This is an optimization exercise on Yosys and OpenROAD, whose aim is small area, not a production implementation. RTL that was checked went through simulation tests only; none was proved equivalent to the original. Some runs may be left out. An edit can pass the tests and still lose a function that they never use. No functional check of the RTL was part of run 6. Power and IR drop assume default switching activity.

`flow/flow/run.sh`:
```
#!/bin/bash
# Layout flow: the standard ORFS flow (standard.sh), with two changes that
# only make the cells smaller:
#  - synthesis maps the logic with an area-oriented ABC script and leaves adders
#    to ABC instead of ORFS's fixed half/full-adder cells (registers are mapped
#    exactly as in the standard synthesis);
#  - the port buffers use the smallest buffer cell.
set -euo pipefail
W="$(pwd)"
rm -rf "$W/scripts_area"
cp -r "$FLOW_HOME/scripts" "$W/scripts_area"
cp "$W/flow/abc_area_map.script" "$W/scripts_area/abc_speed.script"
bash "$W/standard.sh" SCRIPTS_DIR="$W/scripts_area" ADDER_MAP_FILE= \
    BUFFER_PORTS_ARGS="-buffer_cell sky130_fd_sc_hd__buf_1" finish > "$W/standard_flow.log" 2>&1
```
`flow/flow/abc_area_map.script`:
```
strash
&get -n
&fraig -x
&put
scorr
dc2
dretime
strash
&get -n
&dch -f
&nf
&put
```
`flow/standard.sh`:
```
#!/bin/bash
# synth_recipe.tcl (not shown) runs the flow's synth.tcl, then flattens the netlist and writes it again
# the make line also repeats each setting of config.mk as NAME=value (left out here)
make -C /OpenROAD-flow-scripts/flow DESIGN_CONFIG=/design/flow/config.mk WORK_HOME=/design/flow/orfs CLKGATE_MAP_FILE= SYNTH_SCRIPT=/design/flow/synth_recipe.tcl "${@:-finish}"
```
`flow/config.mk`:
```
export PLATFORM = sky130hd
export DESIGN_NAME = top_vga
export DESIGN_NICKNAME = top_vga
export VERILOG_FILES = /design/flow/design.v
export SDC_FILE = /design/flow/constraint.sdc
export NUM_CORES = 4
export LEC_CHECK = 0
export CAP_MARGIN = 20
export CORE_MARGIN = 2
export CORE_UTILIZATION = 40
export SLEW_MARGIN = 20
```
`flow/constraint.sdc`:
```
create_clock -name core_clock -period 15.0 [get_ports {clk_65M}]
set_input_delay 3.0000 -clock core_clock [delete_from_list [all_inputs] [get_ports {clk_65M}]]
set_output_delay 3.0000 -clock core_clock [all_outputs]
set_load 0.01 [all_outputs]
```
`flow/design.v`:
```
`timescale 1ns / 1ps
module top_vga(
    input clk_65M,
    input clear,
    input game_on,
    input game_start,
    output H_sync,
    output V_sync,
    input move_left,
    input move_right,
    input move_up,
    input move_down,
    input fire_in,
    output reg [3:0]VGA_red,
    output reg [3:0]VGA_green,
    output reg [3:0]VGA_blue,
    output [5:0] brom_ball_addr,
    input [0:63] brom_ball_data,
    output [8:0] brom_count_addr,
    input [0:31] brom_count_data,
    output [7:0] brom_thumb_addr,
    input [0:255] brom_thumb_data,
    output [7:0] brom_thumbup_addr,
    input [0:255] brom_thumbup_data,
    output [7:0] brom_devil_addr,
    input [0:63] brom_devil_data
    );
    reg [10:0] hc;
    reg [9:0]  vc;
    wire h_end = hc[10] & hc[8] & (&hc[5:0]);           
    wire v_end = vc[9] & vc[8] & vc[5] & vc[2] & vc[0];  
    always @(posedge clk_65M)
        if (clear) begin
            hc <= 11'd0;
            vc <= 10'd0;
        end else begin
            hc <= h_end ? 11'd0 : hc + 11'd1;
            if (h_end)
                vc <= v_end ? 10'd0 : vc + 10'd1;
        end
    assign H_sync = (hc >= 11'd136);
    assign V_sync = (vc >= 10'd6);
    wire vid_on = (hc > 11'd296) && (hc < 11'd1320) && (vc > 10'd35) && (vc < 10'd803);
    wire refr = (hc == 11'd0) && (vc == 10'd0);
    reg [18:0] lf;
    wire en200 = (lf == 19'h0bf80);
    always @(posedge clk_65M)
        if (clear | en200)
            lf <= 19'd0;
        else
            lf <= {lf[17:0], ~(lf[18] ^ lf[17] ^ lf[16] ^ lf[13])};
    reg ff1, ff2, ff3;
    always @(posedge clk_65M)
        if (clear) begin
            ff1 <= 1'b0; ff2 <= 1'b0; ff3 <= 1'b0;
        end else if (en200) begin
            ff1 <= fire_in; ff2 <= ff1; ff3 <= ff2;
        end
    wire p_fire = ff1 & ff2 & ~ff3;
    reg gs;
    always @(posedge clk_65M)
        if (clear)
            gs <= 1'b1;
        else if (game_start)
            gs <= 1'b0;
        else if (!game_on)
            gs <= 1'b1;
    reg [9:0] sx, sy;
    wire on_floor = (sy >= 10'd745);
    wire at_wall  = (sx >= 10'd1001) || (sx <= 10'd180);
    always @(posedge clk_65M)
        if (clear || gs) begin
            sx <= 10'd600;
            sy <= 10'd745;
        end else if (refr) begin
            if (move_right && sx < 10'd1001 && on_floor)
                sx <= sx + 10'd3;
            else if (move_left && sx > 10'd180 && on_floor)
                sx <= sx - 10'd3;
            else if (move_down && !on_floor && at_wall)
                sy <= sy + 10'd3;
            else if (move_up && sy >= 10'd25 && at_wall)
                sy <= sy - 10'd3;
        end
    wire [10:0] dhs = hc - {1'b0, sx};
    wire [9:0]  dvs = vc - sy;
    wire shooter_raw = (dhs >= 11'd286) && (dhs <= 11'd306) && (dvs >= 10'd25) && (dvs <= 10'd45);
    wire b1_h  = (dhs >= 11'd294) && (dhs <= 11'd298);
    wire b23_v = (dvs >= 10'd33) && (dvs <= 10'd37);
    reg [7:0] k13, k24, k6;
    reg [6:0] k5;
    reg go1, go2, go3, go4, go5, go6;    
    reg c1, c2, c3, c4, c5, c6;          
    wire [10:0] Q    = hc - 11'd923;
    wire [10:0] Qm2  = hc - 11'd925;
    wire [10:0] Qm4  = hc - 11'd927;
    wire [10:0] P3   = 11'd926 - hc;
    wire [10:0] P3m2 = 11'd924 - hc;
    wire [10:0] P3m4 = 11'd922 - hc;
    wire [9:0]  Vq   = vc - 10'd84;
    wire [9:0]  Vqm2 = vc - 10'd86;
    wire [9:0]  Vqm4 = vc - 10'd88;
    wire [9:0]  k24x5 = {2'b0, k24} + {k24, 2'b0};
    wire [9:0]  k5x3  = {3'b0, k5} + {2'b0, k5, 1'b0};
    wire [10:0] k6x3  = {3'b0, k6} + {2'b0, k6, 1'b0};
    wire ah1 = (P3[10:1] == {2'b0, k13}) || (P3m2[10:1] == {2'b0, k13});
    wire ah2 = ((P3[10:2] == {3'b0, k24[7:2]}) && (P3[1:0] >= k24[1:0])) ||
               ((P3m4[10:2] == {3'b0, k24[7:2]}) && (P3[1:0] < k24[1:0]));
    wire ah3 = ((Q[10:2] == {3'b0, k13[7:2]}) && (Q[1:0] >= k13[1:0])) ||
               ((Qm4[10:2] == {3'b0, k13[7:2]}) && (Q[1:0] < k13[1:0]));
    wire ah4 = (Q[10:1] == {2'b0, k24}) || (Qm2[10:1] == {2'b0, k24});
    wire ah5 = (P3[10:2] == {2'b0, k5});
    wire ah6 = ((P3[10:2] == k6x3[10:2]) && (P3[1:0] >= k6x3[1:0])) ||
               ((P3m4[10:2] == k6x3[10:2]) && (P3[1:0] < k6x3[1:0]));
    wire av13 = (Vq[9:2] == k13);
    wire av24 = ((Vq[9:2] == k24x5[9:2]) && (Vq[1:0] >= k24x5[1:0])) ||
                ((Vqm4[9:2] == k24x5[9:2]) && (Vq[1:0] < k24x5[1:0]));
    wire av5 = ((Vq[9:2] == k5x3[9:2]) && (Vq[1:0] >= k5x3[1:0])) ||
               ((Vqm4[9:2] == k5x3[9:2]) && (Vq[1:0] < k5x3[1:0]));
    wire av6 = (Vq[9:1] == {1'b0, k6}) || (Vqm2[9:1] == {1'b0, k6});
    wire ar1 = ah1 & av13;
    wire ar2 = ah2 & av24;
    wire ar3 = ah3 & av13;
    wire ar4 = ah4 & av24;
    wire ar5 = ah5 & av5;
    wire ar6 = ah6 & av6;
    wire atk_on = (ar1 & ~go1) | (ar2 & ~go2) | (ar3 & ~go3) | (ar4 & ~go4) | (ar5 & ~go5) | (ar6 & ~go6);
    wire any_go = go1 | go2 | go3 | go4 | go5 | go6;
    wire r1 = gs | clear;
    always @(posedge clk_65M) begin
        if (r1) k13 <= 8'd0;
        else if (refr) k13 <= (k13 >= 8'd172) ? 8'd0 : k13 + 8'd1;
        if (gs) k24 <= 8'd0;
        else if (refr) k24 <= (k24 >= 8'd138) ? 8'd0 : k24 + 8'd1;
        if (gs) k5 <= 7'd0;
        else if (refr) k5 <= (k5 >= 7'd112) ? 7'd0 : k5 + 7'd1;
        if (gs) k6 <= 8'd0;
        else if (refr) k6 <= (k6 >= 8'd149) ? 8'd0 : k6 + 8'd1;
        if (r1) go1 <= 1'b0; else if (refr && c1) go1 <= 1'b1;
        if (gs) go2 <= 1'b0; else if (refr && c2) go2 <= 1'b1;
        if (gs) go3 <= 1'b0; else if (refr && c3) go3 <= 1'b1;
        if (gs) go4 <= 1'b0; else if (refr && c4) go4 <= 1'b1;
        if (gs) go5 <= 1'b0; else if (refr && c5) go5 <= 1'b1;
        if (gs) go6 <= 1'b0; else if (refr && c6) go6 <= 1'b1;
    end
    always @(posedge clk_65M) begin
        if (r1) c1 <= 1'b0; else if (refr) c1 <= 1'b1; else if (ar1) c1 <= c1 & shooter_raw;
        if (gs) c2 <= 1'b0; else if (refr) c2 <= 1'b1; else if (ar2) c2 <= c2 & shooter_raw;
        if (gs) c3 <= 1'b0; else if (refr) c3 <= 1'b1; else if (ar3) c3 <= c3 & shooter_raw;
        if (gs) c4 <= 1'b0; else if (refr) c4 <= 1'b1; else if (ar4) c4 <= c4 & shooter_raw;
        if (gs) c5 <= 1'b0; else if (refr) c5 <= 1'b1; else if (ar5) c5 <= c5 & shooter_raw;
        if (gs) c6 <= 1'b0; else if (refr) c6 <= 1'b1; else if (ar6) c6 <= c6 & shooter_raw;
    end
    reg [9:0] wh;         
    reg dvh;              
    wire dm = (wh[0]+wh[1]+wh[2]+wh[3]+wh[4]+wh[5]+wh[6]+wh[7]+wh[8]+wh[9]) >= 4'd2;
    reg [10:0] dxp;       
    reg dright;           
    always @(posedge clk_65M) begin
        if (!dm)
            dxp <= 11'd971;
        else if (refr)
            dxp <= dright ? dxp - 11'd3 : dxp + 11'd3;
        else if (gs)
            dxp <= 11'd971;
        if (gs)
            dright <= 1'b0;
        else if (dxp >= 11'd1233)
            dright <= 1'b1;
        else if (dxp <= 11'd476)
            dright <= 1'b0;
    end
    wire [10:0] dhd = hc - dxp;
    wire devil_h = (dhd < 11'd64);
    wire sprite_v = (vc >= 10'd84) && (vc <= 10'd147);
    reg dd;
    always @(posedge clk_65M)
        if (gs) dd <= 1'b0; else if (refr) dd <= 1'b1; else if (b1_h) dd <= dd & devil_h;
    reg ps;               
    reg [3:0] cnt;        
    reg yh;               
    reg [7:0] bb;         
    reg [7:0] ba;         
    wire run = !clear && game_on;
    wire fire = !ps && p_fire && (cnt < 4'd11);
    always @(posedge clk_65M) begin
        if (!run) ps <= 1'b0;
        else if (ps) ps <= !yh;
        else ps <= fire;
        if (clear) cnt <= 4'd0;
        else if (fire) cnt <= cnt + 4'd1;
    end
    wire [9:0] by = {bb, 2'b11};
    wire [9:0] bx = {ba, 2'b10};
    wire brA = on_floor && (sx < 10'd1001);
    wire brB = (sx <= 10'd180);
    wire brC = (sx >= 10'd1001);
    wire [9:0] hA, hB;
    assign hA[0] = (by <= 10'd120) && (by + 10'd6 >= 10'd100) && (sx >= 10'd299) && (sx <= 10'd331);
    assign hA[1] = (by <= 10'd150) && (by + 10'd6 >= 10'd130) && (sx >= 10'd369) && (sx <= 10'd401);
    assign hA[2] = (by <= 10'd180) && (by + 10'd6 >= 10'd160) && (sx >= 10'd439) && (sx <= 10'd471);
    assign hA[3] = (by <= 10'd210) && (by + 10'd6 >= 10'd190) && (sx >= 10'd499) && (sx <= 10'd531);
    assign hA[4] = (by <= 10'd240) && (by + 10'd6 >= 10'd220) && (sx >= 10'd569) && (sx <= 10'd601);
    assign hA[5] = (by <= 10'd270) && (by + 10'd6 >= 10'd250) && (sx >= 10'd639) && (sx <= 10'd671);
    assign hA[6] = (by <= 10'd300) && (by + 10'd6 >= 10'd280) && (sx >= 10'd699) && (sx <= 10'd731);
    assign hA[7] = (by <= 10'd330) && (by + 10'd6 >= 10'd310) && (sx >= 10'd769) && (sx <= 10'd801);
    assign hA[8] = (by <= 10'd360) && (by + 10'd6 >= 10'd340) && (sx >= 10'd839) && (sx <= 10'd871);
    assign hA[9] = (by <= 10'd390) && (by + 10'd6 >= 10'd370) && (sx >= 10'd899) && (sx <= 10'd931);
    assign hB[0] = (sy <= 10'd122) && (sy >= 10'd98)  && (bx >= 10'd297) && (bx <= 10'd327);
    assign hB[1] = (sy <= 10'd152) && (sy >= 10'd128) && (bx >= 10'd367) && (bx <= 10'd397);
    assign hB[2] = (sy <= 10'd182) && (sy >= 10'd158) && (bx >= 10'd437) && (bx <= 10'd467);
    assign hB[3] = (sy <= 10'd212) && (sy >= 10'd188) && (bx >= 10'd497) && (bx <= 10'd527);
    assign hB[4] = (sy <= 10'd242) && (sy >= 10'd218) && (bx >= 10'd567) && (bx <= 10'd597);
    assign hB[5] = (sy <= 10'd272) && (sy >= 10'd248) && (bx >= 10'd637) && (bx <= 10'd667);
    assign hB[6] = (sy <= 10'd302) && (sy >= 10'd278) && (bx >= 10'd697) && (bx <= 10'd727);
    assign hB[7] = (sy <= 10'd332) && (sy >= 10'd308) && (bx >= 10'd767) && (bx <= 10'd797);
    assign hB[8] = (sy <= 10'd362) && (sy >= 10'd338) && (bx >= 10'd837) && (bx <= 10'd867);
    assign hB[9] = (sy <= 10'd392) && (sy >= 10'd368) && (bx >= 10'd897) && (bx <= 10'd927);
    wire devil_hit_ok = (by <= 10'd112) && dd && dm && !dvh;
    wire stepA = brA && ps && (bb > 8'd14) && refr;
    wire stepB = !brA && brB && ps && (ba < 8'd250) && refr;
    wire [9:0] cand = (brA ? hA : hB) & ~wh;
    wire [9:0] first = cand;
    wire step = stepA | stepB;
    wire any_brick = |cand;
    wire yh_next = run && (
                     (step && (any_brick || devil_hit_ok)) ||
                     (brA && ps && (bb <= 8'd14) && refr) ||
                     (!brA && brB && ps && (ba >= 8'd250) && refr) ||
                     (!brA && !brB && brC && ps && refr));
    always @(posedge clk_65M) begin
        yh <= yh_next;
        if (!run) begin
            wh <= 10'd0;
            dvh <= 1'b0;
        end else if (step) begin
            wh <= wh | first;
            if (!any_brick && devil_hit_ok)
                dvh <= 1'b1;
        end
        if (clear || yh) begin
            bb <= 8'd183;
            ba <= 8'd42;
        end else if (run) begin
            if (stepA) bb <= bb - 8'd5;
            if (stepB) ba <= ba + 8'd5;
        end
    end
    reg gover, gwin;
    always @(posedge clk_65M) begin
        if (gs) gover <= 1'b0;
        else gover <= ((cnt == 4'd11) || (any_go && !dm)) && !gwin;
        if (gs) gwin <= 1'b0;
        else gwin <= dm && dvh;
    end
    wire [9:0] dvb = vc - by;
    wire [10:0] dhb = hc - {1'b0, bx};
    wire bullet_on = ps && !yh && (
          (b1_h && (dvb >= 10'd35) && (dvb <= 10'd41)) ||
          ((dhb >= 11'd296) && (dhb <= 11'd302) && b23_v) ||
          ((hc == 11'd297) && b23_v));
    assign brom_ball_addr    = vc[5:0] - 6'd20;
    assign brom_devil_addr   = {2'b00, vc[5:0] - 6'd20};
    assign brom_thumb_addr   = vc[7:0] - 8'd185;
    assign brom_thumbup_addr = vc[7:0] - 8'd235;
    assign brom_count_addr   = {cnt, vc[4:0] - 5'd11};
    reg [255:0] thumb_w, thumbup_w;
    reg [63:0]  ball_w, devil_w;
    reg [31:0]  count_w;
    integer pi;
    always @(*) begin
        for (pi = 0; pi < 256; pi = pi + 1) begin
            thumb_w[pi]   = brom_thumb_data[(pi + 256 - 34) % 256];
            thumbup_w[pi] = brom_thumbup_data[(pi + 256 - 84) % 256];
        end
        for (pi = 0; pi < 64; pi = pi + 1) begin
            ball_w[pi]  = brom_ball_data[(pi + 64 - 27) % 64];
            devil_w[pi] = brom_devil_data[pi];
        end
        for (pi = 0; pi < 32; pi = pi + 1)
            count_w[pi] = brom_count_data[(pi + 32 - 12) % 32];
    end
    wire [7:0] sa  = 8'b1 << hc[2:0];
    wire [7:0] sb  = 8'b1 << hc[5:3];
    wire [3:0] sc  = 4'b1 << hc[7:6];
    wire [3:0] sb4 = 4'b1 << hc[4:3];
    wire [7:0] da  = 8'b1 << dhd[2:0];
    wire [7:0] db  = 8'b1 << dhd[5:3];
    wire [31:0] t1, u1;
    wire [3:0]  t2, u2, cw1;
    wire [7:0]  b1, d1;
    genvar gi;
    generate
        for (gi = 0; gi < 32; gi = gi + 1) begin : g_t1
            assign t1[gi] = |(thumb_w[gi*8 +: 8] & sa);
            assign u1[gi] = |(thumbup_w[gi*8 +: 8] & sa);
        end
        for (gi = 0; gi < 4; gi = gi + 1) begin : g_t2
            assign t2[gi] = |(t1[gi*8 +: 8] & sb);
            assign u2[gi] = |(u1[gi*8 +: 8] & sb);
            assign cw1[gi] = |(count_w[gi*8 +: 8] & sa);
        end
        for (gi = 0; gi < 8; gi = gi + 1) begin : g_b1
            assign b1[gi] = |(ball_w[gi*8 +: 8] & sa);
            assign d1[gi] = |(devil_w[gi*8 +: 8] & da);
        end
    endgenerate
    wire thumb_pix   = |(t2 & sc);
    wire thumbup_pix = |(u2 & sc);
    wire ball_pix    = |(b1 & sb);
    wire devil_pix   = |(d1 & db);
    wire count_pix   = |(cw1 & sb4);
    wire thumb_reg   = (hc >= 11'd546) && (hc <= 11'd801) && (vc >= 10'd185) && (vc <= 10'd440);
    wire thumbup_reg = (hc >= 11'd596) && (hc <= 11'd851) && (vc >= 10'd235) && (vc <= 10'd490);
    wire ball_reg    = (hc >= 11'd923) && (hc <= 11'd986) && sprite_v;
    wire devil_reg   = devil_h && sprite_v;
    wire count_reg_on = (hc >= 11'd396) && (hc <= 11'd427) && (vc >= 10'd235) && (vc <= 10'd266);
    wire [9:0] brick;
    assign brick[0] = (hc >= 11'd596)  && (hc <= 11'd626)  && (vc >= 10'd135) && (vc <= 10'd155);
    assign brick[1] = (hc >= 11'd666)  && (hc <= 11'd696)  && (vc >= 10'd165) && (vc <= 10'd185);
    assign brick[2] = (hc >= 11'd736)  && (hc <= 11'd766)  && (vc >= 10'd195) && (vc <= 10'd215);
    assign brick[3] = (hc >= 11'd796)  && (hc <= 11'd826)  && (vc >= 10'd225) && (vc <= 10'd245);
    assign brick[4] = (hc >= 11'd866)  && (hc <= 11'd896)  && (vc >= 10'd255) && (vc <= 10'd275);
    assign brick[5] = (hc >= 11'd936)  && (hc <= 11'd966)  && (vc >= 10'd285) && (vc <= 10'd305);
    assign brick[6] = (hc >= 11'd996)  && (hc <= 11'd1026) && (vc >= 10'd315) && (vc <= 10'd335);
    assign brick[7] = (hc >= 11'd1066) && (hc <= 11'd1096) && (vc >= 10'd345) && (vc <= 10'd365);
    assign brick[8] = (hc >= 11'd1136) && (hc <= 11'd1166) && (vc >= 10'd375) && (vc <= 10'd395);
    assign brick[9] = (hc >= 11'd1196) && (hc <= 11'd1226) && (vc >= 10'd405) && (vc <= 10'd425);
    wire [9:0] bshow = brick & ~wh;
    wire walls = (((hc >= 11'd466) && (hc <= 11'd476)) || ((hc >= 11'd1296) && (hc <= 11'd1306))) && (vc >= 10'd55) && (vc <= 10'd785)
              || ((hc >= 11'd476) && (hc <= 11'd1306) && (((vc >= 10'd55) && (vc <= 10'd65)) || ((vc >= 10'd775) && (vc <= 10'd785))));
    always @(*) begin
        {VGA_red, VGA_green, VGA_blue} = 12'h000;
        if (!vid_on)
            {VGA_red, VGA_green, VGA_blue} = 12'h000;
        else if (!game_on)
            {VGA_red, VGA_green, VGA_blue} = 12'hFFF;
        else if (gwin && !gover) begin
            if (thumbup_reg)
                {VGA_red, VGA_green, VGA_blue} = thumbup_pix ? 12'h00F : 12'hFFF;
            else
                {VGA_red, VGA_green, VGA_blue} = 12'h0F0;
        end else if (gover) begin
            if (thumb_reg)
                {VGA_red, VGA_green, VGA_blue} = thumb_pix ? 12'h00F : 12'hFFF;
            else
                {VGA_red, VGA_green, VGA_blue} = 12'h000;
        end else if (atk_on && !dm)
            {VGA_red, VGA_green, VGA_blue} = 12'h000;
        else if (bullet_on)
            {VGA_red, VGA_green, VGA_blue} = 12'hF00;
        else if (ball_reg && !dm)
            {VGA_red, VGA_green, VGA_blue} = ball_pix ? 12'hF00 : 12'h888;
        else if (devil_reg && dm)
            {VGA_red, VGA_green, VGA_blue} = devil_pix ? 12'h0F0 : 12'h888;
        else if (shooter_raw)
            {VGA_red, VGA_green, VGA_blue} = 12'hF39;
        else if (count_reg_on)
            {VGA_red, VGA_green, VGA_blue} = count_pix ? 12'hCFF : 12'h888;
        else if (bshow[0] | bshow[3] | bshow[6] | bshow[9])
            {VGA_red, VGA_green, VGA_blue} = 12'hF99;
        else if (bshow[1] | bshow[4] | bshow[7])
            {VGA_red, VGA_green, VGA_blue} = 12'hFFF;
        else if (bshow[2] | bshow[5] | bshow[8])
            {VGA_red, VGA_green, VGA_blue} = 12'h00F;
        else if (walls)
            {VGA_red, VGA_green, VGA_blue} = 12'h033;
        else
            {VGA_red, VGA_green, VGA_blue} = 12'h888;
    end
endmodule
```
run_1/registers.png
(3 px per micron) Other sequential cells in the stronger grey, the rest of the logic in the fainter grey.
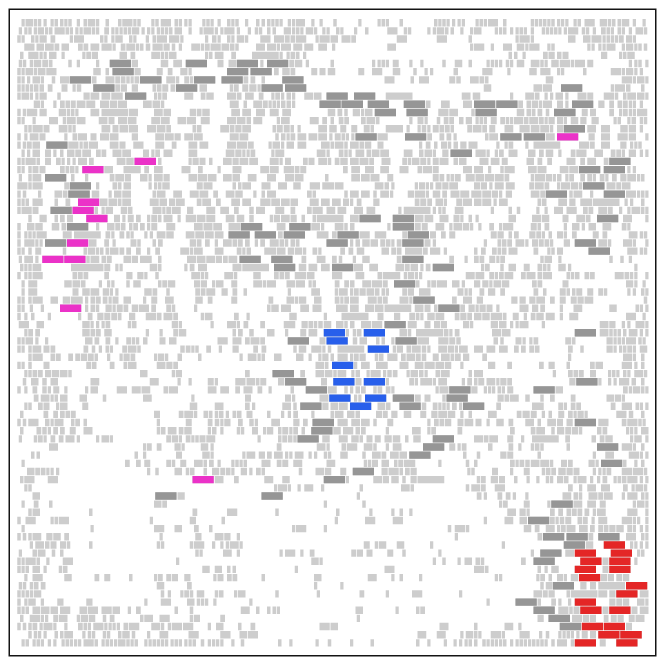
Key: lf = red [placed flops 19, where bottom right]; hc = magenta [placed flops 11]; wh = blue [placed flops 10, where middle]
Another 115 sequential cells are not coloured.

run_1/pins.png
(2 px per micron) Pins as bars across the die edge, other pins in grey.
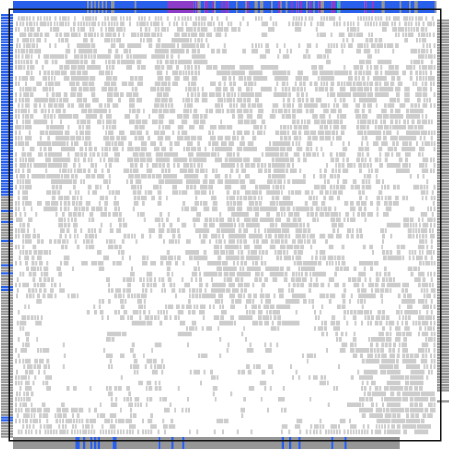
Key: brom_count_data = purple [pins 32, direction input, edge top]; brom_thumb_data = blue [pins 256, direction input, edge 164 top, 76 left, 16 bottom]; V_sync = cyan [pins 1, direction output, edge top]

run_1/clock_map.png
(2 px per micron)
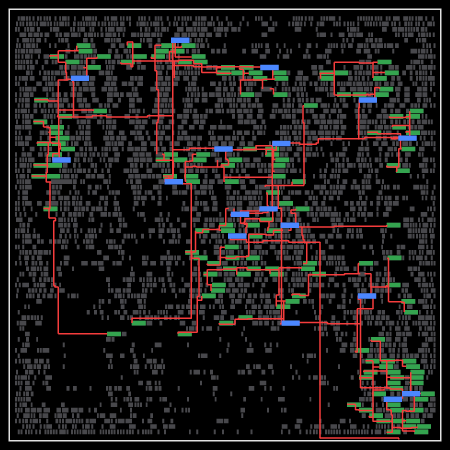
Key: flip-flops = green [count 155]; cells driving clock nets = blue [count 17]; clock wires = red [length 2750 microns]
There are 18 routed clock nets.
Final Skew: 0.0242 ns
clock share of power: 38.1%
Clk power: 0.479 mW

==> impl_metrics.ini, run 1 <==
[final_layout]
clk_share_pct = 2.76
final_common_cell = buf_1
clkbuf_count = 17
design_area_sq_um = 22300
largest_reg_flops = 19
area_dominant_class = multi-input combinational cells
fin_util_pct = 50.6

[route]
wl_met1_microns = 41700
antenna_left = 0
wire_per_inst_microns = 28.1
drtPass1Iterations = 13
dr_wl_met2_microns = 45600
vias = 27000
wl_microns = 111000
highest_layer = met5

[timing]
slew_headroom_pct = 20.1
period_share_pct = 62.6

[setup_path]
crit_type = reg -> out
crit_path_start = hc[3]$_SDFF_PP0_
path_max_fanout = 10
r2r-end = sx[9]$_SDFFE_PP1P_
r2r_setup_slack_ns = 10.16
path_buf_inv = 2

[clock_tree]
post_cts_buffers = 0
ctsHoldBuffers = 0
cts_tree = done
cts_buffer_depth = 2

[logic_synthesis]
synth.most_common_cell = nor2_1
synth-edff-count = 0
synth-warning-count = 1
synth_compound_area_share_pct = 36.3
yosysTopAreaCellShare_pct = 17.4
synthAdderAreaFrac_pct = 1.12
seq_area_frac_synth_pct = 17.4
synth_mux_area_share_pct = 0.407
ys_ff_latch = 155
netlist_instances = 2538
synth_xor_area_share_pct = 14.5

[floorplan]
initial_core_util_pct = 40.4
die_y_microns = 215
coreArea_sq_um = 44100
die_area_sq_um = 46200
fp.dieW_microns = 215

[power]
seqPwrFrac_pct = 34.4
combPwrFrac_pct = 27.5
power.leakage_nw = 7.05
finalPower_mw = 1.26
p_sw_share_pct = 37.2

[grt]
use_met3_pct = 16.4
top_usage_layer = met2
overflow = 0

[run_status]
status = finished clean

[min_path]
hold_depth = 1
## Run 2: what changed since run 1
--- a/flow/design.v
+++ b/flow/design.v
@@ -68,19 +68,19 @@
     reg [9:0] sx, sy;
     wire on_floor = (sy >= 10'd745);
     wire at_wall  = (sx >= 10'd1001) || (sx <= 10'd180);
+    wire mv_r = move_right && (sx < 10'd1001) && on_floor;
+    wire mv_l = !mv_r && move_left && (sx > 10'd180) && on_floor;
+    wire mv_d = !mv_r && !mv_l && move_down && !on_floor && at_wall;
+    wire mv_u = !mv_r && !mv_l && !mv_d && move_up && (sy >= 10'd25) && at_wall;
+    wire mv_x = mv_r | mv_l;
+    wire [9:0] mv_sum = (mv_x ? sx : sy) + ((mv_r | mv_d) ? 10'd3 : 10'h3fd);
     always @(posedge clk_65M)
         if (clear || gs) begin
             sx <= 10'd600;
             sy <= 10'd745;
         end else if (refr) begin
-            if (move_right && sx < 10'd1001 && on_floor)
-                sx <= sx + 10'd3;
-            else if (move_left && sx > 10'd180 && on_floor)
-                sx <= sx - 10'd3;
-            else if (move_down && !on_floor && at_wall)
-                sy <= sy + 10'd3;
-            else if (move_up && sy >= 10'd25 && at_wall)
-                sy <= sy - 10'd3;
+            if (mv_x) sx <= mv_sum;
+            if (mv_d | mv_u) sy <= mv_sum;
         end
     wire [10:0] dhs = hc - {1'b0, sx};
     wire [9:0]  dvs = vc - sy;
@@ -94,9 +94,9 @@
     wire [10:0] Q    = hc - 11'd923;
     wire [10:0] Qm2  = hc - 11'd925;
     wire [10:0] Qm4  = hc - 11'd927;
-    wire [10:0] P3   = 11'd926 - hc;
-    wire [10:0] P3m2 = 11'd924 - hc;
-    wire [10:0] P3m4 = 11'd922 - hc;
+    wire [10:0] P3   = ~Qm4;              
+    wire [10:0] P3m2 = ~Qm2;              
+    wire [10:0] P3m4 = ~Q;                
     wire [9:0]  Vq   = vc - 10'd84;
     wire [9:0]  Vqm2 = vc - 10'd86;
     wire [9:0]  Vqm4 = vc - 10'd88;
@@ -160,7 +160,7 @@
         if (!dm)
             dxp <= 11'd971;
         else if (refr)
-            dxp <= dright ? dxp - 11'd3 : dxp + 11'd3;
+            dxp <= dxp + (dright ? 11'h7fd : 11'd3);
         else if (gs)
             dxp <= 11'd971;
         if (gs)
@@ -195,38 +195,64 @@
     wire brA = on_floor && (sx < 10'd1001);
     wire brB = (sx <= 10'd180);
     wire brC = (sx >= 10'd1001);
-    wire [9:0] hA, hB;
-    assign hA[0] = (by <= 10'd120) && (by + 10'd6 >= 10'd100) && (sx >= 10'd299) && (sx <= 10'd331);
-    assign hA[1] = (by <= 10'd150) && (by + 10'd6 >= 10'd130) && (sx >= 10'd369) && (sx <= 10'd401);
-    assign hA[2] = (by <= 10'd180) && (by + 10'd6 >= 10'd160) && (sx >= 10'd439) && (sx <= 10'd471);
-    assign hA[3] = (by <= 10'd210) && (by + 10'd6 >= 10'd190) && (sx >= 10'd499) && (sx <= 10'd531);
-    assign hA[4] = (by <= 10'd240) && (by + 10'd6 >= 10'd220) && (sx >= 10'd569) && (sx <= 10'd601);
-    assign hA[5] = (by <= 10'd270) && (by + 10'd6 >= 10'd250) && (sx >= 10'd639) && (sx <= 10'd671);
-    assign hA[6] = (by <= 10'd300) && (by + 10'd6 >= 10'd280) && (sx >= 10'd699) && (sx <= 10'd731);
-    assign hA[7] = (by <= 10'd330) && (by + 10'd6 >= 10'd310) && (sx >= 10'd769) && (sx <= 10'd801);
-    assign hA[8] = (by <= 10'd360) && (by + 10'd6 >= 10'd340) && (sx >= 10'd839) && (sx <= 10'd871);
-    assign hA[9] = (by <= 10'd390) && (by + 10'd6 >= 10'd370) && (sx >= 10'd899) && (sx <= 10'd931);
-    assign hB[0] = (sy <= 10'd122) && (sy >= 10'd98)  && (bx >= 10'd297) && (bx <= 10'd327);
-    assign hB[1] = (sy <= 10'd152) && (sy >= 10'd128) && (bx >= 10'd367) && (bx <= 10'd397);
-    assign hB[2] = (sy <= 10'd182) && (sy >= 10'd158) && (bx >= 10'd437) && (bx <= 10'd467);
-    assign hB[3] = (sy <= 10'd212) && (sy >= 10'd188) && (bx >= 10'd497) && (bx <= 10'd527);
-    assign hB[4] = (sy <= 10'd242) && (sy >= 10'd218) && (bx >= 10'd567) && (bx <= 10'd597);
-    assign hB[5] = (sy <= 10'd272) && (sy >= 10'd248) && (bx >= 10'd637) && (bx <= 10'd667);
-    assign hB[6] = (sy <= 10'd302) && (sy >= 10'd278) && (bx >= 10'd697) && (bx <= 10'd727);
-    assign hB[7] = (sy <= 10'd332) && (sy >= 10'd308) && (bx >= 10'd767) && (bx <= 10'd797);
-    assign hB[8] = (sy <= 10'd362) && (sy >= 10'd338) && (bx >= 10'd837) && (bx <= 10'd867);
-    assign hB[9] = (sy <= 10'd392) && (sy >= 10'd368) && (bx >= 10'd897) && (bx <= 10'd927);
-    wire devil_hit_ok = (by <= 10'd112) && dd && dm && !dvh;
-    wire stepA = brA && ps && (bb > 8'd14) && refr;
-    wire stepB = !brA && brB && ps && (ba < 8'd250) && refr;
+    wire [5:0] bu = bb[7:2];
+    wire [5:0] au = ba[7:2];
+    wire [9:0] rowA, colA, rowB, colB;
+    assign rowA[0] = (bu >= 6'd5) && (bu <= 6'd7);
+    assign rowA[1] = (bu == 6'd8);
+    assign rowA[2] = (bu >= 6'd9) && (bu <= 6'd11);
+    assign rowA[3] = (bu == 6'd12);
+    assign rowA[4] = (bu == 6'd13) || (bu == 6'd14);
+    assign rowA[5] = (bu == 6'd15);
+    assign rowA[6] = (bu >= 6'd16) && (bu <= 6'd18);
+    assign rowA[7] = (bu == 6'd19);
+    assign rowA[8] = (bu >= 6'd20) && (bu <= 6'd22);
+    assign rowA[9] = (bu == 6'd23);
+    assign colA[0] = (sx >= 10'd299) && (sx <= 10'd331);
+    assign colA[1] = (sx >= 10'd369) && (sx <= 10'd401);
+    assign colA[2] = (sx >= 10'd439) && (sx <= 10'd471);
+    assign colA[3] = (sx >= 10'd499) && (sx <= 10'd531);
+    assign colA[4] = (sx >= 10'd569) && (sx <= 10'd601);
+    assign colA[5] = (sx >= 10'd639) && (sx <= 10'd671);
+    assign colA[6] = (sx >= 10'd699) && (sx <= 10'd731);
+    assign colA[7] = (sx >= 10'd769) && (sx <= 10'd801);
+    assign colA[8] = (sx >= 10'd839) && (sx <= 10'd871);
+    assign colA[9] = (sx >= 10'd899) && (sx <= 10'd931);
+    assign rowB[0] = (sy <= 10'd122) && (sy >= 10'd98);
+    assign rowB[1] = (sy <= 10'd152) && (sy >= 10'd128);
+    assign rowB[2] = (sy <= 10'd182) && (sy >= 10'd158);
+    assign rowB[3] = (sy <= 10'd212) && (sy >= 10'd188);
+    assign rowB[4] = (sy <= 10'd242) && (sy >= 10'd218);
+    assign rowB[5] = (sy <= 10'd272) && (sy >= 10'd248);
+    assign rowB[6] = (sy <= 10'd302) && (sy >= 10'd278);
+    assign rowB[7] = (sy <= 10'd332) && (sy >= 10'd308);
+    assign rowB[8] = (sy <= 10'd362) && (sy >= 10'd338);
+    assign rowB[9] = (sy <= 10'd392) && (sy >= 10'd368);
+    assign colB[0] = (au == 6'd19);
+    assign colB[1] = (au == 6'd23) || (au == 6'd24);
+    assign colB[2] = (au == 6'd28);
+    assign colB[3] = (au == 6'd31);
+    assign colB[4] = (au == 6'd35) || (au == 6'd36);
+    assign colB[5] = (au == 6'd40);
+    assign colB[6] = (au == 6'd44);
+    assign colB[7] = (au == 6'd48) || (au == 6'd49);
+    assign colB[8] = (au == 6'd53);
+    assign colB[9] = (au == 6'd56);
+    wire [9:0] hA = rowA & colA;
+    wire [9:0] hB = rowB & colB;
+    wire devil_hit_ok = (bu <= 6'd6) && dd && dm && !dvh;    
+    wire by_high = (bb[7:4] != 4'd0);       
+    wire bx_low  = (au != 6'd63);            
+    wire stepA = brA && ps && by_high && refr;
+    wire stepB = !brA && brB && ps && bx_low && refr;
     wire [9:0] cand = (brA ? hA : hB) & ~wh;
     wire [9:0] first = cand;
     wire step = stepA | stepB;
     wire any_brick = |cand;
     wire yh_next = run && (
                      (step && (any_brick || devil_hit_ok)) ||
-                     (brA && ps && (bb <= 8'd14) && refr) ||
-                     (!brA && brB && ps && (ba >= 8'd250) && refr) ||
+                     (brA && ps && !by_high && refr) ||
+                     (!brA && brB && ps && !bx_low && refr) ||
                      (!brA && !brB && brC && ps && refr));
     always @(posedge clk_65M) begin
         yh <= yh_next;
@@ -286,18 +312,18 @@
     wire [3:0] sb4 = 4'b1 << hc[4:3];
     wire [7:0] da  = 8'b1 << dhd[2:0];
     wire [7:0] db  = 8'b1 << dhd[5:3];
-    wire [31:0] t1, u1;
-    wire [3:0]  t2, u2, cw1;
+    wire [7:0] sat = sa & {8{gover}};
+    wire [7:0] sau = sa & {8{~gover}};
+    wire [31:0] t1;
+    wire [3:0]  t2, cw1;
     wire [7:0]  b1, d1;
     genvar gi;
     generate
         for (gi = 0; gi < 32; gi = gi + 1) begin : g_t1
-            assign t1[gi] = |(thumb_w[gi*8 +: 8] & sa);
-            assign u1[gi] = |(thumbup_w[gi*8 +: 8] & sa);
+            assign t1[gi] = |(thumb_w[gi*8 +: 8] & sat) | |(thumbup_w[gi*8 +: 8] & sau);
         end
         for (gi = 0; gi < 4; gi = gi + 1) begin : g_t2
             assign t2[gi] = |(t1[gi*8 +: 8] & sb);
-            assign u2[gi] = |(u1[gi*8 +: 8] & sb);
             assign cw1[gi] = |(count_w[gi*8 +: 8] & sa);
         end
         for (gi = 0; gi < 8; gi = gi + 1) begin : g_b1
@@ -305,8 +331,9 @@
             assign d1[gi] = |(devil_w[gi*8 +: 8] & da);
         end
     endgenerate
-    wire thumb_pix   = |(t2 & sc);
-    wire thumbup_pix = |(u2 & sc);
+    wire thumbs_pix  = |(t2 & sc);
+    wire thumb_pix   = thumbs_pix;
+    wire thumbup_pix = thumbs_pix;
     wire ball_pix    = |(b1 & sb);
     wire devil_pix   = |(d1 & db);
     wire count_pix   = |(cw1 & sb4);
==> flow/flow/run.sh (replaced) <==
#!/bin/bash
# Layout flow: the standard ORFS flow (standard.sh), with changes that only
# make the cells smaller:
#  - synthesis maps the logic with an area-oriented ABC script (with a
#    time-limited &deepsyn pass) and leaves adders
#    to ABC instead of ORFS's fixed half/full-adder cells (registers are mapped
#    exactly as in the standard synthesis);
#  - the port buffers (and synthesis's pass-through buffers) use the smallest
#    buffer cell;
#  - the clock tree uses clkbuf_4 cells and no dummy loads.
set -euo pipefail
W="$(pwd)"
rm -rf "$W/scripts_area"
cp -r "$FLOW_HOME/scripts" "$W/scripts_area"
cp "$W/flow/abc_area_map.script" "$W/scripts_area/abc_speed.script"
bash "$W/standard.sh" SCRIPTS_DIR="$W/scripts_area" ADDER_MAP_FILE= \
    MIN_BUF_CELL_AND_PORTS="sky130_fd_sc_hd__buf_1 A X" \
    BUFFER_PORTS_ARGS="-buffer_cell sky130_fd_sc_hd__buf_1" \
    CTS_ARGS="-sink_clustering_enable -repair_clock_nets -dont_use_dummy_load -buf_list sky130_fd_sc_hd__clkbuf_4" \
    finish > "$W/standard_flow.log" 2>&1
==> flow/flow/abc_area_map.script (replaced) <==
strash
&get -n
&fraig -x
&put
scorr
dc2
dretime
strash
&get -n
&deepsyn -T 180
&put
dc2
&get -n
&dch -f
&nf -a -R 1000
&put
strash
&get -n
&dch -f
&nf -a -R 1000
&put
==> impl_metrics.ini, run 2 <==
[run_status]
status = did not finish
lastStage = I/O pin placement (3_2_place_iop)
stop_error = [ERROR PPL-0024] Number of IO pins (734) exceeds maximum number of available positions (728). Increase the die perimeter from 810.96um to 998.24um.

[logic_synthesis]
synth_top_family_by_area = compound AO/OA/AOI/OAI gates
synth-async-reset-ratio_pct = 0
synth_simple_gate_area_share_pct = 31.1
synth_xor_area_share_pct = 6.99
synthAdderAreaFrac_pct = 0.380
netlist_instances = 2343
syn_avg_cell_area_sq_um = 6.74
yosysTopAreaCellShare_pct = 19.6
synthTopCellsByCount = 291 x nand2_1, 287 x nor2_1, 236 x a21oi_1
synth_compound_area_share_pct = 39.8
synth-edff-count = 0
ys_ff_latch = 155
synth.area.top_cells = dfxtp_1 20%, a21oi_1 7.5%, nand2_1 6.9%
mappedNetlistArea_sq_um = 15800
synthFlopType = dfxtp_1
synth.distinct_cells = 65
synth_top_cell_by_area = dfxtp_1
synth_mux_area_share_pct = 0.539
synth-warning-count = 1
synth.most_common_cell = nand2_1
seq_area_frac_synth_pct = 19.6

[floorplan]
die_y_microns = 203
fp.dieW_microns = 203
initial_core_util_pct = 40.7
rows = 72
## Run 3: what changed since run 2
--- a/flow/flow/run.sh
+++ b/flow/flow/run.sh
@@ -7,7 +7,7 @@
 #    exactly as in the standard synthesis);
 #  - the port buffers (and synthesis's pass-through buffers) use the smallest
 #    buffer cell;
-#  - the clock tree uses clkbuf_4 cells and no dummy loads.
+#  - the clock tree gets no dummy loads.
 set -euo pipefail
 W="$(pwd)"
 rm -rf "$W/scripts_area"
@@ -16,5 +16,5 @@
 bash "$W/standard.sh" SCRIPTS_DIR="$W/scripts_area" ADDER_MAP_FILE= \
     MIN_BUF_CELL_AND_PORTS="sky130_fd_sc_hd__buf_1 A X" \
     BUFFER_PORTS_ARGS="-buffer_cell sky130_fd_sc_hd__buf_1" \
-    CTS_ARGS="-sink_clustering_enable -repair_clock_nets -dont_use_dummy_load -buf_list sky130_fd_sc_hd__clkbuf_4" \
+    CTS_ARGS="-sink_clustering_enable -repair_clock_nets -dont_use_dummy_load" \
     finish > "$W/standard_flow.log" 2>&1
--- a/flow/config.mk
+++ b/flow/config.mk
@@ -6,6 +6,6 @@
 export NUM_CORES = 4
 export LEC_CHECK = 0
 export CAP_MARGIN = 20
-export CORE_MARGIN = 2
-export CORE_UTILIZATION = 40
+export CORE_AREA = 5 5 285 285
+export DIE_AREA = 0 0 290 290
 export SLEW_MARGIN = 20
run_3/final_clocks.png
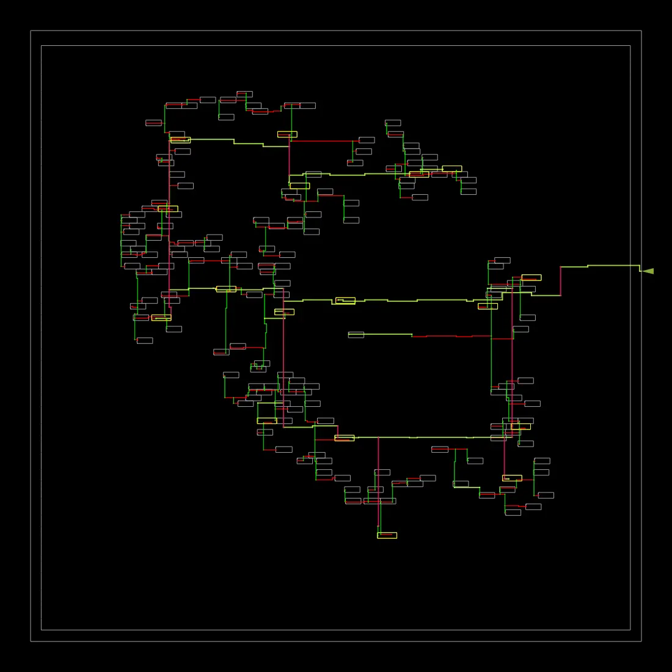
Final Skew: 0.0322 ns
seq_cells: 155
Clk power: 0.371 mW
CTS buffer count: 17
Clock Buffer Count: 17

run_3/clock_map.png
(1.5 px per micron)
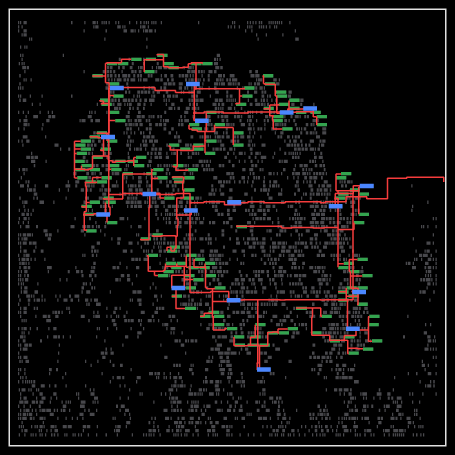
clock share of power: 32.2%
worst skew pair latency: 0.50 ns

==> impl_metrics.ini, run 3 <==
[run_status]
status = finished clean

[final_layout]
fin_util_pct = 27.0
design_area_sq_um = 21000
inverters = 49
final_common_cell = buf_1
largest_reg_flops = 19
area_dominant_class = multi-input combinational cells

[route]
antenna_left = 0
wl_met1_microns = 56400
drtPass1Iterations = 9
vias = 25300
dr_wl_met2_microns = 63800
wire_per_inst_microns = 35.6
highest_layer = met5
wl_microns = 150000

[timing]
period_share_pct = 64.3
slew_headroom_pct = 19.7

[logic_synthesis]
netlist_instances = 2324
synth.distinct_cells = 67
synth_xor_area_share_pct = 6.98
synth.area.top_cells = dfxtp_1 20%, a21oi_1 6.9%, nor2_1 6.1%
synth_mux_area_share_pct = 0.649
synth-async-reset-ratio_pct = 0
synth-warning-count = 1
synthFlopType = dfxtp_1
synth_compound_area_share_pct = 39.2
mappedNetlistArea_sq_um = 15800
synthAdderAreaFrac_pct = 0.253
yosysTopAreaCellShare_pct = 19.6
ys_ff_latch = 155
synth_top_cell_by_area = dfxtp_1
synth-edff-count = 0
synth_simple_gate_area_share_pct = 31.7
syn_avg_cell_area_sq_um = 6.81
seq_area_frac_synth_pct = 19.6

[setup_path]
crit_path_start = brom_thumb_data[20]
r2r-end = sy[5]$_SDFFE_PP1P_
path_max_fanout = 3
crit_type = in -> out
r2r_setup_slack_ns = 10.47
path_buf_inv = 2
cp_slowest_cell = a221oi_1

[power]
ir_drop_mv = 0.0917
power.leakage_nw = 6.38
seqPwrFrac_pct = 37.8
p_sw_share_pct = 36.8
finalPower_mw = 1.15
combPwrFrac_pct = 29.9

[floorplan]
die_area_sq_um = 84100
initial_core_util_pct = 20.4
coreArea_sq_um = 77600
rows = 102
fp.dieW_microns = 290

[grt]
top_usage_layer = met2
overflow = 0

[min_path]
hold_end = lf[13]$_SDFF_PP0_
hold_depth = 1

[clock_tree]
ctsHoldBuffers = 0
cts_buffer_depth = 2
cts_max_level = 4
post_cts_buffers = 0
cts_tree = done
run_3/wire_density.png
(1 px per micron) The die is cut into 29 by 29 equal tiles; white is low, dark blue is high, scaled to the fullest tile. Values are wire area over tile area, all layers added.
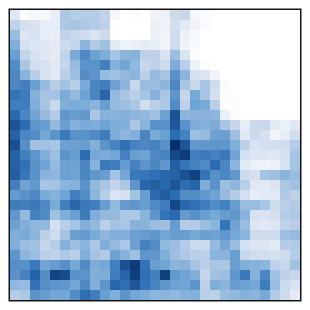
The emptiest ninth of the die: top right. The mean over all tiles is 0.32. 35% of the tiles are over half the peak. 13% of the tiles are nearly empty. The fullest tile reaches 0.83.

run_3/pins.png
(1.5 px per micron) Pins as bars across the die edge, other pins in grey.
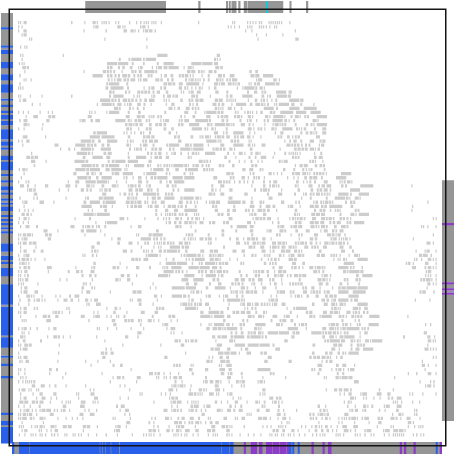

## Run 4: what changed since run 3
--- a/flow/flow/run.sh
+++ b/flow/flow/run.sh
@@ -7,7 +7,7 @@
 #    exactly as in the standard synthesis);
 #  - the port buffers (and synthesis's pass-through buffers) use the smallest
 #    buffer cell;
-#  - the clock tree gets no dummy loads.
+#  - the clock tree uses clkbuf_8 cells and no dummy loads.
 set -euo pipefail
 W="$(pwd)"
 rm -rf "$W/scripts_area"
@@ -16,5 +16,5 @@
 bash "$W/standard.sh" SCRIPTS_DIR="$W/scripts_area" ADDER_MAP_FILE= \
     MIN_BUF_CELL_AND_PORTS="sky130_fd_sc_hd__buf_1 A X" \
     BUFFER_PORTS_ARGS="-buffer_cell sky130_fd_sc_hd__buf_1" \
-    CTS_ARGS="-sink_clustering_enable -repair_clock_nets -dont_use_dummy_load" \
+    CTS_ARGS="-sink_clustering_enable -repair_clock_nets -dont_use_dummy_load -buf_list sky130_fd_sc_hd__clkbuf_8" \
     finish > "$W/standard_flow.log" 2>&1
run_4/pins.png
(1.5 px per micron) Pins as bars across the die edge, other pins in grey.
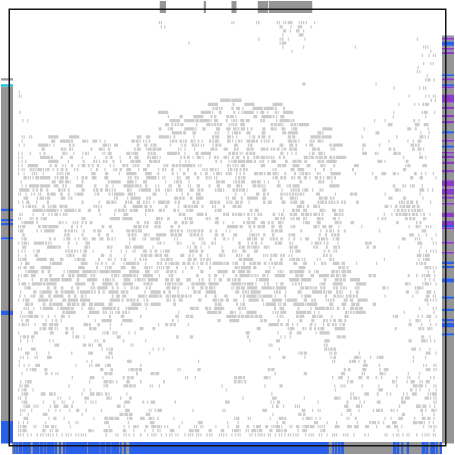
Die W: 290 microns
Die H: 290 microns
# port buffers: 731

run_4/wire_density.png
(1 px per micron) The die is cut into 29 by 29 equal tiles; white is low, dark blue is high, scaled to the fullest tile. Values are wire area over tile area, all layers added.
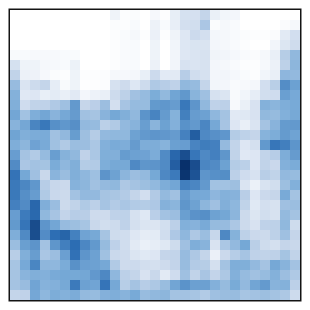
The mean over all tiles is 0.31. 11% of the tiles are nearly empty. The emptiest ninth of the die: top left. The fullest tile reaches 0.97.
Global Route Usage Sum: 32.6%
DR WL/cell: 35.5 microns
Routed WL: 147000 microns

run_4/registers.png
(2 px per micron) Other sequential cells in the stronger grey, the rest of the logic in the fainter grey.
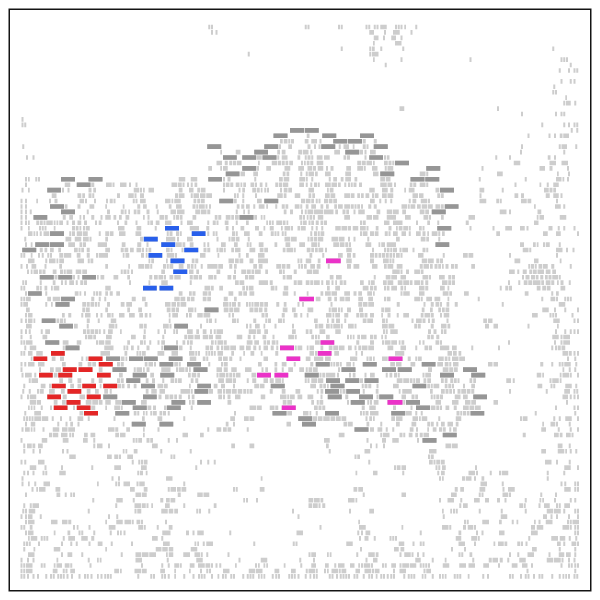
sequential cell power: 0.426 mW
register area: 3110 sq um

==> impl_metrics.ini, run 4 <==
[power]
p_clk_mw = 0.266
p_int_mw = 0.624
p_sw_share_pct = 38.5
power.leakage_nw = 6.55
ir_drop_mv = 0.0558
p_per_area_nw_per_um2 = 49.0
clockPowerShare_pct = 26.2
p_comb_mw = 0.323
seqPwrFrac_pct = 41.9
combPwrFrac_pct = 31.8
finalPower_mw = 1.02

[final_layout]
area_dominant_class = multi-input combinational cells
clk_share_pct = 1.13
design_area_sq_um = 20700
final_common_cell = buf_1
clkbuf_count = 17
drive_gt1_share_pct = 3.73
seq_cells = 155
layout.nets = 3741
buffers_excl_clock = 800
largest_reg_flops = 19
nMultiInputCombCells = 2033
inverters = 53
fin_util_pct = 26.7

[setup_path]
end_kind = primary output
worst-path-stages = 15
crit_type = in -> out
cp_slowest_cell = a222oi_1
arrival_ns = 7.01
critical-path-top-delay-family = compound AO/OA/AOI/OAI gates
reg2reg_depth = 14
path_buf_inv = 2
path_max_fanout = 3
r2r-start = hc[5]$_SDFF_PP0_
r2r_setup_slack_ns = 9.96
crit_path_start = brom_thumb_data[207]
max_stage_delay_ns = 0.76
r2r-end = dxp[10]$_SDFFE_PP0P_

[floorplan]
io_pins = 734
die_area_sq_um = 84100
rows = 102
coreArea_sq_um = 77600
initial_core_util_pct = 20.4
nWellTaps = 1040

[clock_tree]
cts_buffer_depth = 2
cts_buffers = 17
post_cts_buffers = 0
ctsHoldBuffers = 0
root_buffer = clkbuf_8
cts_max_level = 4
cts_tree = done
cts_sinks = 155
clock_latency_ns = 0.54

[logic_synthesis]
synth_xor_area_share_pct = 8.37
yosysTopAreaCellShare_pct = 19.6
ys_ff_latch = 155
synth.most_common_cell = nor2_1
netlist_instances = 2257
seq_area_frac_synth_pct = 19.6
synthTopCellsByCount = 290 x nor2_1, 227 x nand2_1, 185 x a21oi_1
synth_top_cell_by_area = dfxtp_1
synth-warning-count = 1
synth_simple_gate_area_share_pct = 31.1
syn_avg_cell_area_sq_um = 7.00
synth.distinct_cells = 70
synth_mux_area_share_pct = 0.784
synth_top_family_by_area = compound AO/OA/AOI/OAI gates
synth-edff-count = 0
synthFlopType = dfxtp_1
synth-async-reset-ratio_pct = 0
mappedNetlistArea_sq_um = 15800
synthAdderAreaFrac_pct = 0.127
synth.area.top_cells = dfxtp_1 20%, a222oi_1 7.9%, nor2_1 6.9%
synth_compound_area_share_pct = 38.3

[route]
dr_wl_met2_microns = 61900
antenna_left = 0
vias = 25100
wl_met1_microns = 56900
drt_iter0_drc = 3982
highest_layer = met5
drtPass1Iterations = 9
met3_length_microns = 17400

[grt]
overflow = 0
use_met3_pct = 10.1
grt_util_met1_pct = 40.9
top_usage_layer = met2
grt_pass1_wl_microns = 196000

[placement]
pre_cts_slack_ns = 5.22
globalplace.congestion = 1.12

[timing]
fin_crit_ns = 10.01
setup-tns-final_ns = 0
slew_headroom_pct = 17.9
holdWs_ns = 0.460
slew_viol_final = 0
period_share_pct = 66.8
fin_skew_ns = 0.0490

[run_status]
status = finished clean

[min_path]
hold_depth = 1
hold_end = lf[9]$_SDFF_PP0_
run_4/clock_map.png
(1.5 px per micron)
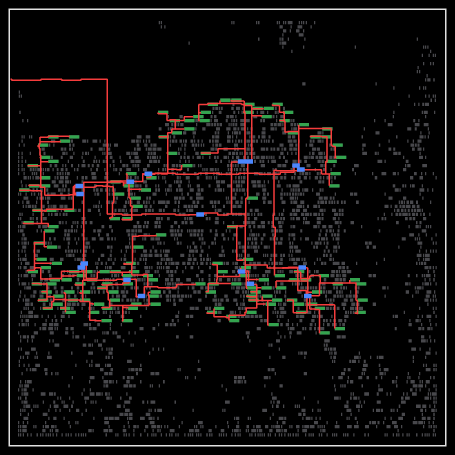

## Run 5: what changed since run 4
--- a/flow/flow/run.sh
+++ b/flow/flow/run.sh
@@ -7,7 +7,8 @@
 #    exactly as in the standard synthesis);
 #  - the port buffers (and synthesis's pass-through buffers) use the smallest
 #    buffer cell;
-#  - the clock tree uses clkbuf_8 cells and no dummy loads.
+#  - the clock tree uses clkbuf_8 cells, at most 12 sinks per cluster and no
+#    dummy loads.
 set -euo pipefail
 W="$(pwd)"
 rm -rf "$W/scripts_area"
@@ -16,5 +17,5 @@
 bash "$W/standard.sh" SCRIPTS_DIR="$W/scripts_area" ADDER_MAP_FILE= \
     MIN_BUF_CELL_AND_PORTS="sky130_fd_sc_hd__buf_1 A X" \
     BUFFER_PORTS_ARGS="-buffer_cell sky130_fd_sc_hd__buf_1" \
-    CTS_ARGS="-sink_clustering_enable -repair_clock_nets -dont_use_dummy_load -buf_list sky130_fd_sc_hd__clkbuf_8" \
+    CTS_ARGS="-sink_clustering_enable -repair_clock_nets -dont_use_dummy_load -sink_clustering_size 12 -buf_list sky130_fd_sc_hd__clkbuf_8" \
     finish > "$W/standard_flow.log" 2>&1
==> flow/flow/abc_area_map.script (replaced) <==
strash
&get -n
&fraig -x
&put
scorr
dc2
dretime
strash
&get -n
&deepsyn -T 300
&put
dc2
&get -n
&dch -f
&nf -a -R 1000
&put
strash
&get -n
&dch -f
&nf -a -R 1000
&put
run_5/clock_map.png
(1.5 px per micron)
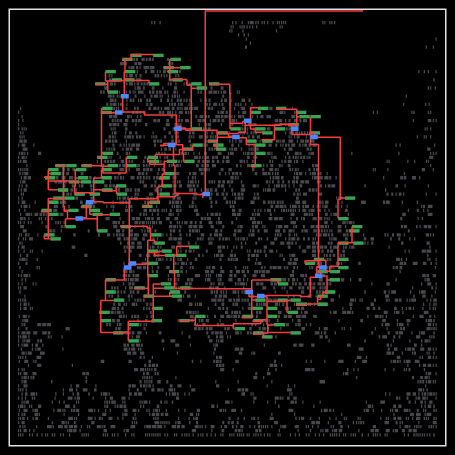
worst skew pair latency: 0.54 ns
Final Skew: 0.0454 ns
Clk power: 0.257 mW
clock share of power: 24.4%

run_5/final_clocks.png
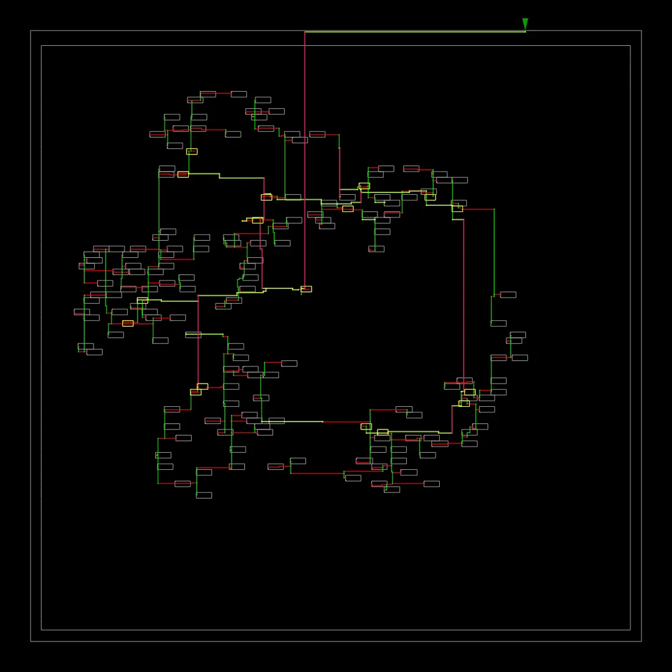
CTS Sinks: 155

run_5/wire_density.png
(1 px per micron) The die is cut into 29 by 29 equal tiles; white is low, dark blue is high, scaled to the fullest tile. Values are wire area over tile area, all layers added.
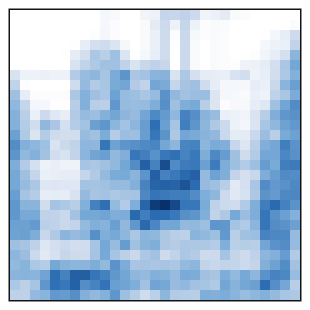
The mean over all tiles is 0.31. The emptiest ninth of the die: top left. 25% of the tiles are over half the peak.
Global Route Usage Sum: 32.3%
DR WL/cell: 34.4 microns
Routed WL: 145000 microns
vias post-DR: 25300

==> impl_metrics.ini, run 5 <==
[run_status]
status = finished clean

[min_path]
hold_end = lf[3]$_SDFF_PP0_
hold_depth = 1

[timing]
slew_headroom_pct = 21.3
fin_crit_ns = 9.58
period_share_pct = 63.9
holdWs_ns = 0.445

[power]
seqPwrFrac_pct = 41.4
p_sw_share_pct = 39.9
ir_drop_mv = 0.0549
finalPower_mw = 1.06
combPwrFrac_pct = 34.3
p_per_area_nw_per_um2 = 50.8
p_comb_mw = 0.362
power.leakage_nw = 6.50
p_int_mw = 0.635

[final_layout]
ff_latch_area_sq_um = 3110
drive_gt1_share_pct = 3.74
seq_cells = 155
area_dominant_class = multi-input combinational cells
design_area_sq_um = 20800

[logic_synthesis]
synth_compound_area_share_pct = 39.8
synth.area.top_cells = dfxtp_1 20%, a21oi_1 7.5%, nand2_1 6.9%
synth.most_common_cell = nand2_1
synth_mux_area_share_pct = 0.539
synthFlopType = dfxtp_1
synth-edff-count = 0
synth-warning-count = 1
mappedNetlistArea_sq_um = 15800
synth_simple_gate_area_share_pct = 31.1

[route]
dr_wl_met2_microns = 64500
drtPass1Iterations = 9
met3_length_microns = 17900
drt_iter0_drc = 3429
wl_met1_microns = 54200

[setup_path]
r2r-start = vc[6]$_SDFFE_PP0P_
worst-path-stages = 21
path_buf_inv = 3
arrival_ns = 6.58
cp_slowest_cell = a21oi_1
end_kind = primary output

[grt]
top_usage_layer = met2
grt_pass1_wl_microns = 194000
overflow = 0
use_met3_pct = 10.8

[clock_tree]
post_cts_buffers = 0
cts_buffers = 17
cts_buffer_depth = 2
ctsHoldBuffers = 0

[floorplan]
coreArea_sq_um = 77600
fp.dieW_microns = 290
io_pins = 734

[placement]
pre_cts_slack_ns = 5.47
globalplace.congestion = 1.08
run_5/pins.png
(1.5 px per micron) Pins as bars across the die edge, other pins in grey.
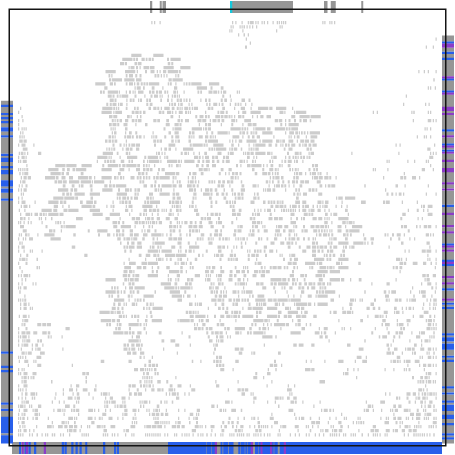

==> run 6: too many edits to list; what changed since run 5 <==
flow/design.v: 398 -> 1781 lines; modules unchanged: 0
  clk_div: new, 23 lines
  clk_pulse: new, 36 lines
  vga_ctrl: new, 82 lines
  attacker1: new, 111 lines
  attacker2: new, 111 lines
  attacker3: new, 111 lines
  attacker4: new, 111 lines
  attacker5: new, 111 lines
  attacker6: new, 111 lines
  shot_2wall: new, 916 lines
  top_vga: edited, 397 -> 53 lines
==> module attacker6 as of run 6 <==
module attacker6
(
    input clk_65M,
    input clear,
    input game_on,
    input [16:0] H_count,
    input [16:0] V_count,
    input vid_on,
    input game_stop,
    input [16:0] shooter_ymid, shooter_xmid,
    output reg atk6_on,  
    output reg game6_over
    );
    parameter HBP = 296;
    parameter HFP = 1320;
    parameter VBP = 35;
    parameter VFP = 803;
    parameter HSP = 136;
    parameter VSP = 6;
    parameter WALL_1_LEFT= 170;
    parameter WALL_1_RIGHT = 180;
    parameter WALL_2_LEFT= 1000;
    parameter WALL_2_RIGHT = 1010;
    parameter WALL_4_LEFT= 180;
    parameter WALL_4_RIGHT = 1010;
    parameter WALL_2_TOP= 20;
    parameter WALL_2_BOTTOM= 750;
    parameter WALL_1_TOP= 20;
    parameter WALL_1_BOTTOM= 750;
    parameter WALL_4_TOP= 740;
    parameter WALL_4_BOTTOM= 750;
    parameter ATTK_X_START = 627; 
    parameter ATTK_Y_START = 49; 
    parameter ATTK_XVEL_DEF = 3; 
    parameter ATTK_YVEL_DEF = 2;
    parameter ATTK_SIZE=3;
    parameter SHOOTER_SIZE=10; 
    wire [16:0]atk_ystart, atk_xstart;
    wire [16:0]atk_ystop, atk_xstop;
    reg [16:0] atk_ystart_next, atk_ystart_reg;
    reg [16:0] atk_xstart_next, atk_xstart_reg;
    reg game6_over_next;
    always@(*)
    begin
    if(((H_count>=atk_xstart + HBP) && (H_count<=HBP+ atk_xstop)) &&((V_count>=atk_ystart + VBP) && (V_count<=VBP+ atk_ystop)) && game6_over == 1'b0)
        atk6_on=1;
    else
        atk6_on=0;
    end
    assign atk_xstart = atk_xstart_reg;
    assign atk_xstop = atk_xstart_reg + ATTK_SIZE;
    assign atk_ystart = atk_ystart_reg;
    assign atk_ystop = atk_ystart_reg + ATTK_SIZE;
    always@(posedge clk_65M)
    begin
    if(game_stop == 1'b1)
        begin
            atk_xstart_reg<=ATTK_X_START;
            atk_ystart_reg<=ATTK_Y_START;
        end
    else
        begin
            atk_xstart_reg<=atk_xstart_next;
            atk_ystart_reg<=atk_ystart_next;
        end
    end
    wire [16:0] shooter_xstart, shooter_xstop, shooter_ystart, shooter_ystop;   
    assign shooter_xstart = shooter_xmid - (SHOOTER_SIZE);
    assign shooter_xstop = shooter_xmid + (SHOOTER_SIZE);
    assign shooter_ystart = shooter_ymid - (SHOOTER_SIZE);
    assign shooter_ystop = shooter_ymid + (SHOOTER_SIZE);
    wire refr_tick;
    reg atk1_hit;
    assign refr_tick=((V_count==0) && (H_count==0));      
    always@(*)
    begin
        atk_xstart_next= atk_xstart_reg;
        if(game_stop==1'b1)
            atk_xstart_next=ATTK_X_START;   
        else if(refr_tick==1'b1 && (atk_xstart > WALL_1_RIGHT )) 
           atk_xstart_next= atk_xstart_reg - ATTK_XVEL_DEF;
        else if(refr_tick==1'b1 && (atk_xstart <= WALL_1_RIGHT)) 
            atk_xstart_next = ATTK_X_START;    
    end
    always@(*)
    begin
        atk_ystart_next= atk_ystart_reg;
        game6_over_next = game6_over;
        if(game_stop==1'b1)
        begin
            atk_ystart_next = ATTK_Y_START;
            game6_over_next = 1'b0;
        end
        else if((refr_tick ==1'b1) && game6_over == 1'b0 && (atk_xstart >= shooter_xstart) && (atk_xstop<=shooter_xstop) && (atk_ystop<=shooter_ystop)&& (atk_ystart>=shooter_ystart))
        game6_over_next =1'b1;
        else if(refr_tick ==1'b1 && (atk_xstart > WALL_1_RIGHT) && game6_over == 1'b0) 
        begin
            atk_ystart_next = atk_ystart_reg + ATTK_YVEL_DEF;   
            game6_over_next = 1'b0;
        end
        else if(refr_tick==1'b1 && (atk_xstart <= WALL_1_RIGHT) && game6_over == 1'b0) 
        begin
            atk_ystart_next = ATTK_Y_START;    
            game6_over_next = 1'b0;
        end
        else if(game6_over == 1'b1)
            game6_over_next = 1'b1;
    end
        always@(posedge clk_65M)
        game6_over <= game6_over_next;
endmodule
==> module attacker3 as of run 6 <==
module attacker3
(
    input clk_65M,
    input clear,
    input game_on,
    input [16:0] H_count,
    input [16:0] V_count,
    input vid_on,
    input game_stop,
    input [16:0] shooter_ymid, shooter_xmid,
    output reg atk3_on,  
    output reg game3_over
    );
    parameter HBP = 296;
    parameter HFP = 1320;
    parameter VBP = 35;
    parameter VFP = 803;
    parameter HSP = 136;
    parameter VSP = 6;
    parameter WALL_1_LEFT= 170;
    parameter WALL_1_RIGHT = 180;
    parameter WALL_2_LEFT= 1000;
    parameter WALL_2_RIGHT = 1010;
    parameter WALL_4_LEFT= 180;
    parameter WALL_4_RIGHT = 1010;
    parameter WALL_2_TOP= 20;
    parameter WALL_2_BOTTOM= 750;
    parameter WALL_1_TOP= 20;
    parameter WALL_1_BOTTOM= 750;
    parameter WALL_4_TOP= 740;
    parameter WALL_4_BOTTOM= 750;
    parameter ATTK_X_START = 627; 
    parameter ATTK_Y_START = 49; 
    parameter ATTK_XVEL_DEF = 1; 
    parameter ATTK_YVEL_DEF = 4;
    parameter ATTK_SIZE=3;
    parameter SHOOTER_SIZE=10; 
    wire [16:0]atk_ystart, atk_xstart;
    wire [16:0]atk_ystop, atk_xstop;
    reg [16:0] atk_ystart_next, atk_ystart_reg;
    reg [16:0] atk_xstart_next, atk_xstart_reg;
    reg game3_over_next;
    always@(*)
    begin
    if(((H_count>=atk_xstart + HBP) && (H_count<=HBP+ atk_xstop)) &&((V_count>=atk_ystart + VBP) && (V_count<=VBP+ atk_ystop)) && game3_over == 1'b0)
        atk3_on=1;
    else
        atk3_on=0;
    end
    assign atk_xstart = atk_xstart_reg;
    assign atk_xstop = atk_xstart_reg + ATTK_SIZE;
    assign atk_ystart = atk_ystart_reg;
    assign atk_ystop = atk_ystart_reg + ATTK_SIZE;
    always@(posedge clk_65M)
    begin
    if(game_stop == 1'b1)
        begin
            atk_xstart_reg<=ATTK_X_START;
            atk_ystart_reg<=ATTK_Y_START;
        end
    else
        begin
            atk_xstart_reg<=atk_xstart_next;
            atk_ystart_reg<=atk_ystart_next;
        end
    end
    wire [16:0] shooter_xstart, shooter_xstop, shooter_ystart, shooter_ystop;   
    assign shooter_xstart = shooter_xmid - (SHOOTER_SIZE);
    assign shooter_xstop = shooter_xmid + (SHOOTER_SIZE);
    assign shooter_ystart = shooter_ymid - (SHOOTER_SIZE);
    assign shooter_ystop = shooter_ymid + (SHOOTER_SIZE);
    wire refr_tick;
    reg atk1_hit;
    assign refr_tick=((V_count==0) && (H_count==0));      
    always@(*)
    begin
        atk_xstart_next= atk_xstart_reg;
        if(game_stop==1'b1)
            atk_xstart_next=ATTK_X_START;   
        else if(refr_tick==1'b1 && (atk_ystop < WALL_4_TOP )) 
           atk_xstart_next= atk_xstart_reg + ATTK_XVEL_DEF;
        else if(refr_tick==1'b1 && (atk_ystop >= WALL_4_TOP)) 
            atk_xstart_next = ATTK_X_START;    
    end
    always@(*)
    begin
        atk_ystart_next= atk_ystart_reg;
        game3_over_next = game3_over;
        if(game_stop==1'b1)
        begin
            atk_ystart_next <= ATTK_Y_START;
            game3_over_next = 1'b0;
        end
        else if((refr_tick ==1'b1) && game3_over == 1'b0 && (atk_xstart >= shooter_xstart) && (atk_xstop<=shooter_xstop) && (atk_ystop<=shooter_ystop)&& (atk_ystart>=shooter_ystart))
        game3_over_next =1'b1;
        else if(refr_tick ==1'b1 && (atk_ystop < WALL_4_TOP )&& game3_over == 1'b0) 
        begin
            atk_ystart_next <= atk_ystart_reg + ATTK_YVEL_DEF;   
            game3_over_next = 1'b0;
        end
        else if(refr_tick==1'b1 && (atk_ystop >= WALL_4_TOP )&& game3_over == 1'b0) 
        begin
            atk_ystart_next <= ATTK_Y_START;    
            game3_over_next = 1'b0;
        end
        else if(game3_over == 1'b1)
            game3_over_next = 1'b1;
    end
        always@(posedge clk_65M)
        game3_over <= game3_over_next;
endmodule
==> module clk_div as of run 6 <==
module clk_div
#(parameter count_div=10000)
(
    input reset,
    input clk_in,
    input en,
    output clk_div
    );
    reg[20:0] count_next,count_reg;
    always@(posedge clk_in)
        if(reset==1'b1)
            count_reg<=0;
        else if(en==1'b1)
            count_reg<=count_next;
    always@(*) begin
        count_next=count_reg;
        if(count_reg==count_div-1)
            count_next=0;
        else
            count_next=count_reg+1;
        end
    assign clk_div=en && (count_reg==count_div-1);
endmodule
==> module attacker5 as of run 6 <==
module attacker5
(
    input clk_65M,
    input clear,
    input game_on,
    input [16:0] H_count,
    input [16:0] V_count,
    input vid_on,
    input game_stop,
    input [16:0] shooter_ymid, shooter_xmid,
    output reg atk5_on,  
    output reg game5_over
    );
    parameter HBP = 296;
    parameter HFP = 1320;
    parameter VBP = 35;
    parameter VFP = 803;
    parameter HSP = 136;
    parameter VSP = 6;
    parameter WALL_1_LEFT= 170;
    parameter WALL_1_RIGHT = 180;
    parameter WALL_2_LEFT= 1000;
    parameter WALL_2_RIGHT = 1010;
    parameter WALL_4_LEFT= 180;
    parameter WALL_4_RIGHT = 1010;
    parameter WALL_2_TOP= 20;
    parameter WALL_2_BOTTOM= 750;
    parameter WALL_1_TOP= 20;
    parameter WALL_1_BOTTOM= 750;
    parameter WALL_4_TOP= 740;
    parameter WALL_4_BOTTOM= 750;
    parameter ATTK_X_START = 627; 
    parameter ATTK_Y_START = 49; 
    parameter ATTK_XVEL_DEF = 4; 
    parameter ATTK_YVEL_DEF = 3;
    parameter ATTK_SIZE=3;
    parameter SHOOTER_SIZE=10; 
    wire [16:0]atk_ystart, atk_xstart;
    wire [16:0]atk_ystop, atk_xstop;
    reg [16:0] atk_ystart_next, atk_ystart_reg;
    reg [16:0] atk_xstart_next, atk_xstart_reg;
    reg game5_over_next;
    always@(*)
    begin
    if(((H_count>=atk_xstart + HBP) && (H_count<=HBP+ atk_xstop)) &&((V_count>=atk_ystart + VBP) && (V_count<=VBP+ atk_ystop)) && game5_over == 1'b0)
        atk5_on=1;
    else
        atk5_on=0;
    end
    assign atk_xstart = atk_xstart_reg;
    assign atk_xstop = atk_xstart_reg + ATTK_SIZE;
    assign atk_ystart = atk_ystart_reg;
    assign atk_ystop = atk_ystart_reg + ATTK_SIZE;
    always@(posedge clk_65M)
    begin
    if(game_stop == 1'b1)
        begin
            atk_xstart_reg<=ATTK_X_START;
            atk_ystart_reg<=ATTK_Y_START;
        end
    else
        begin
            atk_xstart_reg<=atk_xstart_next;
            atk_ystart_reg<=atk_ystart_next;
        end
    end
    wire [16:0] shooter_xstart, shooter_xstop, shooter_ystart, shooter_ystop;   
    assign shooter_xstart = shooter_xmid - (SHOOTER_SIZE);
    assign shooter_xstop = shooter_xmid + (SHOOTER_SIZE);
    assign shooter_ystart = shooter_ymid - (SHOOTER_SIZE);
    assign shooter_ystop = shooter_ymid + (SHOOTER_SIZE);
    wire refr_tick;
    reg atk1_hit;
    assign refr_tick=((V_count==0) && (H_count==0));      
    always@(*)
    begin
        atk_xstart_next= atk_xstart_reg;
        if(game_stop==1'b1)
            atk_xstart_next=ATTK_X_START;   
        else if(refr_tick==1'b1 && (atk_xstart > WALL_1_RIGHT )) 
           atk_xstart_next= atk_xstart_reg - ATTK_XVEL_DEF;
        else if(refr_tick==1'b1 && (atk_xstart <= WALL_1_RIGHT)) 
            atk_xstart_next = ATTK_X_START;    
    end
    always@(*)
    begin
        atk_ystart_next= atk_ystart_reg;
        game5_over_next = game5_over;
        if(game_stop==1'b1)
        begin
            atk_ystart_next = ATTK_Y_START;
            game5_over_next = 1'b0;
        end
        else if((refr_tick ==1'b1) && game5_over == 1'b0 && (atk_xstart >= shooter_xstart) && (atk_xstop<=shooter_xstop) && (atk_ystop<=shooter_ystop)&& (atk_ystart>=shooter_ystart))
        game5_over_next =1'b1;
        else if(refr_tick ==1'b1 && (atk_xstart > WALL_1_RIGHT) && game5_over == 1'b0) 
        begin
            atk_ystart_next = atk_ystart_reg + ATTK_YVEL_DEF;   
            game5_over_next = 1'b0;
        end
        else if(refr_tick==1'b1 && (atk_xstart <= WALL_1_RIGHT) && game5_over == 1'b0) 
        begin
            atk_ystart_next = ATTK_Y_START;    
            game5_over_next = 1'b0;
        end
        else if(game5_over == 1'b1)
            game5_over_next = 1'b1;
    end
        always@(posedge clk_65M)
        game5_over <= game5_over_next;
endmodule
==> module top_vga as of run 6 <==
module top_vga(
    input clk_65M,
    input clear,
    input game_on,
    input game_start,
    output H_sync,
    output V_sync,
    input move_left,
    input move_right,
    input move_up,
    input move_down,
    input fire_in,
    output [3:0]VGA_red,
    output [3:0]VGA_green,
    output [3:0]VGA_blue,
    output [5:0] brom_ball_addr,
    input [0:63] brom_ball_data,
    output [8:0] brom_count_addr,
    input [0:31] brom_count_data,
    output [7:0] brom_thumb_addr,
    input [0:255] brom_thumb_data,
    output [7:0] brom_thumbup_addr,
    input [0:255] brom_thumbup_data,
    output [7:0] brom_devil_addr,
    input [0:63] brom_devil_data
    );
    wire clk_5M, clk_1k, clk_200h;
    wire [16:0]H_count,V_count;
    wire vid_on;
    wire game_startp;
    wire [16:0] shooter_xmid, shooter_ymid;
    wire p_fire;
    wire fire_bullet, y_hit, w11_hit, bullet_on, present_state;
    wire w11;
    wire game1_over, atk1_on, game2_over, atk2_on, game3_over, atk3_on, game4_over, atk4_on, game5_over, atk5_on, game6_over, atk6_on, game_stop;
     clk_div #(.count_div(13)) clk1(.reset(clear),.clk_in(clk_65M),.en(1'b1),.clk_div(clk_5M));
     clk_div #(.count_div(5000)) clk2(.reset(clear),.clk_in(clk_65M),.en(clk_5M),.clk_div(clk_1k));
     clk_div #(.count_div(5)) clk3(.reset(clear),.clk_in(clk_65M),.en(clk_1k),.clk_div(clk_200h));
     clk_pulse clp0(.clk(clk_65M),.clear(clear),.clk_200h(clk_200h),.inp_0(fire_in),.inp_1(1'b0),.inp_pulse(p_fire));
     vga_ctrl vgac1(.clk_65M(clk_65M),.clear(clear),.V_sync(V_sync),.H_sync(H_sync),.H_count(H_count),.V_count(V_count),.vid_on(vid_on));
     shot_2wall shooter(.clk_65M(clk_65M),.brom_ball_data(brom_ball_data), .brom_ball_addr (brom_ball_addr) ,.game_startp(game_start),.brom_count_data(brom_count_data),.brom_count_addr(brom_count_addr),
                        .move_down(move_down),.move_up(move_up),.move_left(move_left),.move_right(move_right),.clear(clear),.game_on(game_on),.H_count(H_count),.V_count(V_count),.vid_on(vid_on),
                        .brom_thumbup_data(brom_thumbup_data),.brom_thumbup_addr(brom_thumbup_addr),.brom_thumb_data(brom_thumb_data),.brom_thumb_addr(brom_thumb_addr),.shooter_ymid(shooter_ymid),.shooter_xmid(shooter_xmid),.VGA_red(VGA_red),.VGA_green(VGA_green),
                        .VGA_blue(VGA_blue),.p_fire(p_fire),.atk1_on(atk1_on),.atk2_on(atk2_on),.atk3_on(atk3_on),.atk4_on(atk4_on),.atk5_on(atk5_on),.atk6_on(atk6_on),.game_stop(game_stop),.game1_over(game1_over),.game2_over(game2_over),
                        .game3_over(game3_over),.game4_over(game4_over),.game5_over(game5_over),.game6_over(game6_over), 
                        .brom_devil_addr(brom_devil_addr), .brom_devil_data(brom_devil_data));  
      attacker1  ATK1 (.clk_65M(clk_65M),.clear(1'b0),.game_on(1'b0),.H_count(H_count),.V_count(V_count),.vid_on(vid_on),.shooter_ymid(shooter_ymid),.shooter_xmid(shooter_xmid),.game_stop(game_stop),.atk1_on(atk1_on),.game1_over(game1_over));
      attacker2  ATK2 (.clk_65M(clk_65M),.clear(1'b0),.game_on(1'b0),.H_count(H_count),.V_count(V_count),.vid_on(vid_on),.shooter_ymid(shooter_ymid),.shooter_xmid(shooter_xmid),.game_stop(game_stop),.atk2_on(atk2_on),.game2_over(game2_over));
      attacker3  ATK3 (.clk_65M(clk_65M),.clear(1'b0),.game_on(1'b0),.H_count(H_count),.V_count(V_count),.vid_on(vid_on),.shooter_ymid(shooter_ymid),.shooter_xmid(shooter_xmid),.game_stop(game_stop),.atk3_on(atk3_on),.game3_over(game3_over));
      attacker4  ATK4 (.clk_65M(clk_65M),.clear(1'b0),.game_on(1'b0),.H_count(H_count),.V_count(V_count),.vid_on(vid_on),.shooter_ymid(shooter_ymid),.shooter_xmid(shooter_xmid),.game_stop(game_stop),.atk4_on(atk4_on),.game4_over(game4_over));
      attacker5  ATK5 (.clk_65M(clk_65M),.clear(1'b0),.game_on(1'b0),.H_count(H_count),.V_count(V_count),.vid_on(vid_on),.shooter_ymid(shooter_ymid),.shooter_xmid(shooter_xmid),.game_stop(game_stop),.atk5_on(atk5_on),.game5_over(game5_over));
      attacker6  ATK6 (.clk_65M(clk_65M),.clear(1'b0),.game_on(1'b0),.H_count(H_count),.V_count(V_count),.vid_on(vid_on),.shooter_ymid(shooter_ymid),.shooter_xmid(shooter_xmid),.game_stop(game_stop),.atk6_on(atk6_on),.game6_over(game6_over));
endmodule
==> module clk_pulse as of run 6 <==
module clk_pulse(
    input clk,
    input clear,
    input clk_200h,
    input inp_0,
    input inp_1,
    output inp_pulse
    );
    wire inp_comp;
    reg FF1_reg,FF2_reg,FF3_reg;
    reg FF1_next,FF2_next,FF3_next;
    assign inp_comp=inp_0|inp_1;
    always@(posedge clk)
        if(clear==1'b1)
        begin
        FF1_reg<=1'b0;
        FF2_reg<=1'b0;
        FF3_reg<=1'b0;
        end
        else if(clk_200h==1'b1)
        begin
        FF1_reg<=FF1_next;
        FF2_reg<=FF2_next;
        FF3_reg<=FF3_next; 
        end
    always@(*)begin
        FF1_next=inp_comp;
    end
    always@(*)begin
        FF2_next=FF1_reg;
    end
    always@(*)begin
        FF3_next=FF2_reg;
    end
    assign inp_pulse=FF1_reg & FF2_reg & ~ FF3_reg;
endmodule
==> flow/run.sh (new file) <==
#!/bin/bash
# synth_recipe.tcl (not shown) runs the flow's synth.tcl, then flattens the netlist and writes it again
# the make line also repeats each setting of config.mk as NAME=value (left out here)
make -C /OpenROAD-flow-scripts/flow DESIGN_CONFIG=/design/flow/config.mk WORK_HOME=/design/flow/orfs CLKGATE_MAP_FILE= SYNTH_SCRIPT=/design/flow/synth_recipe.tcl finish
--- a/flow/config.mk
+++ b/flow/config.mk
@@ -7,5 +7,5 @@
 export LEC_CHECK = 0
 export CAP_MARGIN = 20
-export CORE_AREA = 5 5 285 285
-export DIE_AREA = 0 0 290 290
+export CORE_MARGIN = 2
+export CORE_UTILIZATION = 40
 export SLEW_MARGIN = 20
removed: flow/flow/run.sh
removed: flow/flow/abc_area_map.script
removed: flow/standard.sh
run_6/pins.png
(1 px per micron) Pins as bars across the die edge, other pins in grey.
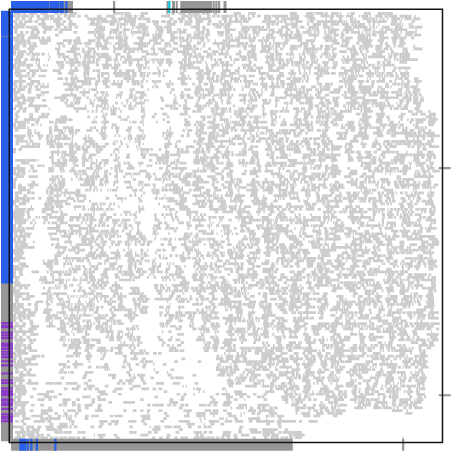
Key: brom_thumb_data = blue [pins 256, direction input, edge 199 left, 49 top, 8 bottom]; V_sync = cyan [pins 1, direction output, edge top]; brom_count_data = purple [pins 32, direction input, edge left]
Die W: 432 microns
Die H: 432 microns

run_6/clock_map.png
(1 px per micron)
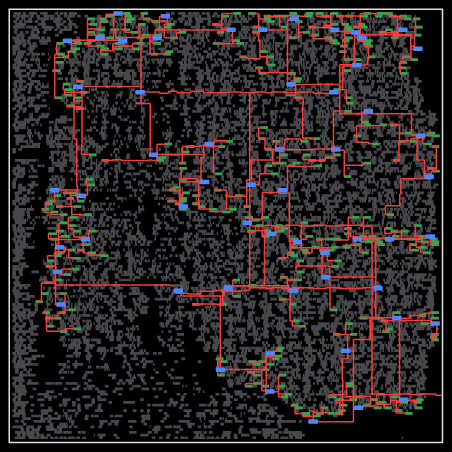
Clk power: 1.48 mW
clock share of power: 35.6%
worst skew pair latency: 0.74 ns
Final Skew: 0.0285 ns

run_6/met1.png
(1 px per micron) Supply wires on this layer in grey.
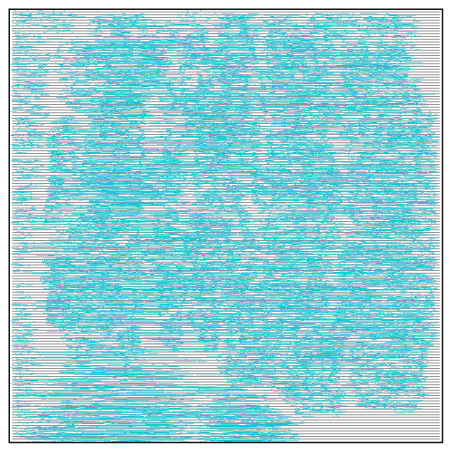
The layer carries 141 mm of wire. The layer holds 41% of the routed length. The wires run mostly horizontal. 11197 nets have wire on it. The longest straight run is 140 microns.

==> impl_metrics.ini, run 6 <==
[final_layout]
nMultiInputCombCells = 8222
ff_latch_area_sq_um = 8260
buffers_excl_clock = 921
design_area_sq_um = 85200
fin_util_pct = 46.7

[power]
ir_drop_mv = 0.0972
p_int_mw = 2.61
finalPower_mw = 4.15
p_per_area_nw_per_um2 = 48.7
p_sw_share_pct = 37.3

[floorplan]
die_area_sq_um = 186000
io_pins = 734
coreArea_sq_um = 182000

[route]
wl_microns = 346000
wl_met1_microns = 141000
wire_per_inst_microns = 27.7
dr_wl_met2_microns = 155000
drtPass1Iterations = 8
met3_length_microns = 24800

[setup_path]
arrival_ns = 8.57
r2r_setup_slack_ns = 6.45
end_kind = primary output
cp_slowest_cell = a211oi_1
reg2reg_depth = 25

[placement]
portBuffers = 731

[logic_synthesis]
ys_ff_latch = 410
synth.most_common_cell = ha_1
synth-async-reset-ratio_pct = 0
synth-edff-count = 0
synth-warning-count = 12
synth_top_family_by_area = simple AND/OR/NAND/NOR gates
synth.distinct_cells = 123
synth_xor_area_share_pct = 12.7
synth_mux_area_share_pct = 6.20
synth.area.top_cells = ha_1 21%, dfxtp_1 11%, xnor2_1 8.3%

[grt]
grt_util_met1_pct = 44.4
grt_pass1_wl_microns = 498000
grt_use_total_pct = 35.6

[clock_tree]
cts_max_level = 2
cts_sinks = 410
post_cts_buffers = 0

[min_path]
hold_end = clk1.count_reg[0]$_SDFF_PP0_

[timing]
period_share_pct = 77.2
holdWs_ns = 0.463
slew_viol_final = 0
slew_headroom_pct = 18.8

[run_status]
status = finished clean

-- what the ideal ports hide --
How much do the figures lean on ideal ports? The routed layouts below were timed once more, with nothing changed but the port constraints. Step 1 assumes that a clkbuf_16 drives the clock port and a buf_2 every other input. Step 2 adds t to the input delays and takes it off the output delays; t is the mean of the earliest and latest rising clock arrival at the registers after step 1. Input paths then give back, and output paths get back, about the clock's delay inside the block. Slacks: ideal / step 1 / step 2; pairs: ideal / step 1.
run	t (ns)	slack for setup (ns)	hold WS [ns]	pins driven straight from the clock port
run 1	0.549	5.604 / 5.545 / 5.670	0.457 / 0.457 / 0.457	1
run 3	0.538	5.355 / 5.268 / 5.268	0.460 / 0.460 / 0.460	1
run 4	0.570	4.987 / 4.940 / 4.940	0.460 / 0.460 / 0.460	1
run 5	0.570	5.415 / 5.363 / 5.517	0.445 / 0.445 / 0.445	1
run 6	0.807	3.426 / 3.341 / 4.148	0.463 / 0.463 / 0.463	1
After both steps every run listed still meets setup and hold. For run 3, which loses most, drivers alone change the setup slack by -0.087 ns; drivers and shift together by -0.087 ns.
